This is an optimization exercise on Yosys and OpenROAD, whose aim is small area, not a production implementation.
Where RTL was checked, it was by simulation tests only, not by an equivalence proof against the original.
Some runs may be left out. An edit can pass the tests and still lose a function that they never use.
No functional check of the RTL was part of runs 2 to 5.
Power is estimated from default activity; no workload was simulated.

**Run 1: supply network**

Pins as bars on the die edge.
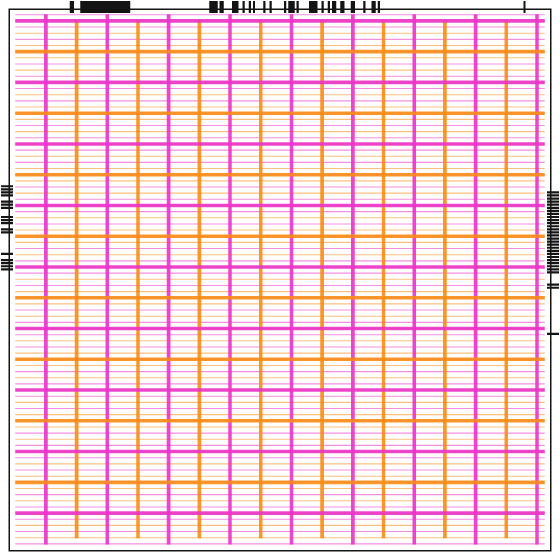
**Run 1: cells coloured by class**

The bar under the picture is 50 microns long. Fill, decap, tap and diode cells in grey.
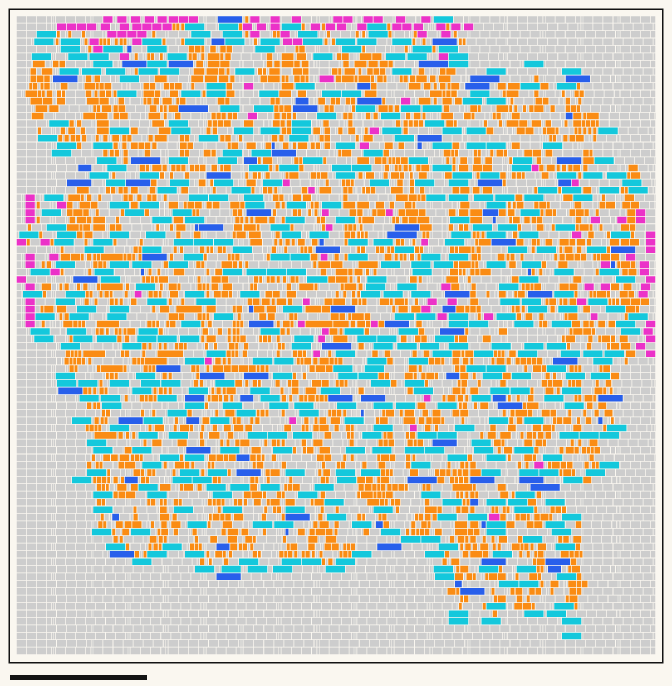
**Run 1: clock network drawn from the DEF**

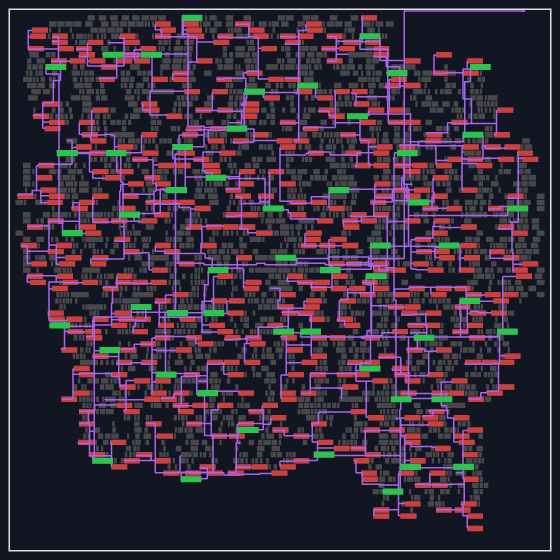
[run.sh]
#!/bin/bash
# synth_recipe.tcl (not shown) runs the flow's synth.tcl, then flattens the netlist and writes it again
# the make line also repeats each setting of config.mk as NAME=value (left out here)
make -C /OpenROAD-flow-scripts/flow DESIGN_CONFIG=/design/flow/config.mk WORK_HOME=/design/flow/orfs CLKGATE_MAP_FILE= SYNTH_SCRIPT=/design/flow/synth_recipe.tcl finish
[config.mk]
export PLATFORM = sky130hd
export DESIGN_NAME = rs232_interface_top
export DESIGN_NICKNAME = rs232_interface_top
export VERILOG_FILES = /design/flow/design.v
export SDC_FILE = /design/flow/constraint.sdc
export NUM_CORES = 4
export LEC_CHECK = 0
export CAP_MARGIN = 20
export CORE_MARGIN = 2
export CORE_UTILIZATION = 40
export SLEW_MARGIN = 20
[constraint.sdc]
create_clock -name core_clock -period 20.0 [get_ports {CLOCK_50}]
set_input_delay 4.0000 -clock core_clock [delete_from_list [all_inputs] [get_ports {CLOCK_50}]]
set_output_delay 4.0000 -clock core_clock [all_outputs]
set_load 0.01 [all_outputs]
[design.v]
module clkdiv(CLK, RST, CLK_DIV);
	input CLK;
	input RST;
	output CLK_DIV;
	reg [31:0]counter;
	wire CLK_DIV;
	parameter divider = 32'd1;
	always @(posedge CLK)
	begin
		if(RST)
			counter <= 0;
		else if(counter == 0)
			counter <= divider;
		else
			counter <= counter - 1;
	end
	assign CLK_DIV = (counter == 1);
endmodule
module uart_tx(CLK, RST, TX_START, TX_DATA, TX_BUSY, TX_PIN);
	input CLK;
	input RST;
	input TX_START;
	input[7:0] TX_DATA;
	output TX_PIN;
	output TX_BUSY;
	reg[3:0] state;
	reg[7:0] tx_buf;
	wire tx_ready;
	assign tx_ready = (state == 0);
	assign TX_BUSY = ~tx_ready;
	wire uart_clk;
	clkdiv uart_div(.CLK(CLK), .RST(RST), .CLK_DIV(uart_clk));
	defparam uart_div.divider = 32'd434;  
	always @(posedge CLK) begin
		if(RST) begin
			tx_buf <= 0;
			state <= 0;
		end else if(tx_ready && TX_START) begin
			tx_buf <= TX_DATA;  
			state <= 4'b0110;
		end else if(uart_clk && state >= 4'b0110) begin
			if(state[3] & uart_clk)
				tx_buf <= (tx_buf >> 1);  
			state <= state + 1;
		end
	end
	assign TX_PIN = (state <= 4'b10 | state == 4'b0110) | (state[3] & tx_buf[0]);
endmodule
module uart_rx(CLK, RST, RX_DATA, RX_RECV, RX_PIN);
	localparam OVERSAMPLING = 16;
	localparam OVERSAMPLING_LOG = 4;  
	input CLK;
	input RST;
	input RX_PIN;
	output reg[7:0] RX_DATA;
	output reg RX_RECV;
	wire clk_oversample;
	reg[4:0] state;
	reg[2:0] filter;
	reg[31:0] counter;
	reg rx_filtered;
	reg[OVERSAMPLING_LOG-1:0] oversample_cnt;
	wire sample = clk_oversample && (oversample_cnt == OVERSAMPLING-1);
	clkdiv oversample_div(.CLK(CLK), .RST(RST), .CLK_DIV(clk_oversample));
	defparam oversample_div.divider = 32'd27;  
	always @(posedge CLK)
	begin
		if(RST) begin
			filter <= 0;
			rx_filtered <= 0;
			oversample_cnt <= 0;
		end else if(clk_oversample) begin
			if(RX_PIN && filter != 3'b111)
				filter <= filter + 3'b1;
			else if(!RX_PIN && filter != 3'b00)
				filter <= filter - 3'b1;
			if(filter == 3'b111)
				rx_filtered <= 1;
			else if(filter == 3'b000)
				rx_filtered <= 0;
			oversample_cnt <= state == 0 ? 4'd8 : oversample_cnt + 4'd1;
		end
	end
	always @(posedge CLK)
	begin
		if(RST) begin
			counter <= 0;
			state <= 0;
			RX_DATA <= 0;
		end else if(counter < 32'd2000000)
			counter <= counter +1;
		else if(state == 5'b00000 && rx_filtered == 0)
			state <= 5'b00111;
		else if(sample) begin
			if(state < 5'b10000)
				state <= state + 1;
			else
				state <= 5'b00000;
			if(state[3])
				RX_DATA <= { rx_filtered, RX_DATA[7:1]};
		end
		RX_RECV <= !RST && (sample && state == 5'b10000 && rx_filtered);
	end
endmodule
module hex_num(HPIN, VAL);
	localparam[6:0] H0 = 7'b0000001;
	localparam[6:0] H1 = 7'b1000000;
	localparam[6:0] H2 = 7'b0001000;
	localparam[6:0] V0 = 7'b0100000;
	localparam[6:0] V1 = 7'b0000010;
	localparam[6:0] V2 = 7'b0010000;
	localparam[6:0] V3 = 7'b0000100;
	output[6:0] HPIN;
	input[3:0] VAL;
	reg[6:0] disp_val;
	assign HPIN = ~disp_val;
	always @(*)
	begin
		case(VAL)
			4'd0: disp_val = (H0 | H2 | V0 | V1 | V2 | V3);
			4'd1: disp_val = (V1 | V3);
			4'd2: disp_val = (H0 | H1 | H2 | V1 | V2);
			4'd3: disp_val = (H0 | H1 | H2 | V1 | V3);
			4'd4: disp_val = (H1 | V0 | V1 | V3);
			4'd5: disp_val = (H0 | H1 | H2 | V0 | V3);
			4'd6: disp_val = (H1 | H2 | V0 | V2 | V3);
			4'd7: disp_val = (H0 | V1 | V3);
			4'd8: disp_val = (H0 | H1 | H2 | V0 | V1 | V2 | V3);
			4'd9: disp_val = (H0 | H1 | H2 | V0 | V1 | V3);
			4'd10: disp_val = (H1);  
			default: disp_val = 0;
		endcase
	end
endmodule
module rs232_interface_top(CLOCK_50, RST, UART_TXD, UART_RXD, LEDG,LEDR, KEY, SW, HEX0, HEX1, HEX2, HEX3, HEX4, HEX5, HEX6, HEX7);
	localparam ST_WAITING = 0;
	localparam ST_SEND    = 1;
	localparam PKTST_START = 0;
	localparam PKTST_CMD   = 1;
	localparam PKTST_LEN   = 2;
	localparam PKTST_DATA  = 3;
	localparam[7:0] CMD_KEY = 0;
	localparam[7:0] CMD_SW = 1;
	localparam[7:0] CMD_LEDG = 2;
	localparam[7:0] CMD_LEDR = 3;
	localparam[7:0] CMD_SET_HEX = 4;
	input CLOCK_50;
	input RST;
	output UART_TXD;
	input UART_RXD;
	output[7:0] LEDG;
	output[17:0] LEDR;
	input [4:0] KEY;
	input [17:0] SW;
	output[6:0] HEX0;
	output[6:0] HEX1;
	output[6:0] HEX2;
	output[6:0] HEX3;
	output[6:0] HEX4;
	output[6:0] HEX5;
	output[6:0] HEX6;
	output[6:0] HEX7;
	reg[7:0] tx_out;
	wire tx_busy;
	reg tx_start;
	wire[7:0] rx_in;
	wire rx_recv;
	reg[1:0] state;
	reg[4:0] last_key;
	reg[17:0] last_sw;
	reg[7:0] ledg_vals;
	reg[17:0] ledr_vals;
	reg[31:0] hex_vals;
	reg[1:0] send_st;
	reg[7:0] send_cmd;
	reg[31:0] send_data;
	reg[7:0] send_len;
	reg[127:0] recv_buf;
	reg[4:0] recv_cnt;
	reg[1:0] recv_state;
	reg[7:0] recv_cur_cmd;
	reg[7:0] recv_cur_len;
	reg[7:0] recv_cur_read;
	reg[17:0] recv_cur_data;    
	uart_tx tx(.CLK(CLOCK_50), .RST(RST), .TX_START(tx_start), .TX_DATA(tx_out), .TX_BUSY(tx_busy), .TX_PIN(UART_TXD));
	uart_rx rx(.CLK(CLOCK_50), .RST(RST), .RX_DATA(rx_in), .RX_RECV(rx_recv), .RX_PIN(UART_RXD));
	hex_num h0(HEX0, hex_vals[3:0]);
	hex_num h1(HEX1, hex_vals[7:4]);
	hex_num h2(HEX2, hex_vals[11:8]);
	hex_num h3(HEX3, hex_vals[15:12]);
	hex_num h4(HEX4, hex_vals[19:16]);
	hex_num h5(HEX5, hex_vals[23:20]);
	hex_num h6(HEX6, hex_vals[27:24]);
	hex_num h7(HEX7, hex_vals[31:28]);
	assign LEDG = ledg_vals;
	assign LEDR = ledr_vals;
	wire recv_pop = (state == ST_WAITING) && (recv_cnt != 0);
	wire recv_push = rx_recv && (recv_pop || recv_cnt != 5'd16);
	wire[7:0] recv_byte = recv_buf >> {recv_cnt - 5'd1, 3'b000};
	wire[17:0] recv_cur_data_nxt = {recv_cur_data[9:0], recv_byte};
	wire[7:0] send_len_nxt = (send_st == PKTST_DATA) ? send_len - 8'd1 : send_len;
	task start_send;
	input[7:0] cmd, len;
	input[31:0] data;
	begin
		send_len <= len;
		send_data <= data;
		send_cmd <= cmd;
		state <= ST_SEND;
	end
	endtask
	task handle_pkt;
	input[7:0] cmd, len;
	input[17:0] data;
	begin
		case(cmd)
		CMD_LEDG: ledg_vals <= data[7:0];
		CMD_LEDR: ledr_vals <= data[17:0];
		CMD_SET_HEX:
			case(data[15:8])
				0: hex_vals[3:0] <= data[3:0];
				1: hex_vals[7:4] <= data[3:0];
				2: hex_vals[11:8] <= data[3:0];
				3: hex_vals[15:12] <= data[3:0];
				4: hex_vals[19:16] <= data[3:0];
				5: hex_vals[23:20] <= data[3:0];
				6: hex_vals[27:24] <= data[3:0];
				7: hex_vals[31:28] <= data[3:0];
			endcase
		endcase
	end
	endtask
	task handle_recv_byte;
	begin
		case(recv_state)
		PKTST_CMD: recv_cur_cmd <= recv_byte;
		PKTST_LEN: recv_cur_len <= recv_byte;
		PKTST_DATA: begin
				recv_cur_data <= recv_cur_data_nxt;
				recv_cur_read <= recv_cur_read + 1;
			end
		endcase
		if(recv_state != PKTST_DATA && (recv_state != PKTST_START || recv_byte == 8'hff))
			recv_state <= recv_state + 1;
		if(recv_state == PKTST_DATA && recv_cur_read+1 >= recv_cur_len) begin
			handle_pkt(recv_cur_cmd, recv_cur_len, recv_cur_data_nxt);
			recv_state <= PKTST_START;
			recv_cur_read <= 0;
			recv_cur_data <= 0;
		end
	end
	endtask
	always @(posedge CLOCK_50)
	begin
		if(RST) begin
			tx_out <= 0;
			tx_start <= 0;
			state <= ST_WAITING;
			last_key <= 0;
			last_sw <= 0;
			ledg_vals <= 0;
			ledr_vals <= 0;
			hex_vals <= 0;
			send_st <= PKTST_START;
			send_cmd <= 0;
			send_data <= 0;
			send_len <= 0;
			recv_buf <= 0;
			recv_cnt <= 0;
			recv_state <= PKTST_START;
			recv_cur_cmd <= 0;
			recv_cur_len <= 0;
			recv_cur_read <= 0;
			recv_cur_data <= 0;
		end else begin
		if(!tx_busy && tx_start)
			tx_start <= 0;
		if(recv_push)
			recv_buf <= (recv_buf << 8) | rx_in;
		recv_cnt <= recv_cnt + recv_push - recv_pop;
		case(state)
		ST_WAITING:
			if(recv_cnt > 0) begin
				handle_recv_byte();              
			end else if(last_key != KEY) begin  
				start_send(CMD_KEY, 1, ~KEY);
				last_key <= KEY;
			end else if(last_sw != SW) begin    
				start_send(CMD_SW, 3, SW);
				last_sw <= SW;
			end
		ST_SEND:
			if(!tx_busy && !tx_start) begin
				case(send_st)
				PKTST_START: tx_out <= 8'hff;
				PKTST_CMD: tx_out <= send_cmd;
				PKTST_LEN: tx_out <= send_len;
				PKTST_DATA:
				begin
					tx_out <= send_data[7:0];
					send_data <= send_data >> 8;
				end
				endcase
				send_len <= send_len_nxt;
				tx_start <= 1;
				if(send_st >= PKTST_LEN && send_len_nxt == 0) begin
					send_st <= PKTST_START;
					state <= ST_WAITING;
				end else if(send_st != PKTST_DATA)
					send_st <= send_st + 1;
			end
		default:
			state <= ST_WAITING;
		endcase
		end
	end
endmodule
==> flow_results.xml, run 1 <==
<?xml version="1.0" encoding="UTF-8"?>
<metrics>
  <group name="global_routing">
    <metric name="grt_busiest_layer" unit="">met2</metric>
    <metric name="grt_antenna_before_repair" unit="">0</metric>
    <metric name="globalRouteMet3Util" unit="">0.0255</metric>
    <metric name="track_usage" unit="">0.174</metric>
    <metric name="grt_overflow_total" unit="">0</metric>
    <metric name="grt_pass1_vias" unit="">16900</metric>
  </group>
  <group name="detailed_routing">
    <metric name="routed-wl-met2" unit="microns">23000</metric>
    <metric name="routedLengthMet1" unit="microns">24900</metric>
    <metric name="top_layer_used" unit="">met4</metric>
    <metric name="drc_errors" unit="">0</metric>
    <metric name="first_iter_violations" unit="">1228</metric>
    <metric name="drt_first_pass_iters" unit="">5</metric>
    <metric name="drtAntennaViolNets" unit="">0</metric>
  </group>
  <group name="critical_path">
    <metric name="max_stage_delay" unit="ns">0.54</metric>
    <metric name="critical_path.max_fanout" unit="">4</metric>
    <metric name="category_of_the_worst_setup_path_launch_point" unit="">flop</metric>
    <metric name="crit_path_cell_chain" unit="">inv_1 &gt; ha_1 &gt; nor3_1 &gt; a21oi_1 &gt; mux2_2 &gt; clkdlybuf4s50_1</metric>
    <metric name="timing.critical_path.to" unit="">UART_TXD</metric>
    <metric name="worst_r2r_startpoint" unit="">recv_cnt[1]$_SDFF_PP0_</metric>
    <metric name="timing.critical_path.required" unit="ns">16.00</metric>
    <metric name="startpoint" unit="">tx.state[0]$_SDFFE_PP0P_</metric>
    <metric name="critical_path_depth" unit="">6</metric>
    <metric name="kind_of_cell_adding_the_most_delay_to_the_critical_path" unit="">buffers and inverters</metric>
    <metric name="r2r_slack" unit="ns">15.29</metric>
    <metric name="worst-path-buf-inv" unit="">2</metric>
  </group>
  <group name="final_layout">
    <metric name="nonClockInverterCount" unit="">132</metric>
    <metric name="diodes" unit="">0</metric>
    <metric name="sequential_cell_total" unit="">477</metric>
    <metric name="clkbuf_count" unit="">74</metric>
    <metric name="largest_cell_class" unit="">multi-input combinational cells</metric>
    <metric name="buffers_excl_clock" unit="">130</metric>
    <metric name="mostFrequentLayoutCell" unit="">dfxtp_1</metric>
    <metric name="layout-drive-gt1-share" unit="">0.0609</metric>
    <metric name="area_growth_syn_to_layout" unit="%">15.3</metric>
    <metric name="largest_register" unit="">recv_buf</metric>
    <metric name="multi_input_area_share" unit="">0.447</metric>
    <metric name="fin_cells" unit="">3398</metric>
    <metric name="layout.nets" unit="">2761</metric>
  </group>
  <group name="die">
    <metric name="design.core.area" unit="sq um">54800</metric>
    <metric name="floorplan.die_area" unit="sq um">57000</metric>
  </group>
  <group name="sta">
    <metric name="achievable-frequency" unit="MHz">159</metric>
    <metric name="hold_slack" unit="ns">0.446</metric>
    <metric name="final-hold-violation-count" unit="">0</metric>
    <metric name="fin_skew" unit="ns">0.0295</metric>
    <metric name="setup_repair_after_global_routing_missed_its_margin" unit="">false</metric>
    <metric name="report.final.setup_viol" unit="">0</metric>
    <metric name="min_period_over_period" unit="">0.314</metric>
    <metric name="setup_total_negative_slack" unit="ns">0</metric>
    <metric name="worst_slack" unit="ns">13.73</metric>
    <metric name="maxSlewHeadroom" unit="">0.210</metric>
  </group>
  <group name="logic_synthesis">
    <metric name="most_frequent_cell_after_synthesis" unit="">dfxtp_1</metric>
    <metric name="ys.flop_type" unit="">dfxtp_1</metric>
    <metric name="synth.area.mux_share" unit="">0.0690</metric>
    <metric name="ys_top_cells_by_area" unit="">dfxtp_1 43%, nand2_1 6.7%, a21oi_1 5.5%, mux2i_1 5.0%, ha_1 4.6%</metric>
    <metric name="post_synthesis_area_per_instance" unit="sq um">8.36</metric>
    <metric name="yosys.area.top_type_share" unit="">0.433</metric>
    <metric name="synth_top_family_by_area" unit="">simple AND/OR/NAND/NOR gates</metric>
    <metric name="synth-compound-area-share" unit="">0.134</metric>
    <metric name="synth_seq_cells" unit="">477</metric>
    <metric name="synth_edf_count" unit="">0</metric>
  </group>
  <group name="job">
    <metric name="timing.max_cap.violations" unit="">0</metric>
  </group>
  <group name="clock_tree">
    <metric name="clock_sink_count" unit="">477</metric>
    <metric name="postCtsHoldBufs" unit="">0</metric>
    <metric name="cts.repair.resized" unit="">0</metric>
    <metric name="cts.root.buffer_cell" unit="">clkbuf_16</metric>
    <metric name="cts.htree.levels" unit="">2</metric>
    <metric name="cts_tree" unit="">built</metric>
    <metric name="cts_buffers" unit="">52</metric>
    <metric name="clk_pin_slew" unit="ns">0.06</metric>
    <metric name="clock_path_buffers" unit="">3</metric>
  </group>
  <group name="power">
    <metric name="power_switching_share" unit="">0.364</metric>
    <metric name="power_switching" unit="W">0.00119</metric>
    <metric name="power.density_cell_area" unit="nW/um^2">129</metric>
    <metric name="share_seq_of_total_power" unit="">0.342</metric>
    <metric name="top_power_group" unit="">registers</metric>
    <metric name="clkPwrFrac" unit="">0.317</metric>
    <metric name="finalPower" unit="W">0.00328</metric>
  </group>
  <group name="min_path">
    <metric name="hold_path_end" unit="">recv_buf[104]$_SDFFE_PP0P_</metric>
    <metric name="hold-path-cell-count" unit="">2</metric>
  </group>
  <group name="placed_design">
    <metric name="dpl.hpwl" unit="microns">33000</metric>
    <metric name="placed_area" unit="sq um">23500</metric>
    <metric name="buffer_ports.inserted" unit="">108</metric>
    <metric name="gp_congestion" unit="">0.798</metric>
  </group>
  <group name="outcome">
    <metric name="run_status" unit="">complete, no violations</metric>
  </group>
</metrics>
About 'supply network':
Key: magenta = VSS; orange = VDD
87 met1 rails follow the rows. 109 signal pins sit on the boundary. The core has 86 rows.
largest vdd supply drop: 0.0835 mV
horizontal die dimension: 239 microns

About 'cells coloured by class':
Key: blue = clock drivers and dummy loads [cells 96]; orange = combinational and other logic [cells 1991]; cyan = sequential cells [cells 477]; magenta = remaining buffers and delay cells [cells 130]
standard-cell rows: 86
post-layout utilization of the core: 0.464
area of all placed cells without fillers: 25400 sq um

About 'clock network drawn from the DEF':
Key: red = flip-flops [count 477]; green = clock drivers [count 52]; purple = clock wires [length 6410 microns]
There are 53 routed clock nets. Position of the flops: all over the die.

--- run 2 (changed files replaced; the others as in run 1) ---
==> design.v <==
module clkdiv(CLK, RST, CLK_DIV, CNT);
	parameter W = 5;
	parameter TAP = 2;            
	parameter [W-1:0] LAST = 0;
	input CLK;
	input RST;
	output CLK_DIV;
	output [W-1:0] CNT;
	reg [W-1:0] state;
	assign CLK_DIV = (state == LAST);
	always @(posedge CLK)
	begin
		if(RST || CLK_DIV)
			state <= {W{1'b1}};
		else
			state <= {state[W-2:0], state[W-1] ^ state[TAP]};
	end
	assign CNT = state;
endmodule
module uart_tx(CLK, RST, TX_START, TX_DATA, TX_BUSY, TX_PIN, DIV_PULSE, DIV_CNT);
	input CLK;
	input RST;
	input TX_START;
	input[7:0] TX_DATA;
	output TX_PIN;
	output TX_BUSY;
	output DIV_PULSE;
	output [8:0] DIV_CNT;
	reg[3:0] state;
	wire tx_ready = (state == 0);
	assign TX_BUSY = ~tx_ready;
	wire uart_clk;
	clkdiv #(.W(9), .TAP(4), .LAST(9'h093)) uart_div(.CLK(CLK), .RST(RST), .CLK_DIV(uart_clk), .CNT(DIV_CNT));
	assign DIV_PULSE = uart_clk;
	always @(posedge CLK) begin
		if(RST)
			state <= 0;
		else if(tx_ready && TX_START)
			state <= 4'b0110;
		else if(uart_clk && !tx_ready)
			state <= state + 1'b1;
	end
	assign TX_PIN = tx_ready | (state == 4'b0110) | (state[3] & TX_DATA[state[2:0]]);
endmodule
module uart_rx(CLK, RST, RX_DATA, RX_RECV, RX_PIN, TXDIV_PULSE, TXDIV_CNT);
	input CLK;
	input RST;
	input RX_PIN;
	input TXDIV_PULSE;
	input [8:0] TXDIV_CNT;
	output reg[7:0] RX_DATA;
	output reg RX_RECV;
	wire tick;
	reg[3:0] state;
	reg[2:0] filter;
	reg rx_filtered;
	reg[3:0] oversample_cnt;
	reg[7:0] together;
	wire[4:0] tick_cnt;
	reg started;
	wire sample = tick && (oversample_cnt == 4'd15);
	clkdiv #(.W(5), .TAP(2), .LAST(5'h19)) oversample_div(.CLK(CLK), .RST(RST), .CLK_DIV(tick), .CNT(tick_cnt));
	always @(posedge CLK)
	begin
		if(RST) begin
			filter <= 0;
			rx_filtered <= 0;
		end else if(tick) begin
			if(RX_PIN && filter != 3'b111)
				filter <= filter + 3'b1;
			else if(!RX_PIN && filter != 3'b000)
				filter <= filter - 3'b1;
			if(filter == 3'b111)
				rx_filtered <= 1;
			else if(filter == 3'b000)
				rx_filtered <= 0;
		end
	end
	always @(posedge CLK)
		if(tick)
			oversample_cnt <= state == 0 ? 4'd8 : oversample_cnt + 4'd1;
	always @(posedge CLK)
	begin
		if(RST) begin
			together <= 0;
			started <= 0;
		end else begin
			if(tick && TXDIV_PULSE)
				together <= together + 1'b1;
			if(together == 8'd164 && tick_cnt == 5'h14 && TXDIV_CNT == 9'h18e)
				started <= 1;
		end
	end
	always @(posedge CLK)
	begin
		if(RST)
			state <= 0;
		else if(!started)
			state <= state;
		else if(state == 0) begin
			if(!rx_filtered)
				state <= 1;
		end else if(sample)
			state <= (state == 4'd10) ? 4'd0 : state + 4'd1;
	end
	always @(posedge CLK)
		if(sample && state >= 4'd2 && state <= 4'd9)
			RX_DATA <= {rx_filtered, RX_DATA[7:1]};
	always @(posedge CLK)
		RX_RECV <= !RST && sample && state == 4'd10 && rx_filtered;
endmodule
module hex_num(HPIN, VAL);
	output[6:0] HPIN;
	input[3:0] VAL;
	localparam[15:0] SEG0 = 16'b0000_0011_1010_1101;  
	localparam[15:0] SEG1 = 16'b0000_0011_1001_1111;  
	localparam[15:0] SEG2 = 16'b0000_0011_1111_1011;  
	localparam[15:0] SEG3 = 16'b0000_0011_0110_1101;  
	localparam[15:0] SEG4 = 16'b0000_0001_0100_0101;  
	localparam[15:0] SEG5 = 16'b0000_0011_0111_0001;  
	localparam[15:0] SEG6 = 16'b0000_0111_0111_1100;  
	assign HPIN = ~{SEG6[VAL], SEG5[VAL], SEG4[VAL], SEG3[VAL], SEG2[VAL], SEG1[VAL], SEG0[VAL]};
endmodule
module rs232_interface_top(CLOCK_50, RST, UART_TXD, UART_RXD, LEDG,LEDR, KEY, SW, HEX0, HEX1, HEX2, HEX3, HEX4, HEX5, HEX6, HEX7);
	localparam PKTST_START = 0;
	localparam PKTST_CMD   = 1;
	localparam PKTST_LEN   = 2;
	localparam PKTST_DATA  = 3;
	localparam RC_OTHER = 0;
	localparam RC_LEDG  = 1;
	localparam RC_LEDR  = 2;
	localparam RC_HEX   = 3;
	localparam DEPTH = 7;
	input CLOCK_50;
	input RST;
	output UART_TXD;
	input UART_RXD;
	output[7:0] LEDG;
	output[17:0] LEDR;
	input [4:0] KEY;
	input [17:0] SW;
	output[6:0] HEX0;
	output[6:0] HEX1;
	output[6:0] HEX2;
	output[6:0] HEX3;
	output[6:0] HEX4;
	output[6:0] HEX5;
	output[6:0] HEX6;
	output[6:0] HEX7;
	reg[7:0] tx_out;
	wire tx_busy;
	reg tx_start;
	wire[7:0] rx_in;
	wire rx_recv;
	wire txdiv_pulse;
	wire[8:0] txdiv_cnt;
	reg sending;
	reg[4:0] last_key;
	reg[17:0] last_sw;
	reg[7:0] ledg_vals;
	reg[17:0] ledr_vals;
	reg[31:0] hex_vals;
	reg send_sw;           
	reg[2:0] send_idx;     
	reg[7:0] recv_buf[0:DEPTH-1];
	reg[2:0] recv_cnt;
	reg[1:0] recv_state;
	reg[1:0] recv_cur_cmd;
	reg[7:0] recv_left;    
	reg[9:0] recv_cur_data;
	uart_tx tx(.CLK(CLOCK_50), .RST(RST), .TX_START(tx_start), .TX_DATA(tx_out), .TX_BUSY(tx_busy), .TX_PIN(UART_TXD),
		.DIV_PULSE(txdiv_pulse), .DIV_CNT(txdiv_cnt));
	uart_rx rx(.CLK(CLOCK_50), .RST(RST), .RX_DATA(rx_in), .RX_RECV(rx_recv), .RX_PIN(UART_RXD),
		.TXDIV_PULSE(txdiv_pulse), .TXDIV_CNT(txdiv_cnt));
	hex_num h0(HEX0, hex_vals[3:0]);
	hex_num h1(HEX1, hex_vals[7:4]);
	hex_num h2(HEX2, hex_vals[11:8]);
	hex_num h3(HEX3, hex_vals[15:12]);
	hex_num h4(HEX4, hex_vals[19:16]);
	hex_num h5(HEX5, hex_vals[23:20]);
	hex_num h6(HEX6, hex_vals[27:24]);
	hex_num h7(HEX7, hex_vals[31:28]);
	assign LEDG = ledg_vals;
	assign LEDR = ledr_vals;
	wire recv_pop = !sending && (recv_cnt != 0);
	wire[7:0] recv_byte = recv_buf[recv_cnt - 3'd1];
	wire[17:0] data_nxt = {recv_cur_data, recv_byte};
	integer i;
	always @(posedge CLOCK_50)
		if(rx_recv) begin
			recv_buf[0] <= rx_in;
			for(i = 1; i < DEPTH; i = i + 1)
				recv_buf[i] <= recv_buf[i-1];
		end
	reg[7:0] send_byte;
	always @(*)
		case(send_idx)
			3'd0: send_byte = 8'hff;
			3'd1: send_byte = {7'b0, send_sw};
			3'd2: send_byte = {6'b0, send_sw, 1'b1};
			3'd3: send_byte = send_sw ? last_sw[7:0] : {3'b111, ~last_key};
			3'd4: send_byte = last_sw[15:8];
			default: send_byte = {6'b0, last_sw[17:16]};
		endcase
	wire send_last = send_sw ? (send_idx == 3'd5) : (send_idx == 3'd3);
	wire send_step = sending && !tx_busy && !tx_start;
	always @(posedge CLOCK_50)
		if(send_step)
			tx_out <= send_byte;
	always @(posedge CLOCK_50)
	begin
		if(RST) begin
			tx_start <= 0;
			sending <= 0;
			last_key <= 0;
			last_sw <= 0;
			send_idx <= 0;
			recv_cnt <= 0;
			recv_state <= PKTST_START;
			recv_cur_data <= 0;
			ledg_vals <= 0;
			ledr_vals <= 0;
			hex_vals <= 0;
		end else begin
			tx_start <= send_step;
			recv_cnt <= recv_cnt + rx_recv - recv_pop;
			if(!sending) begin
				if(recv_cnt != 0) begin
					case(recv_state)
					PKTST_START:
						if(recv_byte == 8'hff)
							recv_state <= PKTST_CMD;
					PKTST_CMD: begin
						recv_state <= PKTST_LEN;
					end
					PKTST_LEN: begin
						recv_state <= PKTST_DATA;
					end
					PKTST_DATA:
						if(recv_left[7:1] == 0) begin
							recv_state <= PKTST_START;
							recv_cur_data <= 0;
							case(recv_cur_cmd)
							RC_LEDG: ledg_vals <= recv_byte;
							RC_LEDR: ledr_vals <= data_nxt;
							RC_HEX:
								if(recv_cur_data[7:3] == 0)
									case(recv_cur_data[2:0])
									0: hex_vals[3:0] <= recv_byte[3:0];
									1: hex_vals[7:4] <= recv_byte[3:0];
									2: hex_vals[11:8] <= recv_byte[3:0];
									3: hex_vals[15:12] <= recv_byte[3:0];
									4: hex_vals[19:16] <= recv_byte[3:0];
									5: hex_vals[23:20] <= recv_byte[3:0];
									6: hex_vals[27:24] <= recv_byte[3:0];
									7: hex_vals[31:28] <= recv_byte[3:0];
									endcase
							endcase
						end else
							recv_cur_data <= data_nxt[9:0];
					endcase
				end else if(last_key != KEY) begin
					sending <= 1;
					last_key <= KEY;
				end else if(last_sw != SW) begin
					sending <= 1;
					last_sw <= SW;
				end
			end else if(send_step) begin
				send_idx <= send_idx + 1'b1;
				if(send_last) begin
					send_idx <= 0;
					sending <= 0;
				end
			end
		end
	end
	always @(posedge CLOCK_50)
	begin
		if(!sending && recv_cnt == 0 && last_key != KEY)
			send_sw <= 0;
		else if(!sending && recv_cnt == 0 && last_sw != SW)
			send_sw <= 1;
		if(recv_pop && recv_state == PKTST_CMD)
			recv_cur_cmd <= (recv_byte == 8'd2) ? RC_LEDG :
			                (recv_byte == 8'd3) ? RC_LEDR :
			                (recv_byte == 8'd4) ? RC_HEX : RC_OTHER;
		if(recv_pop && recv_state == PKTST_LEN)
			recv_left <= recv_byte;
		else if(recv_pop && recv_state == PKTST_DATA)
			recv_left <= recv_left - 1'b1;
	end
endmodule
==> config.mk <==
export PLATFORM = sky130hd
export DESIGN_NAME = rs232_interface_top
export DESIGN_NICKNAME = rs232_interface_top
export VERILOG_FILES = /design/flow/design.v
export SDC_FILE = /design/flow/constraint.sdc
export NUM_CORES = 4
export LEC_CHECK = 0
export CAP_MARGIN = 20
export CORE_MARGIN = 2
export CORE_UTILIZATION = 70
export CTS_BUF_LIST = sky130_fd_sc_hd__clkbuf_4
export PLACE_DENSITY = 0.8
export SLEW_MARGIN = 20
==> flow_results.xml, run 2 <==
<?xml version="1.0" encoding="UTF-8"?>
<metrics>
  <group name="outcome">
    <metric name="run_status" unit="">complete, no violations</metric>
  </group>
  <group name="global_routing">
    <metric name="grt_busiest_layer" unit="">met2</metric>
    <metric name="track_usage" unit="">0.287</metric>
  </group>
  <group name="placed_design">
    <metric name="dpl.hpwl" unit="microns">16000</metric>
    <metric name="buffer_ports.inserted" unit="">108</metric>
    <metric name="placed_area" unit="sq um">12200</metric>
    <metric name="gp_congestion" unit="">0.879</metric>
  </group>
  <group name="final_layout">
    <metric name="largest_cell_class" unit="">sequential cells</metric>
    <metric name="mostFrequentLayoutCell" unit="">dfxtp_1</metric>
    <metric name="clkbuf_count" unit="">86</metric>
    <metric name="final_util" unit="">0.823</metric>
    <metric name="layout-drive-gt1-share" unit="">0.0970</metric>
    <metric name="area_growth_syn_to_layout" unit="%">16.2</metric>
    <metric name="nonClockInverterCount" unit="">45</metric>
  </group>
  <group name="power">
    <metric name="finalPower" unit="W">0.00115</metric>
    <metric name="top_power_group" unit="">registers</metric>
    <metric name="power_switching_share" unit="">0.320</metric>
    <metric name="vdd_ir_drop_max" unit="mV">0.0806</metric>
    <metric name="share_seq_of_total_power" unit="">0.453</metric>
    <metric name="power.density_cell_area" unit="nW/um^2">89.3</metric>
  </group>
  <group name="logic_synthesis">
    <metric name="synth_seq_cells" unit="">224</metric>
    <metric name="most_frequent_cell_after_synthesis" unit="">dfxtp_1</metric>
    <metric name="ys.flop_type" unit="">dfxtp_1</metric>
    <metric name="synth-compound-area-share" unit="">0.131</metric>
  </group>
  <group name="min_path">
    <metric name="hold_path_end" unit="">recv_buf[0][0]$_DFFE_PP_</metric>
  </group>
  <group name="detailed_routing">
    <metric name="routed-wl-met2" unit="microns">12000</metric>
    <metric name="first_iter_violations" unit="">545</metric>
    <metric name="drt_first_pass_iters" unit="">7</metric>
    <metric name="routedLengthMet1" unit="microns">10300</metric>
    <metric name="top_layer_used" unit="">met4</metric>
  </group>
  <group name="die">
    <metric name="dieWidth" unit="microns">130</metric>
    <metric name="placementRows" unit="">46</metric>
    <metric name="floorplan.die_area" unit="sq um">16900</metric>
  </group>
  <group name="clock_tree">
    <metric name="clock_sink_count" unit="">224</metric>
    <metric name="clk_pin_slew" unit="ns">0.07</metric>
    <metric name="cts.root.buffer_cell" unit="">clkbuf_4</metric>
    <metric name="postCtsHoldBufs" unit="">0</metric>
    <metric name="cts_buffers" unit="">55</metric>
  </group>
  <group name="critical_path">
    <metric name="timing.critical_path.to" unit="">UART_TXD</metric>
    <metric name="worst-path-buf-inv" unit="">2</metric>
    <metric name="crit_path_cell_chain" unit="">inv_1 &gt; ha_1 &gt; nor2b_1 &gt; a211oi_1 &gt; a31oi_1 &gt; clkdlybuf4s50_1</metric>
    <metric name="timing.critical_path.required" unit="ns">16.00</metric>
    <metric name="category_of_the_worst_setup_path_launch_point" unit="">flop</metric>
  </group>
  <group name="sta">
    <metric name="hold_slack" unit="ns">0.420</metric>
    <metric name="setup_total_negative_slack" unit="ns">0</metric>
    <metric name="fin_skew" unit="ns">0.0395</metric>
    <metric name="final-hold-violation-count" unit="">0</metric>
    <metric name="maxSlewHeadroom" unit="">0.289</metric>
  </group>
  <group name="job">
    <metric name="timing.max_cap.violations" unit="">0</metric>
  </group>
</metrics>
**Run 2: supply network**

Pins as bars on the die edge.
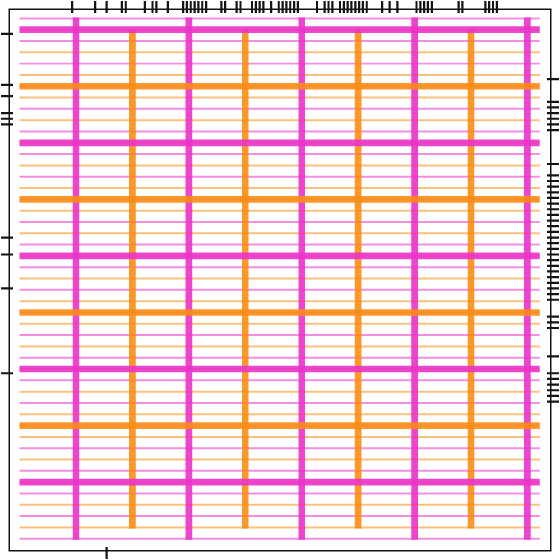
Key: magenta = VSS; orange = VDD
9 straps on met4. 9 straps on met5.

**Run 2: clock network drawn from the DEF**

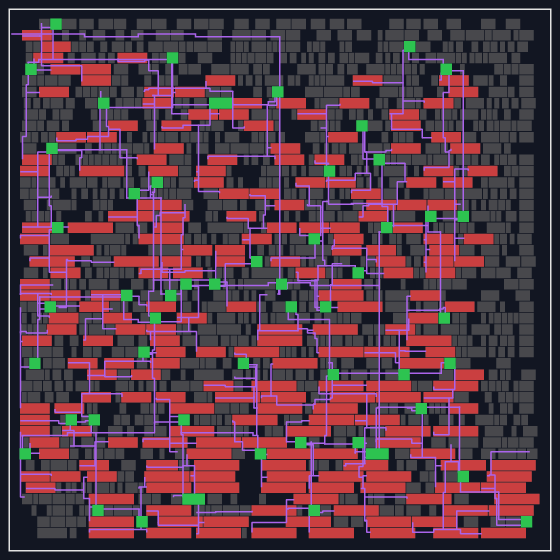
Key: purple = clock wires [length 3010 microns]; red = flip-flops [count 224]; green = clock drivers [count 55]
Position of the flops: all over the die. There are 56 routed clock nets.

**Run 2: wiring by layer**

The bar under the picture is 50 microns long. Two of the layers only.
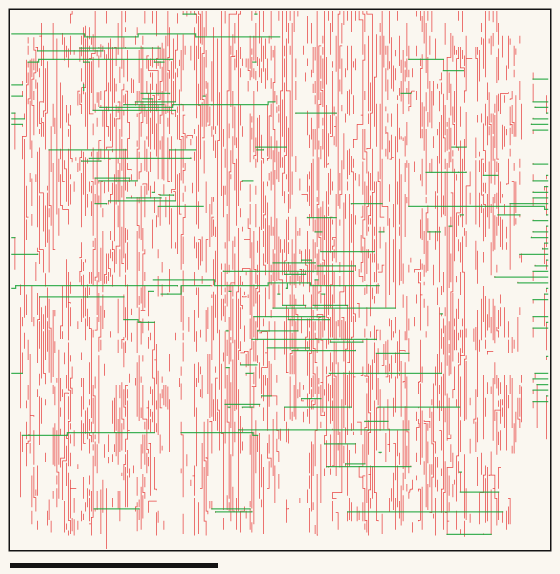
Key: red = metal 2 [wire length 12000 microns]; green = metal 3 [wire length 1270 microns]

## Run 3: what changed since run 2
--- a/config.mk
+++ b/config.mk
@@ -7,7 +7,5 @@
 export LEC_CHECK = 0
 export CAP_MARGIN = 20
 export CORE_MARGIN = 2
-export CORE_UTILIZATION = 70
-export CTS_BUF_LIST = sky130_fd_sc_hd__clkbuf_4
-export PLACE_DENSITY = 0.8
+export CORE_UTILIZATION = 40
 export SLEW_MARGIN = 20
==> flow_results.xml, run 3 <==
<?xml version="1.0" encoding="UTF-8"?>
<metrics>
  <group name="final_layout">
    <metric name="largest_cell_class" unit="">sequential cells</metric>
    <metric name="layout-drive-gt1-share" unit="">0.0677</metric>
    <metric name="top_library_cells_by_usage_in_the_layout_fill_and_taps_aside" unit="">137 x dfxtp_1, 130 x nor2_1, 129 x nand2_1</metric>
    <metric name="final_util" unit="">0.490</metric>
    <metric name="nonClockInverterCount" unit="">45</metric>
    <metric name="mostFrequentLayoutCell" unit="">dfxtp_1</metric>
    <metric name="area_growth_syn_to_layout" unit="%">19.8</metric>
  </group>
  <group name="critical_path">
    <metric name="timing.critical_path.required" unit="ns">16.00</metric>
    <metric name="category_of_the_worst_setup_path_launch_point" unit="">flop</metric>
    <metric name="worst-path-buf-inv" unit="">2</metric>
    <metric name="crit_path_cell_chain" unit="">inv_1 &gt; ha_1 &gt; nor2b_1 &gt; a211oi_1 &gt; a31oi_1 &gt; clkdlybuf4s50_1</metric>
    <metric name="timing.critical_path.to" unit="">UART_TXD</metric>
  </group>
  <group name="placed_design">
    <metric name="gp_congestion" unit="">0.795</metric>
    <metric name="placed_area" unit="sq um">12400</metric>
    <metric name="dpl.hpwl" unit="microns">16200</metric>
    <metric name="buffer_ports.inserted" unit="">108</metric>
  </group>
  <group name="sta">
    <metric name="final-hold-violation-count" unit="">0</metric>
    <metric name="hold_slack" unit="ns">0.424</metric>
    <metric name="setup_total_negative_slack" unit="ns">0</metric>
    <metric name="maxSlewHeadroom" unit="">0.305</metric>
    <metric name="fin_skew" unit="ns">0.0107</metric>
  </group>
  <group name="power">
    <metric name="top_power_group" unit="">registers</metric>
    <metric name="power.density_cell_area" unit="nW/um^2">94.7</metric>
    <metric name="finalPower" unit="W">0.00126</metric>
    <metric name="share_seq_of_total_power" unit="">0.414</metric>
    <metric name="power_switching_share" unit="">0.302</metric>
    <metric name="cell_internal_pwr" unit="W">0.000878</metric>
  </group>
  <group name="logic_synthesis">
    <metric name="ys.flop_type" unit="">dfxtp_1</metric>
    <metric name="synthArstFlopShare" unit="">0</metric>
    <metric name="synth_seq_cells" unit="">224</metric>
    <metric name="synth-compound-area-share" unit="">0.131</metric>
    <metric name="most_frequent_cell_after_synthesis" unit="">dfxtp_1</metric>
  </group>
  <group name="global_routing">
    <metric name="grt_busiest_layer" unit="">met2</metric>
    <metric name="track_usage" unit="">0.168</metric>
    <metric name="global_route_wire_length_before_repair" unit="microns">40700</metric>
  </group>
  <group name="die">
    <metric name="floorplan.die_area" unit="sq um">29100</metric>
    <metric name="placementRows" unit="">60</metric>
  </group>
  <group name="detailed_routing">
    <metric name="routedLengthMet1" unit="microns">11600</metric>
    <metric name="top_layer_used" unit="">met4</metric>
    <metric name="routed-wl-met2" unit="microns">11100</metric>
    <metric name="drt_first_pass_iters" unit="">5</metric>
    <metric name="first_iter_violations" unit="">602</metric>
  </group>
  <group name="clock_tree">
    <metric name="postCtsHoldBufs" unit="">0</metric>
    <metric name="clk_pin_slew" unit="ns">0.06</metric>
    <metric name="clock_path_buffers" unit="">3</metric>
    <metric name="cts.root.buffer_cell" unit="">clkbuf_16</metric>
  </group>
  <group name="outcome">
    <metric name="run_status" unit="">complete, no violations</metric>
  </group>
  <group name="min_path">
    <metric name="hold_path_end" unit="">recv_buf[0][0]$_DFFE_PP_</metric>
  </group>
  <group name="job">
    <metric name="timing.max_cap.violations" unit="">0</metric>
  </group>
</metrics>
**Run 3: supply network**

Pins as bars on the die edge.
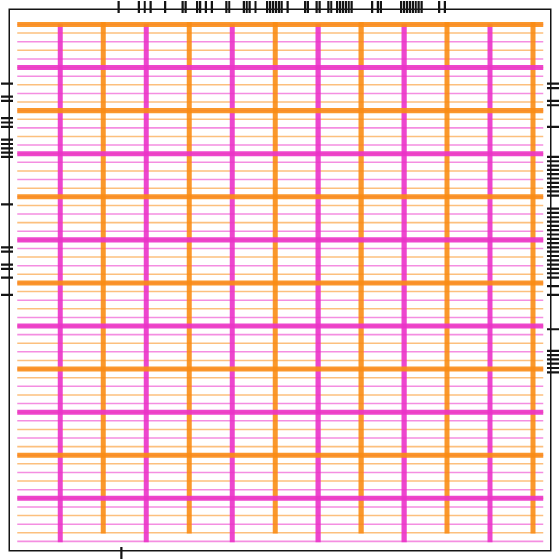
Key: orange = VDD; magenta = VSS
12 straps on met4. 61 met1 rails follow the rows. 109 signal pins sit on the boundary. 12 straps on met5.
core box area: 27100 sq um
horizontal die dimension: 170 microns
largest vdd supply drop: 0.0686 mV
floorplan die height: 170 microns

**Run 3: wiring by layer**

The bar under the picture is 50 microns long. Two of the layers only.
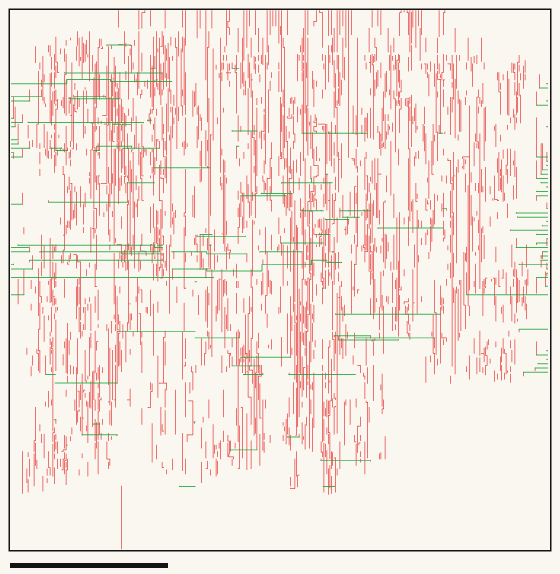
Key: green = metal 3 [wire length 1160 microns]; red = metal 2 [wire length 11100 microns]

**Run 3: clock wiring as the flow saved it**

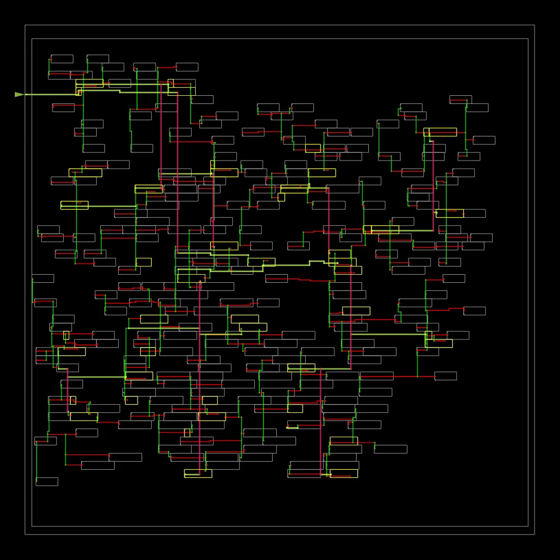
Clock buffer cells: 33
total clock network power: 0.000478 W
CTS sink count: 224

## Run 4: what changed since run 3
==> flow/run.sh (new file) <==
#!/bin/bash
# The standard layout (standard.sh, unchanged synthesis, floorplan, power grid and
# tap cells), with two placement/CTS choices passed as ORFS variables:
#  - port buffers are buf_1 cells (buffer_ports -buffer_cell), the smallest buffer;
#  - the clock tree uses clkbuf_4 cells, larger sink clusters and no dummy loads.
set -euo pipefail
export BUFFER_PORTS_ARGS="-buffer_cell sky130_fd_sc_hd__buf_1"
export CTS_ARGS="-sink_clustering_enable -repair_clock_nets -buf_list sky130_fd_sc_hd__clkbuf_8 -sink_clustering_size 16 -sink_clustering_max_diameter 40 -dont_use_dummy_load"
bash standard.sh > standard_flow.log 2>&1
==> standard.sh (new file) <==
#!/bin/bash
# synth_recipe.tcl (not shown) runs the flow's synth.tcl, then flattens the netlist and writes it again
# the make line also repeats each setting of config.mk as NAME=value (left out here)
make -C /OpenROAD-flow-scripts/flow DESIGN_CONFIG=/design/flow/config.mk WORK_HOME=/design/flow/orfs CLKGATE_MAP_FILE= SYNTH_SCRIPT=/design/flow/synth_recipe.tcl "${@:-finish}"
--- a/config.mk
+++ b/config.mk
@@ -7,5 +7,6 @@
 export LEC_CHECK = 0
 export CAP_MARGIN = 20
 export CORE_MARGIN = 2
-export CORE_UTILIZATION = 40
+export CORE_UTILIZATION = 70
+export PLACE_DENSITY = 0.8
 export SLEW_MARGIN = 20
removed: run.sh
==> flow_results.xml, run 4 <==
<?xml version="1.0" encoding="UTF-8"?>
<metrics>
  <group name="final_layout">
    <metric name="clkbuf_count" unit="">28</metric>
    <metric name="post-route-cell-area" unit="sq um">11900</metric>
    <metric name="number_of_flip_flops_in_the_largest_register" unit="">56</metric>
    <metric name="area_growth_syn_to_layout" unit="%">7.32</metric>
    <metric name="top_library_cells_by_usage_in_the_layout_fill_and_taps_aside" unit="">137 x dfxtp_1, 130 x nor2_1, 129 x nand2_1</metric>
    <metric name="largest_cell_class" unit="">sequential cells</metric>
    <metric name="layout.nets" unit="">1338</metric>
    <metric name="mostFrequentLayoutCell" unit="">dfxtp_1</metric>
    <metric name="nonClockInverterCount" unit="">45</metric>
  </group>
  <group name="logic_synthesis">
    <metric name="ys.warnings.count" unit="">6</metric>
    <metric name="synthArstFlopShare" unit="">0</metric>
    <metric name="most_frequent_cell_after_synthesis" unit="">dfxtp_1</metric>
    <metric name="synth_seq_cells" unit="">224</metric>
    <metric name="synth-compound-area-share" unit="">0.131</metric>
    <metric name="ys.flop_type" unit="">dfxtp_1</metric>
    <metric name="ys_top_cells_by_area" unit="">dfxtp_1 25%, edfxtp_1 23%, ha_1 6.5%, o21ai_0 4.7%, a21oi_1 4.5%</metric>
  </group>
  <group name="die">
    <metric name="design.core.area" unit="sq um">15700</metric>
    <metric name="dieWidth" unit="microns">130</metric>
    <metric name="floorplan.die_area" unit="sq um">16900</metric>
    <metric name="die_h" unit="microns">130</metric>
    <metric name="floorplan.initialDensity" unit="">0.708</metric>
    <metric name="tap_cells" unit="">216</metric>
  </group>
  <group name="placed_design">
    <metric name="dp_cells" unit="">1438</metric>
    <metric name="dpl.hpwl" unit="microns">15200</metric>
    <metric name="placed_area" unit="sq um">11500</metric>
    <metric name="gp_congestion" unit="">0.836</metric>
    <metric name="buffer_ports.inserted" unit="">108</metric>
  </group>
  <group name="power">
    <metric name="vdd_ir_drop_max" unit="mV">0.0867</metric>
    <metric name="cell_internal_pwr" unit="W">0.000708</metric>
    <metric name="power_switching_share" unit="">0.316</metric>
    <metric name="power.clock.total" unit="W">0.000268</metric>
    <metric name="top_power_group" unit="">registers</metric>
    <metric name="power.density_cell_area" unit="nW/um^2">86.9</metric>
    <metric name="share_seq_of_total_power" unit="">0.505</metric>
    <metric name="finalPower" unit="W">0.00103</metric>
  </group>
  <group name="sta">
    <metric name="maxSlewHeadroom" unit="">0.254</metric>
    <metric name="fin_skew" unit="ns">0.0990</metric>
    <metric name="setup_total_negative_slack" unit="ns">0</metric>
    <metric name="final-hold-violation-count" unit="">0</metric>
    <metric name="hold_slack" unit="ns">0.432</metric>
  </group>
  <group name="detailed_routing">
    <metric name="routedLengthMet1" unit="microns">10100</metric>
    <metric name="dr_total_vias" unit="">8436</metric>
    <metric name="top_layer_used" unit="">met4</metric>
    <metric name="first_iter_violations" unit="">522</metric>
    <metric name="routed-wl-met2" unit="microns">10700</metric>
    <metric name="drt_first_pass_iters" unit="">5</metric>
  </group>
  <group name="min_path">
    <metric name="hold_path_end" unit="">recv_buf[5][2]$_DFFE_PP_</metric>
    <metric name="worstHoldStart" unit="">recv_buf[4][2]$_DFFE_PP_</metric>
    <metric name="hp-class" unit="">flop to flop</metric>
  </group>
  <group name="global_routing">
    <metric name="global_route_wire_length_before_repair" unit="microns">36200</metric>
    <metric name="grt_busiest_layer" unit="">met2</metric>
  </group>
  <group name="clock_tree">
    <metric name="cts.root.buffer_cell" unit="">clkbuf_8</metric>
    <metric name="postCtsHoldBufs" unit="">0</metric>
    <metric name="clock_path_buffers" unit="">3</metric>
    <metric name="clk_pin_slew" unit="ns">0.06</metric>
    <metric name="clock_sink_count" unit="">224</metric>
  </group>
  <group name="job">
    <metric name="timing.max_cap.violations" unit="">0</metric>
  </group>
  <group name="critical_path">
    <metric name="category_of_the_worst_setup_path_launch_point" unit="">flop</metric>
    <metric name="timing.critical_path.to" unit="">UART_TXD</metric>
    <metric name="worst-path-buf-inv" unit="">2</metric>
    <metric name="crit_path_cell_chain" unit="">inv_1 &gt; ha_1 &gt; nor2b_1 &gt; a211oi_1 &gt; a31oi_1 &gt; buf_1</metric>
    <metric name="kind_of_cell_adding_the_most_delay_to_the_critical_path" unit="">flip-flops</metric>
    <metric name="timing.critical_path.required" unit="ns">16.00</metric>
  </group>
  <group name="outcome">
    <metric name="run_status" unit="">complete, no violations</metric>
  </group>
</metrics>
**Run 4: cells coloured by class**

The bar under the picture is 50 microns long. Fill, decap, tap and diode cells in grey.
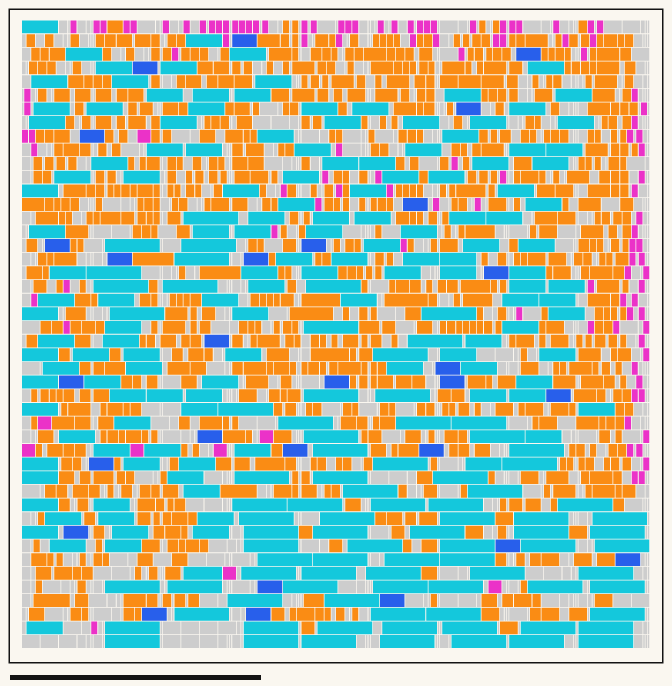
Key: magenta = remaining buffers and delay cells [cells 115]; cyan = sequential cells [cells 224]; orange = combinational and other logic [cells 883]; blue = clock drivers [cells 28]
post-layout utilization of the core: 0.760
standard-cell rows: 46

**Run 4: clock network drawn from the DEF**

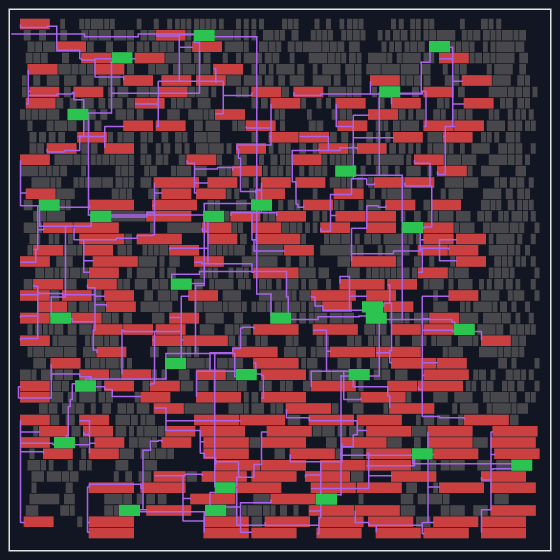
Key: red = flip-flops [count 224]; green = clock drivers [count 28]; purple = clock wires [length 2460 microns]
Position of the flops: all over the die. There are 29 routed clock nets.

**Run 4: wiring by layer**

The bar under the picture is 50 microns long. Two of the layers only.
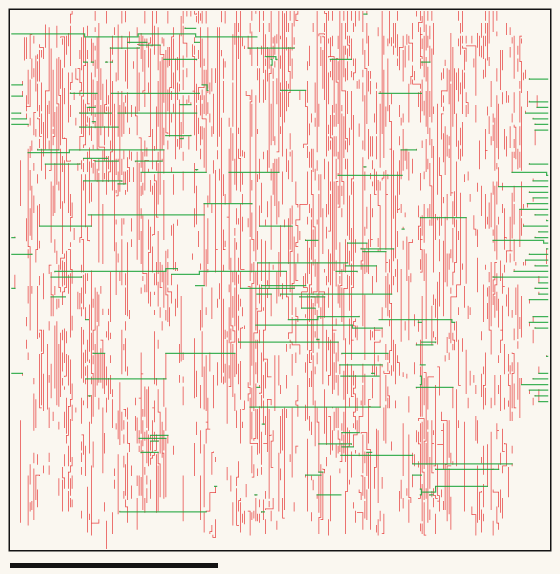
Key: green = metal 3 [wire length 1150 microns]; red = metal 2 [wire length 10700 microns]
Routed wire per std cell: 15.4 microns
Total GRT Usage: 0.263

## Run 5: what changed since run 4
--- a/flow/run.sh
+++ b/flow/run.sh
@@ -5,5 +5,5 @@
 #  - the clock tree uses clkbuf_4 cells, larger sink clusters and no dummy loads.
 set -euo pipefail
 export BUFFER_PORTS_ARGS="-buffer_cell sky130_fd_sc_hd__buf_1"
-export CTS_ARGS="-sink_clustering_enable -repair_clock_nets -buf_list sky130_fd_sc_hd__clkbuf_8 -sink_clustering_size 16 -sink_clustering_max_diameter 40 -dont_use_dummy_load"
+export CTS_ARGS="-sink_clustering_enable -repair_clock_nets -buf_list sky130_fd_sc_hd__clkbuf_4 -sink_clustering_size 10 -sink_clustering_max_diameter 30 -dont_use_dummy_load"
 bash standard.sh > standard_flow.log 2>&1
==> flow_results.xml, run 5 <==
<?xml version="1.0" encoding="UTF-8"?>
<metrics>
  <group name="min_path">
    <metric name="hold-path-cell-count" unit="">0</metric>
    <metric name="worstHoldStart" unit="">recv_buf[3][3]$_DFFE_PP_</metric>
    <metric name="hp-class" unit="">flop to flop</metric>
    <metric name="hold_path_end" unit="">recv_buf[4][3]$_DFFE_PP_</metric>
  </group>
  <group name="detailed_routing">
    <metric name="first_iter_violations" unit="">510</metric>
    <metric name="vias_per_cell" unit="">5.75</metric>
    <metric name="routed-wl-met2" unit="microns">10700</metric>
    <metric name="wire_per_inst" unit="microns">15.2</metric>
    <metric name="dr_total_vias" unit="">8502</metric>
    <metric name="routedLengthMet1" unit="microns">10100</metric>
    <metric name="wl" unit="microns">22500</metric>
    <metric name="drt_first_pass_iters" unit="">7</metric>
    <metric name="top_layer_used" unit="">met4</metric>
  </group>
  <group name="clock_tree">
    <metric name="postCtsHoldBufs" unit="">0</metric>
    <metric name="clock_sink_count" unit="">224</metric>
    <metric name="cts_tree" unit="">built</metric>
    <metric name="cts.root.buffer_cell" unit="">clkbuf_4</metric>
    <metric name="clock_path_buffers" unit="">3</metric>
    <metric name="cts.repair.resized" unit="">0</metric>
    <metric name="clk_pin_slew" unit="ns">0.08</metric>
  </group>
  <group name="placed_design">
    <metric name="placed_area" unit="sq um">11500</metric>
    <metric name="dpl.hpwl" unit="microns">15200</metric>
    <metric name="dp_cells" unit="">1438</metric>
    <metric name="gp_congestion" unit="">0.836</metric>
    <metric name="buffer_ports.inserted" unit="">108</metric>
  </group>
  <group name="critical_path">
    <metric name="max_stage_delay" unit="ns">0.48</metric>
    <metric name="category_of_the_worst_setup_path_launch_point" unit="">flop</metric>
    <metric name="worst-endpoint-arrival" unit="ns">2.06</metric>
    <metric name="worst_r2r_startpoint" unit="">recv_cnt[1]$_SDFF_PP0_</metric>
    <metric name="timing.critical_path.to" unit="">UART_TXD</metric>
    <metric name="timing.critical_path.required" unit="ns">16.00</metric>
    <metric name="crit_path_cell_chain" unit="">inv_1 &gt; ha_1 &gt; nor2b_1 &gt; a211oi_1 &gt; a31oi_1 &gt; buf_1</metric>
    <metric name="worst_setup_path_end_kind" unit="">output pin</metric>
    <metric name="worst-path-buf-inv" unit="">2</metric>
    <metric name="kind_of_cell_adding_the_most_delay_to_the_critical_path" unit="">flip-flops</metric>
  </group>
  <group name="power">
    <metric name="power.density_cell_area" unit="nW/um^2">84.5</metric>
    <metric name="cell_internal_pwr" unit="W">0.000673</metric>
    <metric name="finalPower" unit="W">0.000998</metric>
    <metric name="combinational_cell_fraction_of_total_power" unit="">0.246</metric>
    <metric name="power_consumed_by_combinational_cells" unit="W">0.000246</metric>
    <metric name="vdd_ir_drop_max" unit="mV">0.0764</metric>
    <metric name="share_seq_of_total_power" unit="">0.523</metric>
    <metric name="power_switching" unit="W">0.000325</metric>
    <metric name="power_switching_share" unit="">0.325</metric>
    <metric name="top_power_group" unit="">registers</metric>
  </group>
  <group name="logic_synthesis">
    <metric name="synth.area.mux_share" unit="">0.0474</metric>
    <metric name="post_synthesis_area_per_instance" unit="sq um">9.54</metric>
    <metric name="ys.warnings.count" unit="">6</metric>
    <metric name="commonest_cells_post_synth" unit="">138 x dfxtp_1, 130 x nor2_1, 129 x nand2_1</metric>
    <metric name="synthArstFlopShare" unit="">0</metric>
    <metric name="synth-compound-area-share" unit="">0.131</metric>
    <metric name="adder_cell_fraction_of_synth_area" unit="">0.0691</metric>
    <metric name="ys_top_cells_by_area" unit="">dfxtp_1 25%, edfxtp_1 23%, ha_1 6.5%, o21ai_0 4.7%, a21oi_1 4.5%</metric>
    <metric name="synth_xor_xnor_area_share" unit="">0.0395</metric>
    <metric name="synth_top_cell_by_area" unit="">dfxtp_1</metric>
    <metric name="yosys.area.top_type_share" unit="">0.249</metric>
    <metric name="most_frequent_cell_after_synthesis" unit="">dfxtp_1</metric>
    <metric name="synth.lib_cells_used.distinct" unit="">62</metric>
    <metric name="synth_seq_cells" unit="">224</metric>
    <metric name="syn_nets" unit="">1248</metric>
    <metric name="ys.flop_type" unit="">dfxtp_1</metric>
  </group>
  <group name="final_layout">
    <metric name="multi_input_comb_cells" unit="">838</metric>
    <metric name="fillers" unit="">1196</metric>
    <metric name="nonClockInverterCount" unit="">45</metric>
    <metric name="mostFrequentLayoutCell" unit="">dfxtp_1</metric>
    <metric name="multi_input_comb_area" unit="sq um">5270</metric>
    <metric name="final_util" unit="">0.754</metric>
    <metric name="largest_cell_class" unit="">sequential cells</metric>
    <metric name="number_of_flip_flops_in_the_largest_register" unit="">56</metric>
    <metric name="layout.nets" unit="">1349</metric>
    <metric name="fin_cells" unit="">1478</metric>
    <metric name="area_growth_syn_to_layout" unit="%">6.51</metric>
    <metric name="top_library_cells_by_usage_in_the_layout_fill_and_taps_aside" unit="">137 x dfxtp_1, 130 x nor2_1, 129 x nand2_1</metric>
    <metric name="signal_buffer_area_fraction" unit="">0.0391</metric>
    <metric name="seq-cell-share" unit="">0.453</metric>
    <metric name="post-route-cell-area" unit="sq um">11800</metric>
    <metric name="layout.area.seq" unit="sq um">5350</metric>
  </group>
  <group name="die">
    <metric name="design.core.area" unit="sq um">15700</metric>
    <metric name="floorplan.die_area" unit="sq um">16900</metric>
    <metric name="tap_cells" unit="">216</metric>
    <metric name="floorplan.initialDensity" unit="">0.708</metric>
    <metric name="design.portCount" unit="">109</metric>
    <metric name="dieWidth" unit="microns">130</metric>
    <metric name="placementRows" unit="">46</metric>
    <metric name="die_h" unit="microns">130</metric>
  </group>
  <group name="global_routing">
    <metric name="grt_antenna_before_repair" unit="">1</metric>
    <metric name="global_route_wire_length_before_repair" unit="microns">36300</metric>
    <metric name="grt_busiest_layer" unit="">met2</metric>
    <metric name="track_usage" unit="">0.265</metric>
    <metric name="grt_max_degree" unit="">113</metric>
    <metric name="grt.met1_usage" unit="">0.365</metric>
  </group>
  <group name="sta">
    <metric name="maxSlewViolCount" unit="">0</metric>
    <metric name="setup_total_negative_slack" unit="ns">0</metric>
    <metric name="setup_repair_after_global_routing_missed_its_margin" unit="">false</metric>
    <metric name="period_needed" unit="ns">6.06</metric>
    <metric name="hold_slack" unit="ns">0.404</metric>
    <metric name="maxSlewHeadroom" unit="">0.250</metric>
    <metric name="worst_slack" unit="ns">13.94</metric>
    <metric name="final-hold-violation-count" unit="">0</metric>
    <metric name="min_period_over_period" unit="">0.303</metric>
    <metric name="achievable-frequency" unit="MHz">165</metric>
  </group>
  <group name="job">
    <metric name="timing.max_cap.violations" unit="">0</metric>
  </group>
  <group name="outcome">
    <metric name="run_status" unit="">complete, no violations</metric>
  </group>
</metrics>
**Run 5: clock wiring as the flow saved it**

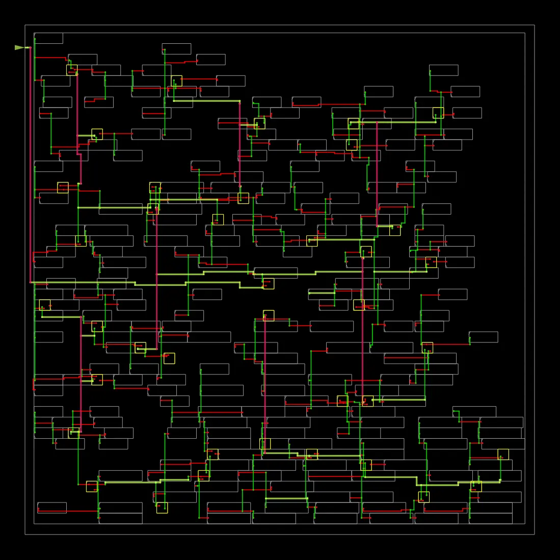
total clock network power: 0.000230 W
Clock buffer cells: 39
sequential cells: 224
total clock buffers created by CTS: 39
worst clock skew on the final layout: 0.0793 ns

**Run 5: clock network drawn from the DEF**

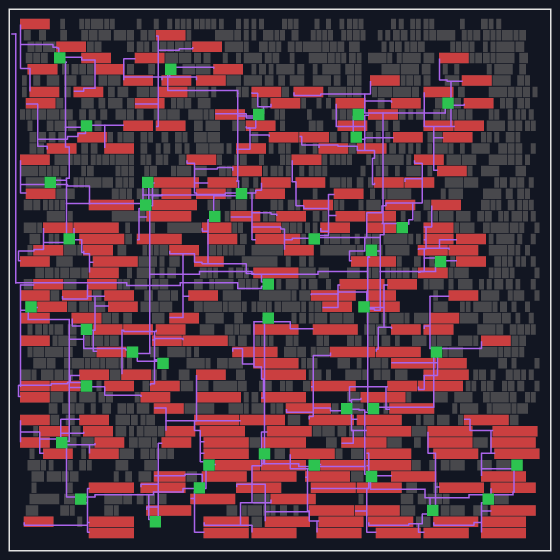
Key: red = flip-flops [count 224]; green = clock drivers [count 39]; purple = clock wires [length 2400 microns]
Position of the flops: all over the die.
clock power share: 0.231
clock insertion delay at the later pin of the skew report: 0.63 ns

**Run 5: wiring by layer**

The bar under the picture is 50 microns long. Two of the layers only.
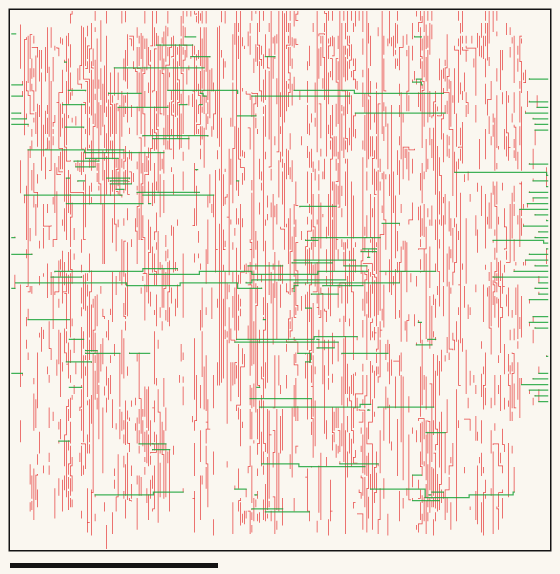
Key: green = metal 3 [wire length 1210 microns]; red = metal 2 [wire length 10700 microns]

## Run 6: what changed since run 5
--- a/design.v
+++ b/design.v
@@ -1,21 +1,22 @@
 module clkdiv(CLK, RST, CLK_DIV, CNT);
-	parameter W = 5;
-	parameter TAP = 2;            
-	parameter [W-1:0] LAST = 0;
+	parameter divider = 1;
+	parameter W = 1;
 	input CLK;
 	input RST;
 	output CLK_DIV;
 	output [W-1:0] CNT;
-	reg [W-1:0] state;
-	assign CLK_DIV = (state == LAST);
-	always @(posedge CLK)
-	begin
-		if(RST || CLK_DIV)
-			state <= {W{1'b1}};
+	reg [W-1:0] counter;
+	always @(posedge CLK)
+	begin
+		if(RST)
+			counter <= 0;
+		else if(counter == 0)
+			counter <= divider;
 		else
-			state <= {state[W-2:0], state[W-1] ^ state[TAP]};
-	end
-	assign CNT = state;
+			counter <= counter - 1'b1;
+	end
+	assign CNT = counter;
+	assign CLK_DIV = (counter == 1);
 endmodule
 module uart_tx(CLK, RST, TX_START, TX_DATA, TX_BUSY, TX_PIN, DIV_PULSE, DIV_CNT);
 	input CLK;
@@ -30,7 +31,7 @@
 	wire tx_ready = (state == 0);
 	assign TX_BUSY = ~tx_ready;
 	wire uart_clk;
-	clkdiv #(.W(9), .TAP(4), .LAST(9'h093)) uart_div(.CLK(CLK), .RST(RST), .CLK_DIV(uart_clk), .CNT(DIV_CNT));
+	clkdiv #(.divider(434), .W(9)) uart_div(.CLK(CLK), .RST(RST), .CLK_DIV(uart_clk), .CNT(DIV_CNT));
 	assign DIV_PULSE = uart_clk;
 	always @(posedge CLK) begin
 		if(RST)
@@ -55,11 +56,10 @@
 	reg[2:0] filter;
 	reg rx_filtered;
 	reg[3:0] oversample_cnt;
-	reg[7:0] together;
-	wire[4:0] tick_cnt;
+	reg[12:0] pulses;
 	reg started;
 	wire sample = tick && (oversample_cnt == 4'd15);
-	clkdiv #(.W(5), .TAP(2), .LAST(5'h19)) oversample_div(.CLK(CLK), .RST(RST), .CLK_DIV(tick), .CNT(tick_cnt));
+	clkdiv #(.divider(27), .W(5)) oversample_div(.CLK(CLK), .RST(RST), .CLK_DIV(tick), .CNT());
 	always @(posedge CLK)
 	begin
 		if(RST) begin
@@ -82,12 +82,12 @@
 	always @(posedge CLK)
 	begin
 		if(RST) begin
-			together <= 0;
+			pulses <= 0;
 			started <= 0;
 		end else begin
-			if(tick && TXDIV_PULSE)
-				together <= together + 1'b1;
-			if(together == 8'd164 && tick_cnt == 5'h14 && TXDIV_CNT == 9'h18e)
+			if(TXDIV_PULSE)
+				pulses <= pulses + 1'b1;
+			if(pulses == 13'd4597 && TXDIV_CNT == 9'd131)
 				started <= 1;
 		end
 	end
==> run.sh (new file) <==
#!/bin/bash
# synth_recipe.tcl (not shown) runs the flow's synth.tcl, then flattens the netlist and writes it again
# the make line also repeats each setting of config.mk as NAME=value (left out here)
make -C /OpenROAD-flow-scripts/flow DESIGN_CONFIG=/design/flow/config.mk WORK_HOME=/design/flow/orfs CLKGATE_MAP_FILE= SYNTH_SCRIPT=/design/flow/synth_recipe.tcl finish
--- a/config.mk
+++ b/config.mk
@@ -7,6 +7,5 @@
 export LEC_CHECK = 0
 export CAP_MARGIN = 20
 export CORE_MARGIN = 2
-export CORE_UTILIZATION = 70
-export PLACE_DENSITY = 0.8
+export CORE_UTILIZATION = 40
 export SLEW_MARGIN = 20
removed: flow/run.sh
removed: standard.sh
==> flow_results.xml, run 6 <==
<?xml version="1.0" encoding="UTF-8"?>
<metrics>
  <group name="logic_synthesis">
    <metric name="most_frequent_cell_after_synthesis" unit="">nor2_1</metric>
    <metric name="ys.flop_type" unit="">dfxtp_1</metric>
    <metric name="synthArstFlopShare" unit="">0</metric>
    <metric name="synth_seq_cells" unit="">229</metric>
    <metric name="synth.area.mux_share" unit="">0.0774</metric>
    <metric name="synth_top_cell_by_area" unit="">dfxtp_1</metric>
    <metric name="synth-compound-area-share" unit="">0.110</metric>
    <metric name="syn_nets" unit="">1267</metric>
    <metric name="ys_top_cells_by_area" unit="">dfxtp_1 25%, edfxtp_1 23%, ha_1 6.9%, mux2i_1 6.5%, nor2_1 4.9%</metric>
  </group>
  <group name="critical_path">
    <metric name="worst-endpoint-arrival" unit="ns">2.35</metric>
    <metric name="timing.critical_path.to" unit="">UART_TXD</metric>
    <metric name="timing.critical_path.required" unit="ns">16.00</metric>
    <metric name="category_of_the_worst_setup_path_launch_point" unit="">flop</metric>
    <metric name="worst_setup_path_end_kind" unit="">output pin</metric>
    <metric name="kind_of_cell_adding_the_most_delay_to_the_critical_path" unit="">multiplexers</metric>
    <metric name="crit_path_cell_chain" unit="">mux4_2 &gt; nand2_1 &gt; nand2_1 &gt; nand2_1 &gt; o211ai_1 &gt; clkdlybuf4s50_1</metric>
    <metric name="worst-path-buf-inv" unit="">1</metric>
    <metric name="max_stage_delay" unit="ns">0.53</metric>
    <metric name="critical_path_class" unit="">flop to output pin</metric>
  </group>
  <group name="global_routing">
    <metric name="grt.met1_usage" unit="">0.222</metric>
    <metric name="grt_busiest_layer" unit="">met2</metric>
    <metric name="global_route_wire_length_before_repair" unit="microns">40600</metric>
    <metric name="grt_antenna_before_repair" unit="">0</metric>
    <metric name="grt_max_degree" unit="">74</metric>
    <metric name="track_usage" unit="">0.160</metric>
  </group>
  <group name="clock_tree">
    <metric name="clock_insertion_delay_worst_skew" unit="ns">0.51</metric>
    <metric name="cts_buffers" unit="">25</metric>
    <metric name="cts_tree" unit="">built</metric>
    <metric name="clock_sink_count" unit="">229</metric>
    <metric name="cts.repair.resized" unit="">0</metric>
    <metric name="clock_path_buffers" unit="">3</metric>
    <metric name="clk_pin_slew" unit="ns">0.06</metric>
    <metric name="cts.root.buffer_cell" unit="">clkbuf_16</metric>
    <metric name="postCtsHoldBufs" unit="">0</metric>
  </group>
  <group name="detailed_routing">
    <metric name="first_iter_violations" unit="">586</metric>
    <metric name="dr_total_vias" unit="">8457</metric>
    <metric name="routedLengthMet1" unit="microns">12000</metric>
    <metric name="wire_per_inst" unit="microns">14.6</metric>
    <metric name="drt_first_pass_iters" unit="">5</metric>
    <metric name="top_layer_used" unit="">met4</metric>
    <metric name="vias_per_cell" unit="">5.08</metric>
  </group>
  <group name="sta">
    <metric name="maxSlewViolCount" unit="">0</metric>
    <metric name="maxSlewHeadroom" unit="">0.368</metric>
    <metric name="setup_repair_after_global_routing_missed_its_margin" unit="">false</metric>
    <metric name="period_needed" unit="ns">6.35</metric>
    <metric name="fin_skew" unit="ns">0.00899</metric>
    <metric name="achievable-frequency" unit="MHz">158</metric>
    <metric name="setup_total_negative_slack" unit="ns">0</metric>
    <metric name="hold_slack" unit="ns">0.421</metric>
    <metric name="final-hold-violation-count" unit="">0</metric>
  </group>
  <group name="final_layout">
    <metric name="mostFrequentLayoutCell" unit="">nor2_1</metric>
    <metric name="nonClockInverterCount" unit="">53</metric>
    <metric name="top_library_cells_by_usage_in_the_layout_fill_and_taps_aside" unit="">151 x nor2_1, 142 x dfxtp_1, 120 x nand2_1</metric>
    <metric name="area_growth_syn_to_layout" unit="%">19.1</metric>
    <metric name="signal_buffer_area_fraction" unit="">0.0850</metric>
    <metric name="multi_input_comb_area" unit="sq um">5540</metric>
    <metric name="multi_input_comb_cells" unit="">840</metric>
    <metric name="fin_cells" unit="">1665</metric>
    <metric name="sequential_cell_total" unit="">229</metric>
    <metric name="clkbuf_count" unit="">34</metric>
    <metric name="largest_cell_class" unit="">multi-input combinational cells</metric>
    <metric name="layout.area.seq" unit="sq um">5450</metric>
    <metric name="layout.nets" unit="">1359</metric>
    <metric name="number_of_flip_flops_in_the_largest_register" unit="">56</metric>
    <metric name="seq-cell-share" unit="">0.399</metric>
    <metric name="fillers" unit="">2609</metric>
  </group>
  <group name="min_path">
    <metric name="worstHoldStart" unit="">rx.RX_DATA[0]$_DFFE_PP_</metric>
    <metric name="hp-class" unit="">flop to flop</metric>
    <metric name="hold_path_end" unit="">recv_buf[0][0]$_DFFE_PP_</metric>
  </group>
  <group name="die">
    <metric name="placementRows" unit="">61</metric>
    <metric name="design.portCount" unit="">109</metric>
    <metric name="floorplan.die_area" unit="sq um">30000</metric>
    <metric name="floorplan.initialDensity" unit="">0.409</metric>
    <metric name="tap_cells" unit="">378</metric>
  </group>
  <group name="placed_design">
    <metric name="buffer_ports.inserted" unit="">108</metric>
    <metric name="dpl.hpwl" unit="microns">17000</metric>
    <metric name="placed_area" unit="sq um">12800</metric>
  </group>
  <group name="power">
    <metric name="power.density_cell_area" unit="nW/um^2">99.8</metric>
    <metric name="combinational_cell_fraction_of_total_power" unit="">0.235</metric>
    <metric name="power_consumed_by_combinational_cells" unit="W">0.000320</metric>
    <metric name="share_seq_of_total_power" unit="">0.424</metric>
    <metric name="clkPwrFrac" unit="">0.341</metric>
    <metric name="top_power_group" unit="">registers</metric>
    <metric name="power_switching_share" unit="">0.307</metric>
    <metric name="power.clock.total" unit="W">0.000465</metric>
    <metric name="power_switching" unit="W">0.000419</metric>
    <metric name="cell_internal_pwr" unit="W">0.000943</metric>
    <metric name="finalPower" unit="W">0.00136</metric>
  </group>
  <group name="outcome">
    <metric name="run_status" unit="">complete, no violations</metric>
  </group>
  <group name="job">
    <metric name="timing.max_cap.violations" unit="">0</metric>
  </group>
</metrics>
**Run 6: cells coloured by class**

The bar under the picture is 50 microns long. Fill, decap, tap and diode cells in grey.
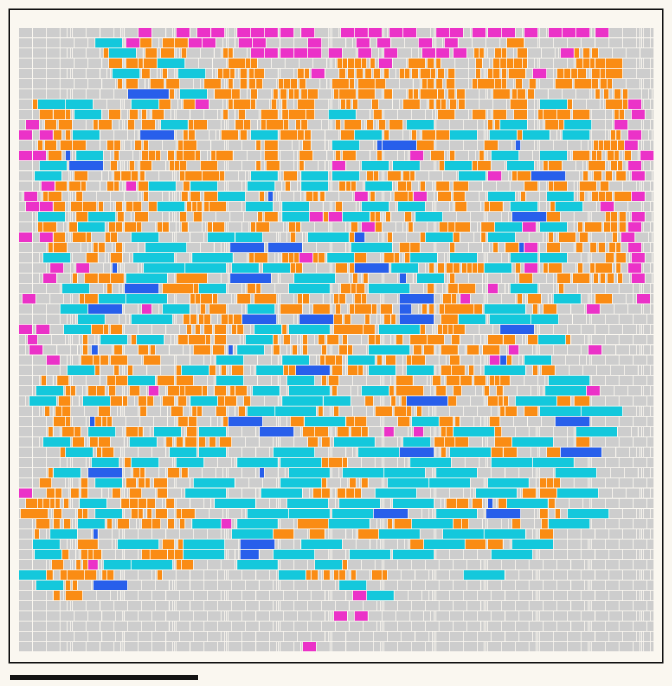
Key: orange = combinational and other logic [cells 893]; magenta = remaining buffers and delay cells [cells 119]; blue = clock drivers and dummy loads [cells 46]; cyan = sequential cells [cells 229]

**Run 6: supply network**

Pins as bars on the die edge.
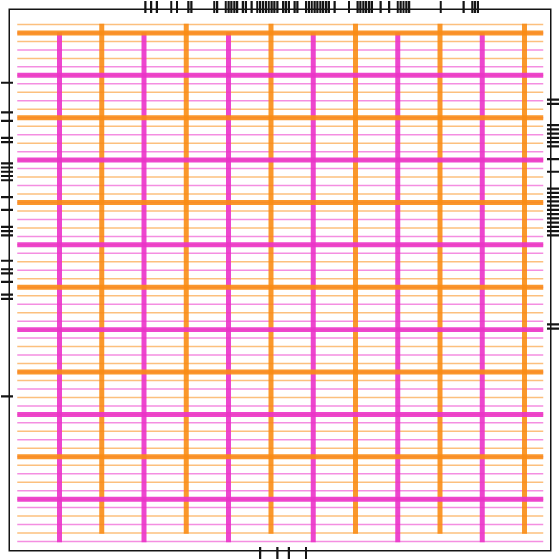
Key: orange = VDD; magenta = VSS
12 straps on met5. The core has 61 rows. 62 met1 rails follow the rows. 12 straps on met4.
horizontal die dimension: 173 microns
core box area: 28000 sq um
largest vdd supply drop: 0.0745 mV
floorplan die height: 173 microns

**Run 6: wiring by layer**

The bar under the picture is 50 microns long. Two of the layers only.
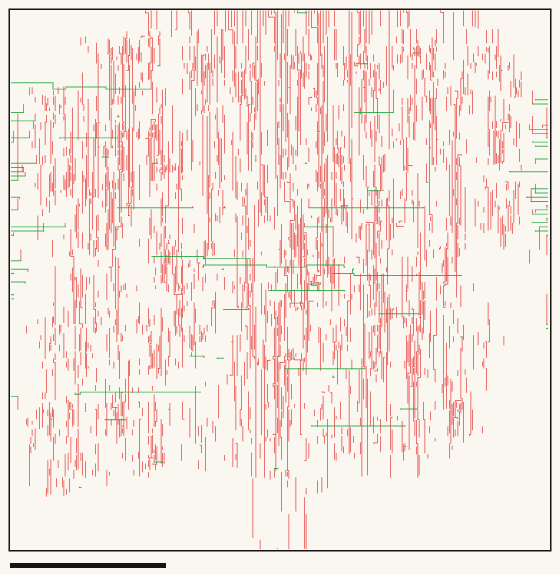
Key: green = metal 3 [wire length 645 microns]; red = metal 2 [wire length 11200 microns]

==> run 7: a larger rewrite; changed files in full <==
removed: run.sh
==> design.v <==
module clkdiv(CLK, RST, CLK_DIV, CNT);
	parameter W = 5;
	parameter TAP = 2;            
	parameter [W-1:0] LAST = 0;
	input CLK;
	input RST;
	output CLK_DIV;
	output [W-1:0] CNT;
	reg [W-1:0] state;
	assign CLK_DIV = (state == LAST);
	always @(posedge CLK)
	begin
		if(RST || CLK_DIV)
			state <= {W{1'b1}};
		else
			state <= {state[W-2:0], state[W-1] ^ state[TAP]};
	end
	assign CNT = state;
endmodule
module uart_tx(CLK, RST, TX_START, TX_DATA, TX_BUSY, TX_PIN, DIV_PULSE, DIV_CNT);
	input CLK;
	input RST;
	input TX_START;
	input[7:0] TX_DATA;
	output TX_PIN;
	output TX_BUSY;
	output DIV_PULSE;
	output [8:0] DIV_CNT;
	reg[3:0] state;
	wire tx_ready = (state == 0);
	assign TX_BUSY = ~tx_ready;
	wire uart_clk;
	clkdiv #(.W(9), .TAP(4), .LAST(9'h093)) uart_div(.CLK(CLK), .RST(RST), .CLK_DIV(uart_clk), .CNT(DIV_CNT));
	assign DIV_PULSE = uart_clk;
	always @(posedge CLK) begin
		if(RST)
			state <= 0;
		else if(tx_ready && TX_START)
			state <= 4'b0110;
		else if(uart_clk && !tx_ready)
			state <= state + 1'b1;
	end
	assign TX_PIN = tx_ready | (state == 4'b0110) | (state[3] & TX_DATA[state[2:0]]);
endmodule
module uart_rx(CLK, RST, RX_DATA, RX_RECV, RX_FIRST, RX_PIN, TXDIV_PULSE, TXDIV_CNT);
	input CLK;
	input RST;
	input RX_PIN;
	input TXDIV_PULSE;
	input [8:0] TXDIV_CNT;
	output reg[7:0] RX_DATA;
	output reg RX_RECV;
	output RX_FIRST;       
	wire tick;
	reg[3:0] state;
	reg[2:0] filter;
	reg rx_filtered;
	reg[3:0] oversample_cnt;
	reg[7:0] together;
	wire[4:0] tick_cnt;
	reg started;
	wire sample = tick && (oversample_cnt == 4'd15);
	clkdiv #(.W(5), .TAP(2), .LAST(5'h19)) oversample_div(.CLK(CLK), .RST(RST), .CLK_DIV(tick), .CNT(tick_cnt));
	always @(posedge CLK)
	begin
		if(RST) begin
			filter <= 0;
			rx_filtered <= 0;
		end else if(tick) begin
			if(RX_PIN && filter != 3'b111)
				filter <= filter + 3'b1;
			else if(!RX_PIN && filter != 3'b000)
				filter <= filter - 3'b1;
			if(filter == 3'b111)
				rx_filtered <= 1;
			else if(filter == 3'b000)
				rx_filtered <= 0;
		end
	end
	always @(posedge CLK)
		if(tick)
			oversample_cnt <= state == 0 ? 4'd8 : oversample_cnt + 4'd1;
	always @(posedge CLK)
	begin
		if(RST)
			started <= 0;
		else if(together == 8'h45 && tick_cnt == 5'h14 && TXDIV_CNT == 9'h18e)
			started <= 1;
	end
	always @(posedge CLK)
	begin
		if(RST)
			together <= 8'hff;
		else if(tick && TXDIV_PULSE)
			together <= {together[6:0], together[7] ^ together[5] ^ together[4] ^ together[3]};
	end
	always @(posedge CLK)
	begin
		if(RST)
			state <= 0;
		else if(!started)
			state <= state;
		else if(state == 0) begin
			if(!rx_filtered)
				state <= 1;
		end else if(sample)
			state <= (state == 4'd10) ? 4'd0 : state + 4'd1;
	end
	assign RX_FIRST = sample && state == 4'd2;
	always @(posedge CLK)
		if(sample && state >= 4'd2 && state <= 4'd9)
			RX_DATA <= {rx_filtered, RX_DATA[7:1]};
	always @(posedge CLK)
		RX_RECV <= !RST && sample && state == 4'd10 && rx_filtered;
endmodule
module hex_code(CODE, VAL);
	output[3:0] CODE;
	input[3:0] VAL;
	localparam[15:0] E0 = 16'b0000001110001101;
	localparam[15:0] E1 = 16'b1111110101000101;
	localparam[15:0] E2 = 16'b1111110010011110;
	localparam[15:0] E3 = 16'b1111100010000011;
	assign CODE = {E3[VAL], E2[VAL], E1[VAL], E0[VAL]};
endmodule
module hex_num(HPIN, VAL);
	output[6:0] HPIN;
	input[3:0] VAL;    
	localparam[15:0] S0 = 16'b1010101110101011;  
	localparam[15:0] S1 = 16'b1011101010111010;  
	localparam[15:0] S2 = 16'b0011111100111111;  
	localparam[15:0] S3 = 16'b0000111110101111;  
	localparam[15:0] S4 = 16'b1000110010001100;  
	localparam[15:0] S5 = 16'b0000111100011111;  
	localparam[15:0] S6 = 16'b0000000011111111;  
	assign HPIN = ~{S6[VAL], S5[VAL], S4[VAL], S3[VAL], S2[VAL], S1[VAL], S0[VAL]};
endmodule
module rs232_interface_top(CLOCK_50, RST, UART_TXD, UART_RXD, LEDG,LEDR, KEY, SW, HEX0, HEX1, HEX2, HEX3, HEX4, HEX5, HEX6, HEX7);
	localparam PKTST_START = 0;
	localparam PKTST_CMD   = 1;
	localparam PKTST_LEN   = 2;
	localparam PKTST_DATA  = 3;
	localparam RC_OTHER = 0;
	localparam RC_LEDG  = 1;
	localparam RC_LEDR  = 2;
	localparam RC_HEX   = 3;
	localparam DEPTH = 6;
	localparam[3:0] HEX_CODE0 = 4'd11;    
	input CLOCK_50;
	input RST;
	output UART_TXD;
	input UART_RXD;
	output[7:0] LEDG;
	output[17:0] LEDR;
	input [4:0] KEY;
	input [17:0] SW;
	output[6:0] HEX0;
	output[6:0] HEX1;
	output[6:0] HEX2;
	output[6:0] HEX3;
	output[6:0] HEX4;
	output[6:0] HEX5;
	output[6:0] HEX6;
	output[6:0] HEX7;
	reg[7:0] tx_out;
	wire tx_busy;
	reg tx_start;
	wire[7:0] rx_in;
	wire rx_recv;
	wire rx_first;
	wire txdiv_pulse;
	wire[8:0] txdiv_cnt;
	reg sending;
	reg[4:0] last_key;
	reg[17:0] last_sw;
	reg[7:0] ledg_vals;
	reg[17:0] ledr_vals;
	reg[31:0] hex_vals;    
	wire[3:0] hex_new;     
	reg send_sw;           
	reg[2:0] send_idx;     
	reg[7:0] recv_buf[0:DEPTH-1];
	reg[2:0] recv_cnt;     
	reg recv_pend;         
	reg[1:0] recv_state;
	reg[1:0] recv_cur_cmd;
	reg[7:0] recv_left;    
	reg[9:0] recv_cur_data;
	uart_tx tx(.CLK(CLOCK_50), .RST(RST), .TX_START(tx_start), .TX_DATA(tx_out), .TX_BUSY(tx_busy), .TX_PIN(UART_TXD),
		.DIV_PULSE(txdiv_pulse), .DIV_CNT(txdiv_cnt));
	uart_rx rx(.CLK(CLOCK_50), .RST(RST), .RX_DATA(rx_in), .RX_RECV(rx_recv), .RX_FIRST(rx_first), .RX_PIN(UART_RXD),
		.TXDIV_PULSE(txdiv_pulse), .TXDIV_CNT(txdiv_cnt));
	hex_code hc(hex_new, recv_byte[3:0]);
	wire hex_write = recv_pop && recv_state == PKTST_DATA && recv_left[7:1] == 0 &&
		recv_cur_cmd == RC_HEX && recv_cur_data[7:3] == 0;
	wire[3:0] hex_d = RST ? HEX_CODE0 : hex_new;
	genvar g;
	generate
		for(g = 0; g < 8; g = g + 1) begin : digit
			always @(posedge CLOCK_50)
				if(RST || (hex_write && recv_cur_data[2:0] == g))
					hex_vals[4*g+3:4*g] <= hex_d;
		end
	endgenerate
	hex_num h0(HEX0, hex_vals[3:0]);
	hex_num h1(HEX1, hex_vals[7:4]);
	hex_num h2(HEX2, hex_vals[11:8]);
	hex_num h3(HEX3, hex_vals[15:12]);
	hex_num h4(HEX4, hex_vals[19:16]);
	hex_num h5(HEX5, hex_vals[23:20]);
	hex_num h6(HEX6, hex_vals[27:24]);
	hex_num h7(HEX7, hex_vals[31:28]);
	assign LEDG = ledg_vals;
	assign LEDR = ledr_vals;
	wire recv_any = (recv_cnt != 0) || recv_pend;
	wire recv_pop = !sending && recv_any;
	wire[7:0] recv_byte = (recv_cnt == 0) ? rx_in : recv_buf[recv_cnt - 3'd1];
	wire recv_move = rx_first && recv_pend && !(recv_pop && recv_cnt == 0);
	wire[17:0] data_nxt = {recv_cur_data, recv_byte};
	integer i;
	always @(posedge CLOCK_50)
		if(recv_move) begin
			recv_buf[0] <= rx_in;
			for(i = 1; i < DEPTH; i = i + 1)
				recv_buf[i] <= recv_buf[i-1];
		end
	reg[7:0] send_byte;
	always @(*)
		case(send_idx)
			3'd0: send_byte = 8'hff;
			3'd1: send_byte = {7'b0, send_sw};
			3'd2: send_byte = {6'b0, send_sw, 1'b1};
			3'd3: send_byte = send_sw ? last_sw[7:0] : {3'b111, ~last_key};
			3'd4: send_byte = last_sw[15:8];
			default: send_byte = {6'b0, last_sw[17:16]};
		endcase
	wire send_last = send_sw ? (send_idx == 3'd5) : (send_idx == 3'd3);
	wire send_step = sending && !tx_busy && !tx_start;
	always @(posedge CLOCK_50)
		if(send_step)
			tx_out <= send_byte;
	always @(posedge CLOCK_50)
	begin
		if(RST) begin
			tx_start <= 0;
			sending <= 0;
			last_key <= 0;
			last_sw <= 0;
			recv_cnt <= 0;
			recv_pend <= 0;
			recv_state <= PKTST_START;
			ledg_vals <= 0;
			ledr_vals <= 0;
		end else begin
			tx_start <= send_step;
			recv_cnt <= recv_cnt + recv_move - (recv_pop && recv_cnt != 0);
			if(rx_recv)
				recv_pend <= 1;
			else if(rx_first || (recv_pop && recv_cnt == 0))
				recv_pend <= 0;
			if(!sending) begin
				if(recv_any) begin
					case(recv_state)
					PKTST_START:
						if(recv_byte == 8'hff)
							recv_state <= PKTST_CMD;
					PKTST_CMD: begin
						recv_state <= PKTST_LEN;
					end
					PKTST_LEN: begin
						recv_state <= PKTST_DATA;
					end
					PKTST_DATA:
						if(recv_left[7:1] == 0) begin
							recv_state <= PKTST_START;
							case(recv_cur_cmd)
							RC_LEDG: ledg_vals <= recv_byte;
							RC_LEDR: ledr_vals <= data_nxt;
							endcase
						end
					endcase
				end else if(last_key != KEY) begin
					sending <= 1;
					last_key <= KEY;
				end else if(last_sw != SW) begin
					sending <= 1;
					last_sw <= SW;
				end
			end else if(send_step) begin
				if(send_last)
					sending <= 0;
			end
		end
	end
	always @(posedge CLOCK_50)
	begin
		if(!sending)
			send_idx <= 0;
		else if(send_step)
			send_idx <= send_idx + 1'b1;
		if(recv_pop && recv_state == PKTST_LEN)
			recv_cur_data <= 0;
		else if(recv_pop && recv_state == PKTST_DATA)
			recv_cur_data <= data_nxt[9:0];
		if(!sending && !recv_any && last_key != KEY)
			send_sw <= 0;
		else if(!sending && !recv_any && last_sw != SW)
			send_sw <= 1;
		if(recv_pop && recv_state == PKTST_CMD)
			recv_cur_cmd <= (recv_byte == 8'd2) ? RC_LEDG :
			                (recv_byte == 8'd3) ? RC_LEDR :
			                (recv_byte == 8'd4) ? RC_HEX : RC_OTHER;
		if(recv_pop && recv_state == PKTST_LEN)
			recv_left <= recv_byte;
		else if(recv_pop && recv_state == PKTST_DATA)
			recv_left <= recv_left - 1'b1;
	end
endmodule
==> flow/run.sh <==
#!/bin/bash
# The standard layout (standard.sh, unchanged synthesis, floorplan, power grid and
# tap cells), with two placement/CTS choices passed as ORFS variables:
#  - port buffers are buf_1 cells (buffer_ports -buffer_cell), the smallest buffer;
#  - the clock tree uses clkbuf_4 cells, larger sink clusters and no dummy loads.
set -euo pipefail
export BUFFER_PORTS_ARGS="-buffer_cell sky130_fd_sc_hd__buf_1"
export CTS_ARGS="-sink_clustering_enable -repair_clock_nets -buf_list sky130_fd_sc_hd__clkbuf_4 -sink_clustering_size 10 -sink_clustering_max_diameter 30 -dont_use_dummy_load"
bash standard.sh > standard_flow.log 2>&1
==> standard.sh <==
#!/bin/bash
# synth_recipe.tcl (not shown) runs the flow's synth.tcl, then flattens the netlist and writes it again
# the make line also repeats each setting of config.mk as NAME=value (left out here)
make -C /OpenROAD-flow-scripts/flow DESIGN_CONFIG=/design/flow/config.mk WORK_HOME=/design/flow/orfs CLKGATE_MAP_FILE= SYNTH_SCRIPT=/design/flow/synth_recipe.tcl "${@:-finish}"
==> config.mk <==
export PLATFORM = sky130hd
export DESIGN_NAME = rs232_interface_top
export DESIGN_NICKNAME = rs232_interface_top
export VERILOG_FILES = /design/flow/design.v
export SDC_FILE = /design/flow/constraint.sdc
export NUM_CORES = 4
export LEC_CHECK = 0
export ABC_AREA = 1
export CAP_MARGIN = 20
export CORE_MARGIN = 2
export CORE_UTILIZATION = 70
export PLACE_DENSITY = 0.8
export SLEW_MARGIN = 20
==> flow_results.xml, run 7 <==
<?xml version="1.0" encoding="UTF-8"?>
<metrics>
  <group name="die">
    <metric name="design.core.area" unit="sq um">13900</metric>
    <metric name="placementRows" unit="">43</metric>
    <metric name="dieWidth" unit="microns">123</metric>
    <metric name="tap_cells" unit="">180</metric>
    <metric name="floorplan.die_area" unit="sq um">15200</metric>
    <metric name="design.portCount" unit="">109</metric>
    <metric name="floorplan.initialDensity" unit="">0.716</metric>
  </group>
  <group name="sta">
    <metric name="final-hold-violation-count" unit="">0</metric>
    <metric name="period_needed" unit="ns">6.11</metric>
    <metric name="setup_repair_after_global_routing_missed_its_margin" unit="">false</metric>
    <metric name="fin_skew" unit="ns">0.0807</metric>
    <metric name="maxSlewHeadroom" unit="">0.344</metric>
    <metric name="maxSlewViolCount" unit="">0</metric>
    <metric name="achievable-frequency" unit="MHz">164</metric>
    <metric name="setup_total_negative_slack" unit="ns">0</metric>
    <metric name="hold_slack" unit="ns">0.433</metric>
  </group>
  <group name="power">
    <metric name="power_consumed_by_combinational_cells" unit="W">0.000450</metric>
    <metric name="cell_internal_pwr" unit="W">0.000782</metric>
    <metric name="pwr.group.sequential" unit="W">0.000612</metric>
    <metric name="top_power_group" unit="">registers</metric>
    <metric name="share_seq_of_total_power" unit="">0.474</metric>
    <metric name="finalPower" unit="W">0.00129</metric>
    <metric name="power.clock.total" unit="W">0.000230</metric>
    <metric name="power_switching" unit="W">0.000509</metric>
    <metric name="clkPwrFrac" unit="">0.178</metric>
    <metric name="combinational_cell_fraction_of_total_power" unit="">0.348</metric>
    <metric name="power.density_cell_area" unit="nW/um^2">121</metric>
  </group>
  <group name="clock_tree">
    <metric name="clock_path_buffers" unit="">3</metric>
    <metric name="cts_buffers" unit="">40</metric>
    <metric name="clock_sink_count" unit="">217</metric>
    <metric name="clk_pin_slew" unit="ns">0.10</metric>
    <metric name="cts_tree" unit="">built</metric>
    <metric name="clock_insertion_delay_worst_skew" unit="ns">0.64</metric>
    <metric name="cts.repair.resized" unit="">0</metric>
    <metric name="cts.root.buffer_cell" unit="">clkbuf_4</metric>
  </group>
  <group name="min_path">
    <metric name="worstHoldStart" unit="">recv_buf[0][5]$_DFFE_PN_</metric>
    <metric name="hold_path_end" unit="">recv_buf[1][5]$_DFFE_PN_</metric>
    <metric name="hp-class" unit="">flop to flop</metric>
  </group>
  <group name="critical_path">
    <metric name="r2r_slack" unit="ns">16.44</metric>
    <metric name="critical_path_class" unit="">flop to output pin</metric>
    <metric name="crit_path_cell_chain" unit="">inv_1 &gt; nor2_1 &gt; nor3_1 &gt; o311ai_0 &gt; nand3_1 &gt; buf_1</metric>
    <metric name="category_of_the_worst_setup_path_launch_point" unit="">flop</metric>
    <metric name="worst_r2r_startpoint" unit="">recv_cnt[0]$_SDFF_PP0_</metric>
    <metric name="max_stage_delay" unit="ns">0.47</metric>
    <metric name="timing.critical_path.required" unit="ns">16.00</metric>
    <metric name="worst_setup_path_end_kind" unit="">output pin</metric>
    <metric name="kind_of_cell_adding_the_most_delay_to_the_critical_path" unit="">flip-flops</metric>
    <metric name="worst-endpoint-arrival" unit="ns">2.11</metric>
    <metric name="timing.critical_path.to" unit="">UART_TXD</metric>
    <metric name="worst-path-buf-inv" unit="">2</metric>
  </group>
  <group name="placed_design">
    <metric name="placed_area" unit="sq um">10400</metric>
    <metric name="buffer_ports.inserted" unit="">108</metric>
    <metric name="dpl.hpwl" unit="microns">13500</metric>
    <metric name="dp_cells" unit="">1359</metric>
  </group>
  <group name="logic_synthesis">
    <metric name="ys.flop_type" unit="">edfxtp_1</metric>
    <metric name="ys.warnings.count" unit="">6</metric>
    <metric name="most_frequent_cell_after_synthesis" unit="">nand2_1</metric>
    <metric name="synth_seq_cells" unit="">217</metric>
    <metric name="synth-compound-area-share" unit="">0.120</metric>
    <metric name="synthArstFlopShare" unit="">0</metric>
    <metric name="synth_top_cell_by_area" unit="">edfxtp_1</metric>
    <metric name="commonest_cells_post_synth" unit="">205 x nand2_1, 155 x inv_1, 121 x nor2_1</metric>
    <metric name="ys_top_cells_by_area" unit="">edfxtp_1 33%, dfxtp_1 22%, nand2_1 7.7%, inv_1 5.9%, nor2_1 4.6%</metric>
    <metric name="synth.area.mux_share" unit="">0</metric>
    <metric name="syn_nets" unit="">1150</metric>
  </group>
  <group name="final_layout">
    <metric name="fin_cells" unit="">1400</metric>
    <metric name="layout.area.seq" unit="sq um">5450</metric>
    <metric name="area_growth_syn_to_layout" unit="%">7.66</metric>
    <metric name="signal_buffer_area_fraction" unit="">0.0414</metric>
    <metric name="largest_cell_class" unit="">sequential cells</metric>
    <metric name="fillers" unit="">1077</metric>
    <metric name="seq-cell-share" unit="">0.509</metric>
    <metric name="sequential_cell_total" unit="">217</metric>
    <metric name="multi_input_comb_cells" unit="">686</metric>
    <metric name="clkbuf_count" unit="">40</metric>
    <metric name="top_library_cells_by_usage_in_the_layout_fill_and_taps_aside" unit="">205 x nand2_1, 154 x inv_1, 120 x nor2_1</metric>
    <metric name="layout.nets" unit="">1269</metric>
    <metric name="number_of_flip_flops_in_the_largest_register" unit="">48</metric>
    <metric name="mostFrequentLayoutCell" unit="">nand2_1</metric>
  </group>
  <group name="global_routing">
    <metric name="grt_busiest_layer" unit="">met2</metric>
    <metric name="grt_antenna_before_repair" unit="">1</metric>
    <metric name="grt_overflow_total" unit="">0</metric>
    <metric name="global_route_wire_length_before_repair" unit="microns">31300</metric>
    <metric name="globalRouteMet3Util" unit="">0.0530</metric>
    <metric name="grt_max_degree" unit="">75</metric>
    <metric name="grt.met1_usage" unit="">0.349</metric>
  </group>
  <group name="detailed_routing">
    <metric name="top_layer_used" unit="">met4</metric>
    <metric name="vias_per_cell" unit="">5.47</metric>
    <metric name="drt_first_pass_iters" unit="">5</metric>
    <metric name="routedLengthMet1" unit="microns">8660</metric>
    <metric name="drtAntennaViolNets" unit="">0</metric>
    <metric name="first_iter_violations" unit="">493</metric>
    <metric name="drc_errors" unit="">0</metric>
  </group>
  <group name="job">
    <metric name="timing.max_cap.violations" unit="">0</metric>
  </group>
  <group name="outcome">
    <metric name="run_status" unit="">complete, no violations</metric>
  </group>
</metrics>
**Run 7: supply network**

Pins as bars on the die edge.
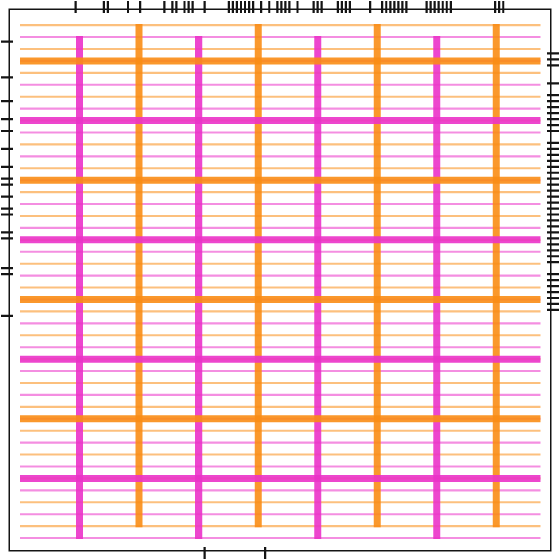
Key: orange = VDD; magenta = VSS
8 straps on met5. 8 straps on met4. The core has 43 rows. 44 met1 rails follow the rows. 109 signal pins sit on the boundary.
floorplan die height: 123 microns
largest vdd supply drop: 0.0734 mV

**Run 7: wiring by layer**

The bar under the picture is 20 microns long. Two of the layers only.
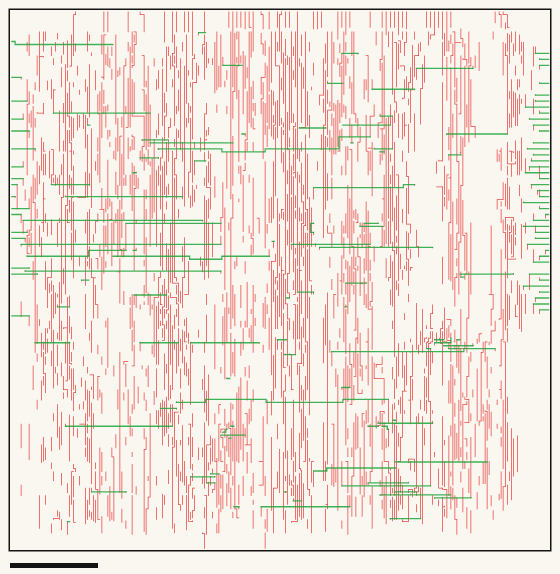
Key: red = metal 2 [wire length 9380 microns]; green = metal 3 [wire length 1090 microns]
total vias in the final route: 7653
Routed wire per std cell: 14.0 microns
Total GRT Usage: 0.259
final routed wirelength across all metal layers: 19600 microns

**Run 7: cells coloured by class**

The bar under the picture is 20 microns long. Fill, decap, tap and diode cells in grey.
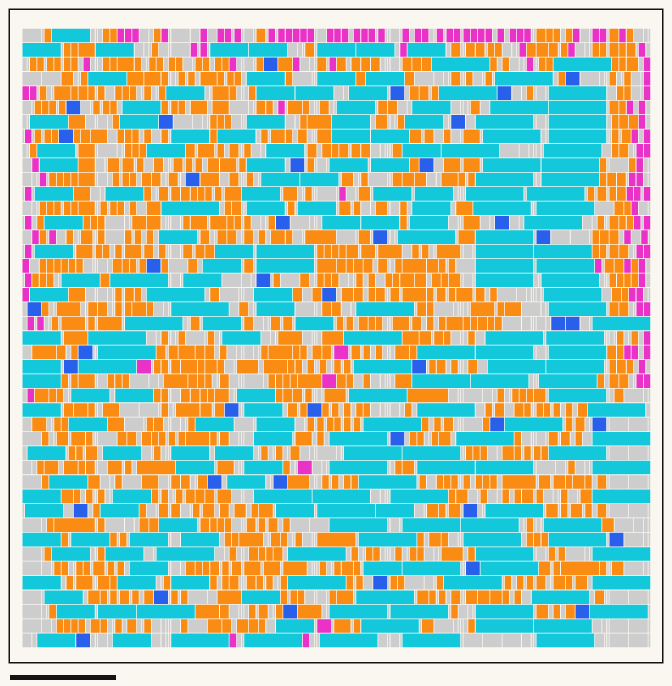
Key: cyan = sequential cells [cells 217]; blue = clock drivers [cells 40]; magenta = remaining buffers and delay cells [cells 113]; orange = combinational and other logic [cells 849]

## Run 8: what changed since run 7
--- a/config.mk
+++ b/config.mk
@@ -5,7 +5,6 @@
 export SDC_FILE = /design/flow/constraint.sdc
 export NUM_CORES = 4
 export LEC_CHECK = 0
-export ABC_AREA = 1
 export CAP_MARGIN = 20
 export CORE_MARGIN = 2
 export CORE_UTILIZATION = 70
==> flow_results.xml, run 8 <==
<?xml version="1.0" encoding="UTF-8"?>
<metrics>
  <group name="sta">
    <metric name="achievable-frequency" unit="MHz">169</metric>
    <metric name="hold_slack" unit="ns">0.418</metric>
    <metric name="setup_total_negative_slack" unit="ns">0</metric>
    <metric name="period_needed" unit="ns">5.91</metric>
    <metric name="final-hold-violation-count" unit="">0</metric>
    <metric name="report.final.setup_viol" unit="">0</metric>
    <metric name="setup_repair_after_global_routing_missed_its_margin" unit="">false</metric>
  </group>
  <group name="final_layout">
    <metric name="fillers" unit="">974</metric>
    <metric name="top_library_cells_by_usage_in_the_layout_fill_and_taps_aside" unit="">110 x edfxtp_1, 107 x buf_1, 107 x dfxtp_1</metric>
    <metric name="clk_share" unit="">0.0272</metric>
    <metric name="mostFrequentLayoutCell" unit="">edfxtp_1</metric>
    <metric name="multi_input_comb_cells" unit="">573</metric>
    <metric name="layout.nets" unit="">1050</metric>
    <metric name="area_growth_syn_to_layout" unit="%">7.26</metric>
    <metric name="largest_cell_class" unit="">sequential cells</metric>
    <metric name="number_of_flip_flops_in_the_largest_register" unit="">48</metric>
    <metric name="signal_buffer_area_fraction" unit="">0.0445</metric>
    <metric name="clkbuf_count" unit="">38</metric>
  </group>
  <group name="detailed_routing">
    <metric name="wl" unit="microns">19200</metric>
    <metric name="top_layer_used" unit="">met4</metric>
    <metric name="wire_per_inst" unit="microns">16.3</metric>
    <metric name="routedLengthMet1" unit="microns">8510</metric>
    <metric name="drtAntennaViolNets" unit="">0</metric>
    <metric name="vias_per_cell" unit="">5.91</metric>
    <metric name="first_iter_violations" unit="">484</metric>
    <metric name="dr_total_vias" unit="">6979</metric>
    <metric name="drc_errors" unit="">0</metric>
    <metric name="drt_first_pass_iters" unit="">5</metric>
  </group>
  <group name="global_routing">
    <metric name="grt_overflow_total" unit="">0</metric>
    <metric name="track_usage" unit="">0.256</metric>
    <metric name="grt_busiest_layer" unit="">met2</metric>
    <metric name="globalRouteMet3Util" unit="">0.0516</metric>
    <metric name="grt.met1_usage" unit="">0.352</metric>
    <metric name="global_route_wire_length_before_repair" unit="microns">30400</metric>
  </group>
  <group name="logic_synthesis">
    <metric name="synth_seq_cells" unit="">217</metric>
    <metric name="synth-compound-area-share" unit="">0.103</metric>
    <metric name="synth_top_cell_by_area" unit="">edfxtp_1</metric>
    <metric name="ys.flop_type" unit="">edfxtp_1</metric>
    <metric name="commonest_cells_post_synth" unit="">110 x edfxtp_1, 107 x dfxtp_1, 97 x nor2_1</metric>
    <metric name="syn_nets" unit="">936</metric>
    <metric name="synth.area.mux_share" unit="">0.0800</metric>
    <metric name="synthArstFlopShare" unit="">0</metric>
    <metric name="ys.warnings.count" unit="">6</metric>
    <metric name="most_frequent_cell_after_synthesis" unit="">edfxtp_1</metric>
    <metric name="ys_top_cells_by_area" unit="">edfxtp_1 34%, dfxtp_1 22%, mux2i_1 5.9%, nor2_1 3.7%, xor2_1 2.6%</metric>
  </group>
  <group name="critical_path">
    <metric name="category_of_the_worst_setup_path_launch_point" unit="">flop</metric>
    <metric name="timing.critical_path.to" unit="">UART_TXD</metric>
    <metric name="crit-reg2reg-capture" unit="">recv_cnt[2]$_SDFF_PP0_</metric>
    <metric name="worst_setup_path_end_kind" unit="">output pin</metric>
    <metric name="worst-path-buf-inv" unit="">2</metric>
    <metric name="critical_path_class" unit="">flop to output pin</metric>
    <metric name="critical_path_depth" unit="">6</metric>
    <metric name="worst-endpoint-arrival" unit="ns">1.91</metric>
    <metric name="crit_path_cell_chain" unit="">inv_1 &gt; ha_1 &gt; nor2b_1 &gt; a211oi_1 &gt; a31oi_1 &gt; buf_1</metric>
    <metric name="timing.critical_path.required" unit="ns">16.00</metric>
    <metric name="max_stage_delay" unit="ns">0.45</metric>
    <metric name="kind_of_cell_adding_the_most_delay_to_the_critical_path" unit="">flip-flops</metric>
    <metric name="worst_r2r_startpoint" unit="">recv_cnt[1]$_SDFF_PP0_</metric>
    <metric name="r2r_slack" unit="ns">16.16</metric>
  </group>
  <group name="min_path">
    <metric name="hold_path_end" unit="">tx.uart_div.state[8]$_SDFF_PP1_</metric>
    <metric name="hp-class" unit="">flop to flop</metric>
    <metric name="worstHoldStart" unit="">tx.uart_div.state[7]$_SDFF_PP1_</metric>
  </group>
  <group name="power">
    <metric name="cell_internal_pwr" unit="W">0.000740</metric>
    <metric name="combinational_cell_fraction_of_total_power" unit="">0.312</metric>
    <metric name="power_consumed_by_combinational_cells" unit="W">0.000358</metric>
    <metric name="top_power_group" unit="">registers</metric>
    <metric name="pwr.group.sequential" unit="W">0.000566</metric>
    <metric name="power_switching" unit="W">0.000408</metric>
    <metric name="share_seq_of_total_power" unit="">0.493</metric>
    <metric name="finalPower" unit="W">0.00115</metric>
    <metric name="power.clock.total" unit="W">0.000224</metric>
    <metric name="power.density_cell_area" unit="nW/um^2">109</metric>
    <metric name="vdd_ir_drop_max" unit="mV">0.0784</metric>
  </group>
  <group name="clock_tree">
    <metric name="cts_tree" unit="">built</metric>
    <metric name="clock_sink_count" unit="">217</metric>
    <metric name="cts_buffers" unit="">38</metric>
    <metric name="clk_pin_slew" unit="ns">0.10</metric>
    <metric name="cts.root.buffer_cell" unit="">clkbuf_4</metric>
  </group>
  <group name="job">
    <metric name="timing.max_cap.violations" unit="">0</metric>
  </group>
  <group name="die">
    <metric name="floorplan.die_area" unit="sq um">14900</metric>
    <metric name="die_h" unit="microns">122</metric>
    <metric name="floorplan.initialDensity" unit="">0.711</metric>
    <metric name="design.portCount" unit="">109</metric>
    <metric name="dieWidth" unit="microns">122</metric>
  </group>
  <group name="placed_design">
    <metric name="placed_area" unit="sq um">10200</metric>
    <metric name="dpl.hpwl" unit="microns">13500</metric>
    <metric name="buffer_ports.inserted" unit="">108</metric>
    <metric name="dp_cells" unit="">1142</metric>
  </group>
  <group name="outcome">
    <metric name="run_status" unit="">complete, no violations</metric>
  </group>
</metrics>
**Run 8: clock network drawn from the DEF**

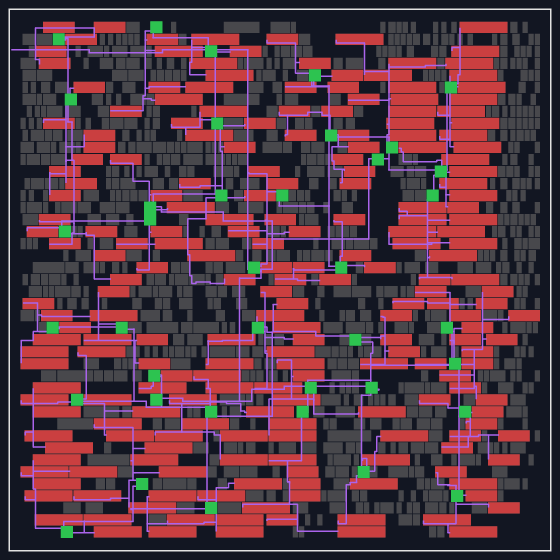
Key: green = clock drivers [count 38]; red = flip-flops [count 217]; purple = clock wires [length 2340 microns]
Position of the flops: all over the die. There are 39 routed clock nets.

**Run 8: clock wiring as the flow saved it**

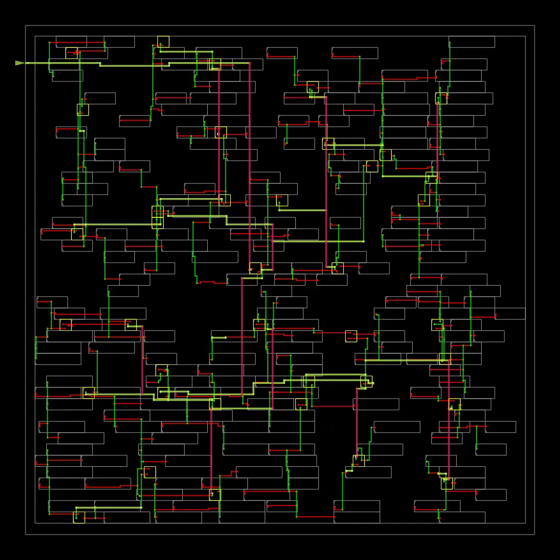
sequential cells: 217
worst clock skew on the final layout: 0.0707 ns

**Run 8: cells coloured by class**

The bar under the picture is 20 microns long. Fill, decap, tap and diode cells in grey.
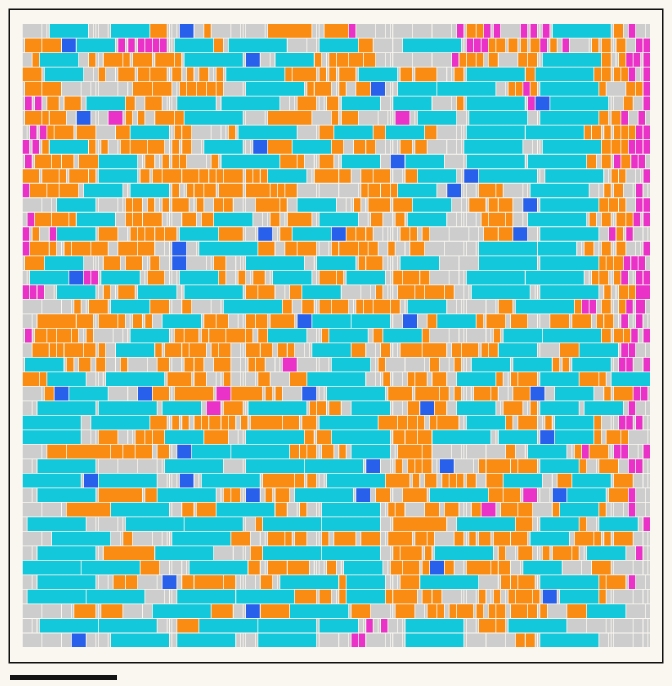
Key: magenta = remaining buffers and delay cells [cells 116]; blue = clock drivers [cells 38]; cyan = sequential cells [cells 217]; orange = combinational and other logic [cells 629]
post-layout utilization of the core: 0.762
sequential cell area share: 0.519
area of all placed cells without fillers: 10500 sq um
core box area: 13800 sq um
standard-cell rows: 43

## Run 9: what changed since run 8
--- a/config.mk
+++ b/config.mk
@@ -7,6 +7,6 @@
 export LEC_CHECK = 0
 export CAP_MARGIN = 20
 export CORE_MARGIN = 2
-export CORE_UTILIZATION = 70
-export PLACE_DENSITY = 0.8
+export CORE_UTILIZATION = 85
+export PLACE_DENSITY = 0.9
 export SLEW_MARGIN = 20
==> flow_results.xml, run 9 <==
<?xml version="1.0" encoding="UTF-8"?>
<metrics>
  <group name="final_layout">
    <metric name="seq-cell-share" unit="">0.522</metric>
    <metric name="layout.nets" unit="">1048</metric>
    <metric name="fillers" unit="">420</metric>
    <metric name="signal_buffer_area_fraction" unit="">0.0447</metric>
    <metric name="top_library_cells_by_usage_in_the_layout_fill_and_taps_aside" unit="">110 x edfxtp_1, 107 x buf_1, 107 x dfxtp_1</metric>
    <metric name="largest_cell_class" unit="">sequential cells</metric>
    <metric name="clk_share" unit="">0.0259</metric>
    <metric name="post-route-cell-area" unit="sq um">10400</metric>
    <metric name="number_of_flip_flops_in_the_largest_register" unit="">48</metric>
    <metric name="final_util" unit="">0.922</metric>
    <metric name="sequential_cell_total" unit="">217</metric>
    <metric name="multi_input_comb_cells" unit="">573</metric>
    <metric name="mostFrequentLayoutCell" unit="">edfxtp_1</metric>
  </group>
  <group name="power">
    <metric name="pwr.group.sequential" unit="W">0.000570</metric>
    <metric name="power_consumed_by_combinational_cells" unit="W">0.000374</metric>
    <metric name="power.clock.total" unit="W">0.000224</metric>
    <metric name="share_seq_of_total_power" unit="">0.488</metric>
    <metric name="power_switching" unit="W">0.000430</metric>
    <metric name="combinational_cell_fraction_of_total_power" unit="">0.320</metric>
    <metric name="finalPower" unit="W">0.00117</metric>
    <metric name="cell_internal_pwr" unit="W">0.000737</metric>
    <metric name="top_power_group" unit="">registers</metric>
  </group>
  <group name="sta">
    <metric name="hold_slack" unit="ns">0.443</metric>
    <metric name="achievable-frequency" unit="MHz">166</metric>
    <metric name="setup_repair_after_global_routing_missed_its_margin" unit="">false</metric>
    <metric name="period_needed" unit="ns">6.02</metric>
    <metric name="final-hold-violation-count" unit="">0</metric>
  </group>
  <group name="logic_synthesis">
    <metric name="synth_seq_cells" unit="">217</metric>
    <metric name="ys_top_cells_by_area" unit="">edfxtp_1 34%, dfxtp_1 22%, mux2i_1 5.9%, nor2_1 3.7%, xor2_1 2.6%</metric>
    <metric name="synth.area.mux_share" unit="">0.0800</metric>
    <metric name="synthArstFlopShare" unit="">0</metric>
    <metric name="ys.flop_type" unit="">edfxtp_1</metric>
    <metric name="commonest_cells_post_synth" unit="">110 x edfxtp_1, 107 x dfxtp_1, 97 x nor2_1</metric>
    <metric name="synth-compound-area-share" unit="">0.103</metric>
    <metric name="synth_top_cell_by_area" unit="">edfxtp_1</metric>
    <metric name="most_frequent_cell_after_synthesis" unit="">edfxtp_1</metric>
  </group>
  <group name="detailed_routing">
    <metric name="drtAntennaViolNets" unit="">0</metric>
    <metric name="routedLengthMet1" unit="microns">8160</metric>
    <metric name="wl" unit="microns">22800</metric>
    <metric name="dr_total_vias" unit="">7614</metric>
    <metric name="vias_per_cell" unit="">6.67</metric>
    <metric name="top_layer_used" unit="">met4</metric>
    <metric name="first_iter_violations" unit="">780</metric>
    <metric name="drt_first_pass_iters" unit="">9</metric>
  </group>
  <group name="critical_path">
    <metric name="max_stage_delay" unit="ns">0.46</metric>
    <metric name="critical_path_class" unit="">flop to output pin</metric>
    <metric name="worst-path-buf-inv" unit="">2</metric>
    <metric name="r2r_slack" unit="ns">16.09</metric>
    <metric name="category_of_the_worst_setup_path_launch_point" unit="">flop</metric>
    <metric name="crit_path_cell_chain" unit="">inv_1 &gt; ha_1 &gt; nor2b_1 &gt; a211oi_1 &gt; a31oi_1 &gt; buf_1</metric>
    <metric name="worst-endpoint-arrival" unit="ns">2.02</metric>
    <metric name="crit-reg2reg-capture" unit="">recv_cnt[2]$_SDFF_PP0_</metric>
    <metric name="kind_of_cell_adding_the_most_delay_to_the_critical_path" unit="">flip-flops</metric>
    <metric name="timing.critical_path.required" unit="ns">16.00</metric>
    <metric name="worst_r2r_startpoint" unit="">recv_cnt[2]$_SDFF_PP0_</metric>
    <metric name="worst_setup_path_end_kind" unit="">output pin</metric>
  </group>
  <group name="min_path">
    <metric name="hp-class" unit="">flop to flop</metric>
    <metric name="worstHoldStart" unit="">tx_start$_SDFF_PP0_</metric>
    <metric name="hold_path_end" unit="">tx.state[3]$_SDFFE_PP0P_</metric>
  </group>
  <group name="clock_tree">
    <metric name="cts_buffers" unit="">36</metric>
    <metric name="cts_tree" unit="">built</metric>
    <metric name="cts.root.buffer_cell" unit="">clkbuf_4</metric>
    <metric name="clk_pin_slew" unit="ns">0.10</metric>
  </group>
  <group name="global_routing">
    <metric name="track_usage" unit="">0.370</metric>
    <metric name="grt_busiest_layer" unit="">met2</metric>
    <metric name="globalRouteMet3Util" unit="">0.0585</metric>
    <metric name="grt.met1_usage" unit="">0.457</metric>
    <metric name="grt_overflow_total" unit="">0</metric>
  </group>
  <group name="die">
    <metric name="design.portCount" unit="">109</metric>
    <metric name="floorplan.die_area" unit="sq um">12400</metric>
  </group>
  <group name="outcome">
    <metric name="run_status" unit="">complete, no violations</metric>
  </group>
  <group name="placed_design">
    <metric name="dp_cells" unit="">1105</metric>
    <metric name="placed_area" unit="sq um">10200</metric>
    <metric name="buffer_ports.inserted" unit="">108</metric>
  </group>
  <group name="job">
    <metric name="timing.max_cap.violations" unit="">0</metric>
  </group>
</metrics>
**Run 9: supply network**

Pins as bars on the die edge.
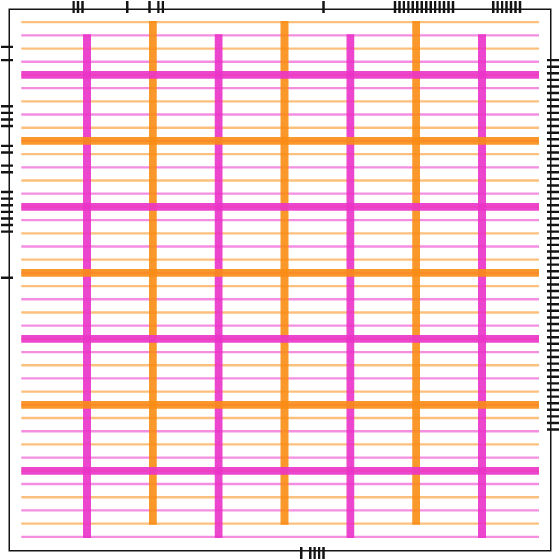
Key: orange = VDD; magenta = VSS
The core has 39 rows. 40 met1 rails follow the rows. 109 signal pins sit on the boundary.
largest vdd supply drop: 0.0880 mV
floorplan die height: 111 microns
horizontal die dimension: 111 microns
core box area: 11300 sq um

**Run 9: clock wiring as the flow saved it**

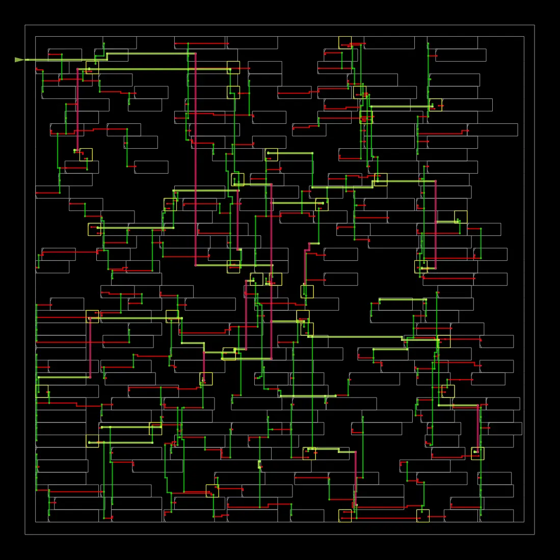
Clock buffer cells: 36
clock insertion delay at the later pin of the skew report: 0.59 ns
CTS sink count: 217
worst clock skew on the final layout: 0.0589 ns

**Run 9: cells coloured by class**

The bar under the picture is 20 microns long. Fill, decap, tap and diode cells in grey.
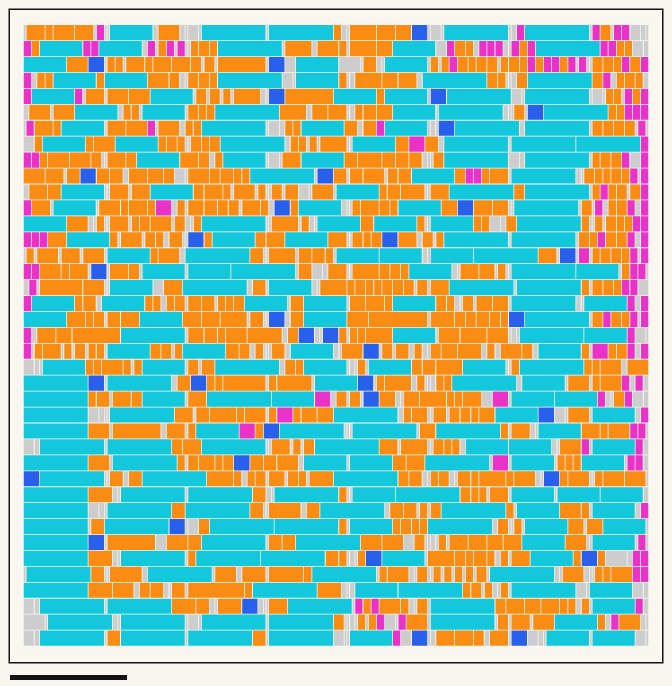
Key: magenta = remaining buffers and delay cells [cells 116]; orange = combinational and other logic [cells 629]; cyan = sequential cells [cells 217]; blue = clock drivers [cells 36]


==> layout pictures side by side <==
Cells coloured by class.
The bar under the picture is 50 microns long. Fill, decap, tap and diode cells in grey.
Plate I
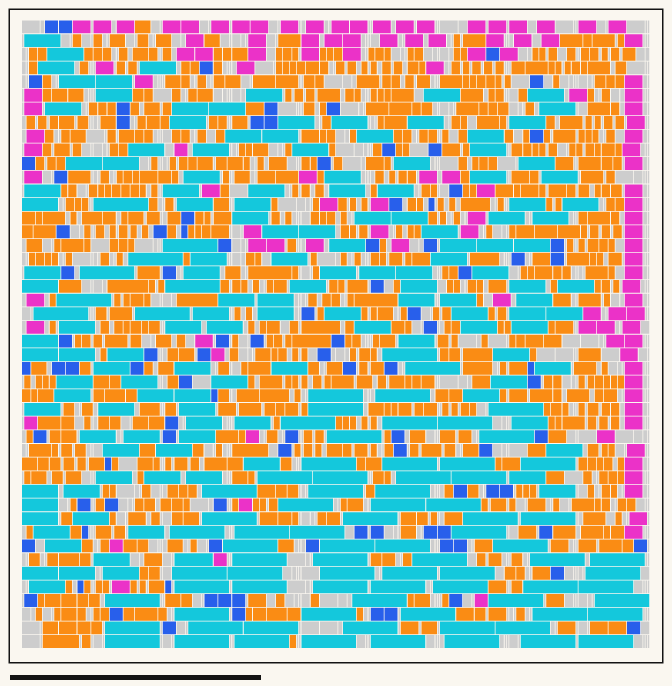
Plate II
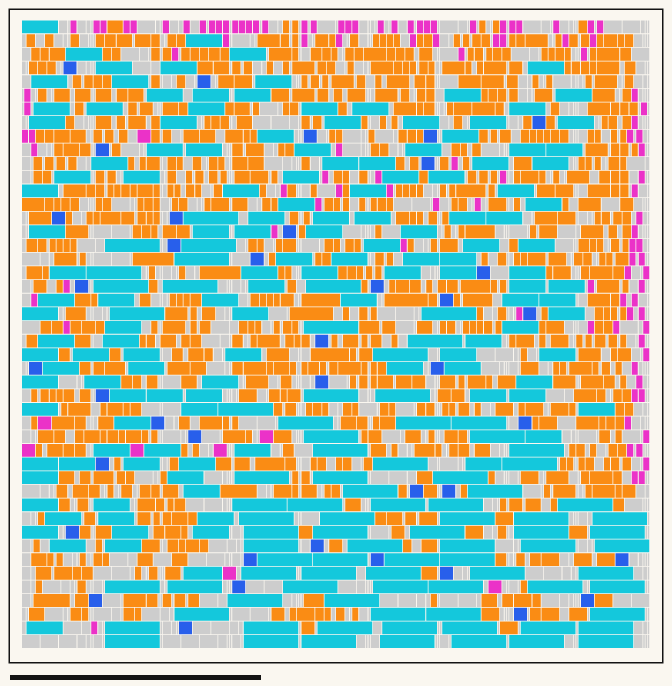
Plate III
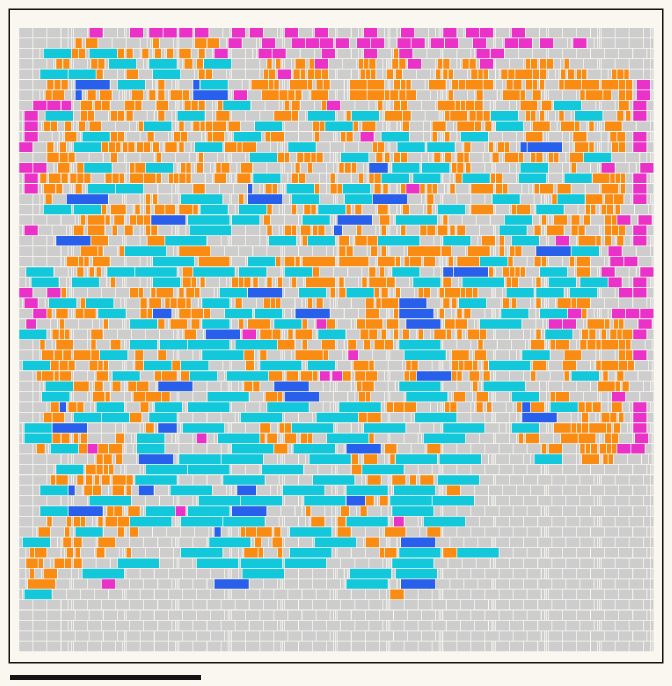
run 5 -> Plate II
run 3 -> Plate III
run 2 -> Plate I
- lowest utilization: Plate III
- largest die: Plate III

Key to Plate I:
Key: blue = clock drivers and dummy loads [cells 97]; cyan = sequential cells [cells 224]; magenta = remaining buffers and delay cells [cells 115]; orange = combinational and other logic [cells 883]


==> layout pictures side by side <==
Clock network drawn from the DEF.
panel A
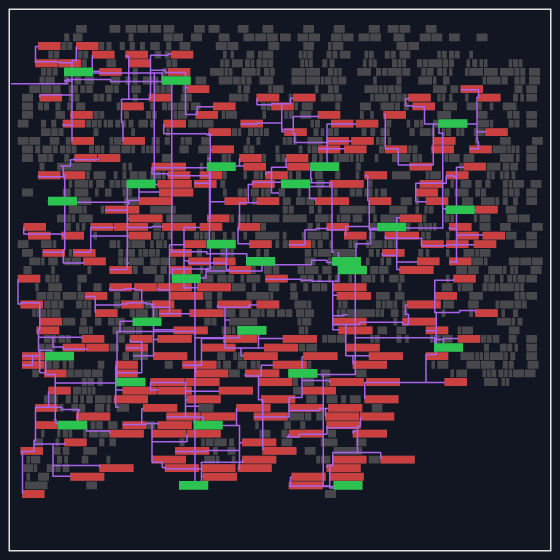
panel B
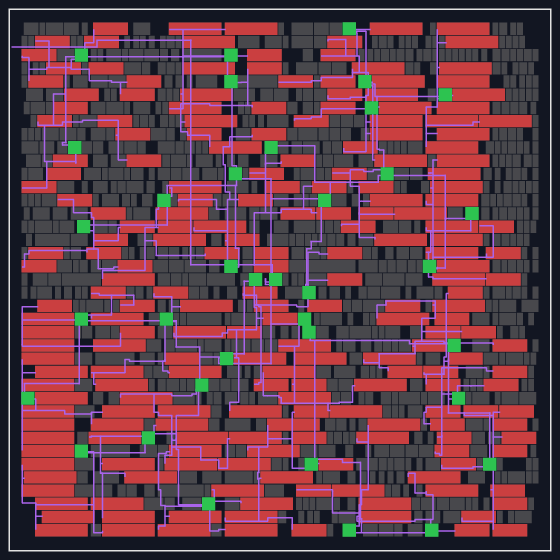
panel C
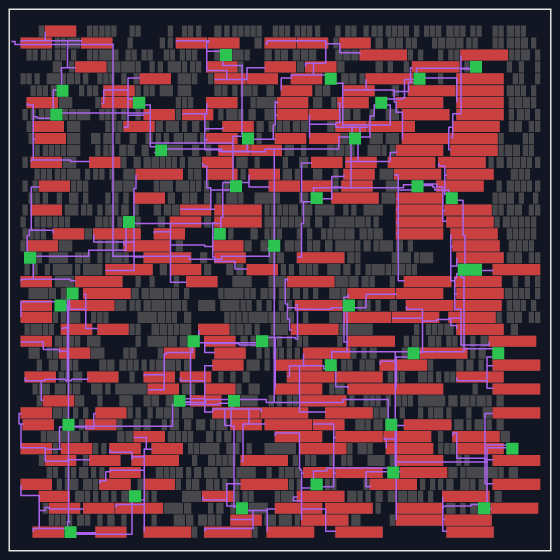
panel D
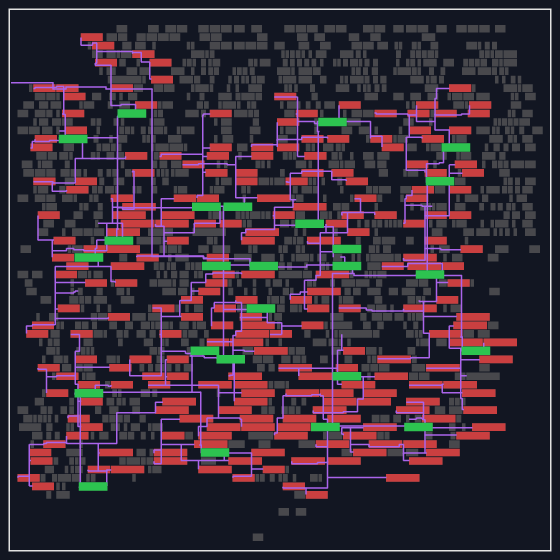
run 7 -> panel C
run 9 -> panel B
run 6 -> panel D
run 3 -> panel A

Key to panel D:
Key: red = flip-flops [count 229]; purple = clock wires [length 2770 microns]; green = clock drivers [count 25]
There are 26 routed clock nets.

## static timing again, ports no longer ideal
No port has a modelled driver above. Below, the same layouts with a new extraction and two added sets of constraints. Step 1 sets driving cells, clkbuf_16 on the clock port and buf_2 on the other inputs (assumed; they add their load-dependent delay and slew). Step 2 also shifts input and output timing later by t, the mid clock arrival at the registers, as if the neighbouring blocks saw the same clock. a / b / c = ideal / step 1 / step 2; a / b = the first two.
| run | t (ns) | setup WS [ns] | clock arrival spread, ns |
|---|---|---|---|
| run 1 | 0.651 | 13.725 / 13.670 / 13.230 | 0.033 / 0.033 |
| run 2 | 0.704 | 13.478 / 13.436 / 13.809 | 0.045 / 0.045 |
| run 3 | 0.571 | 13.643 / 13.597 / 13.395 | 0.011 / 0.011 |
| run 4 | 0.577 | 13.982 / 13.938 / 14.270 | 0.100 / 0.100 |
| run 5 | 0.623 | 13.942 / 13.906 / 14.264 | 0.081 / 0.081 |
| run 6 | 0.550 | 13.653 / 13.607 / 13.931 | 0.009 / 0.010 |
| run 7 | 0.633 | 13.888 / 13.852 / 14.301 | 0.081 / 0.081 |
| run 8 | 0.632 | 14.086 / 14.052 / 13.721 | 0.074 / 0.074 |
| run 9 | 0.598 | 13.981 / 13.945 / 13.814 | 0.059 / 0.060 |
After both steps every run listed still meets setup and hold. The setup slack of run 1, which loses most, moves by -0.055 ns with the drivers and by -0.495 ns with both steps.
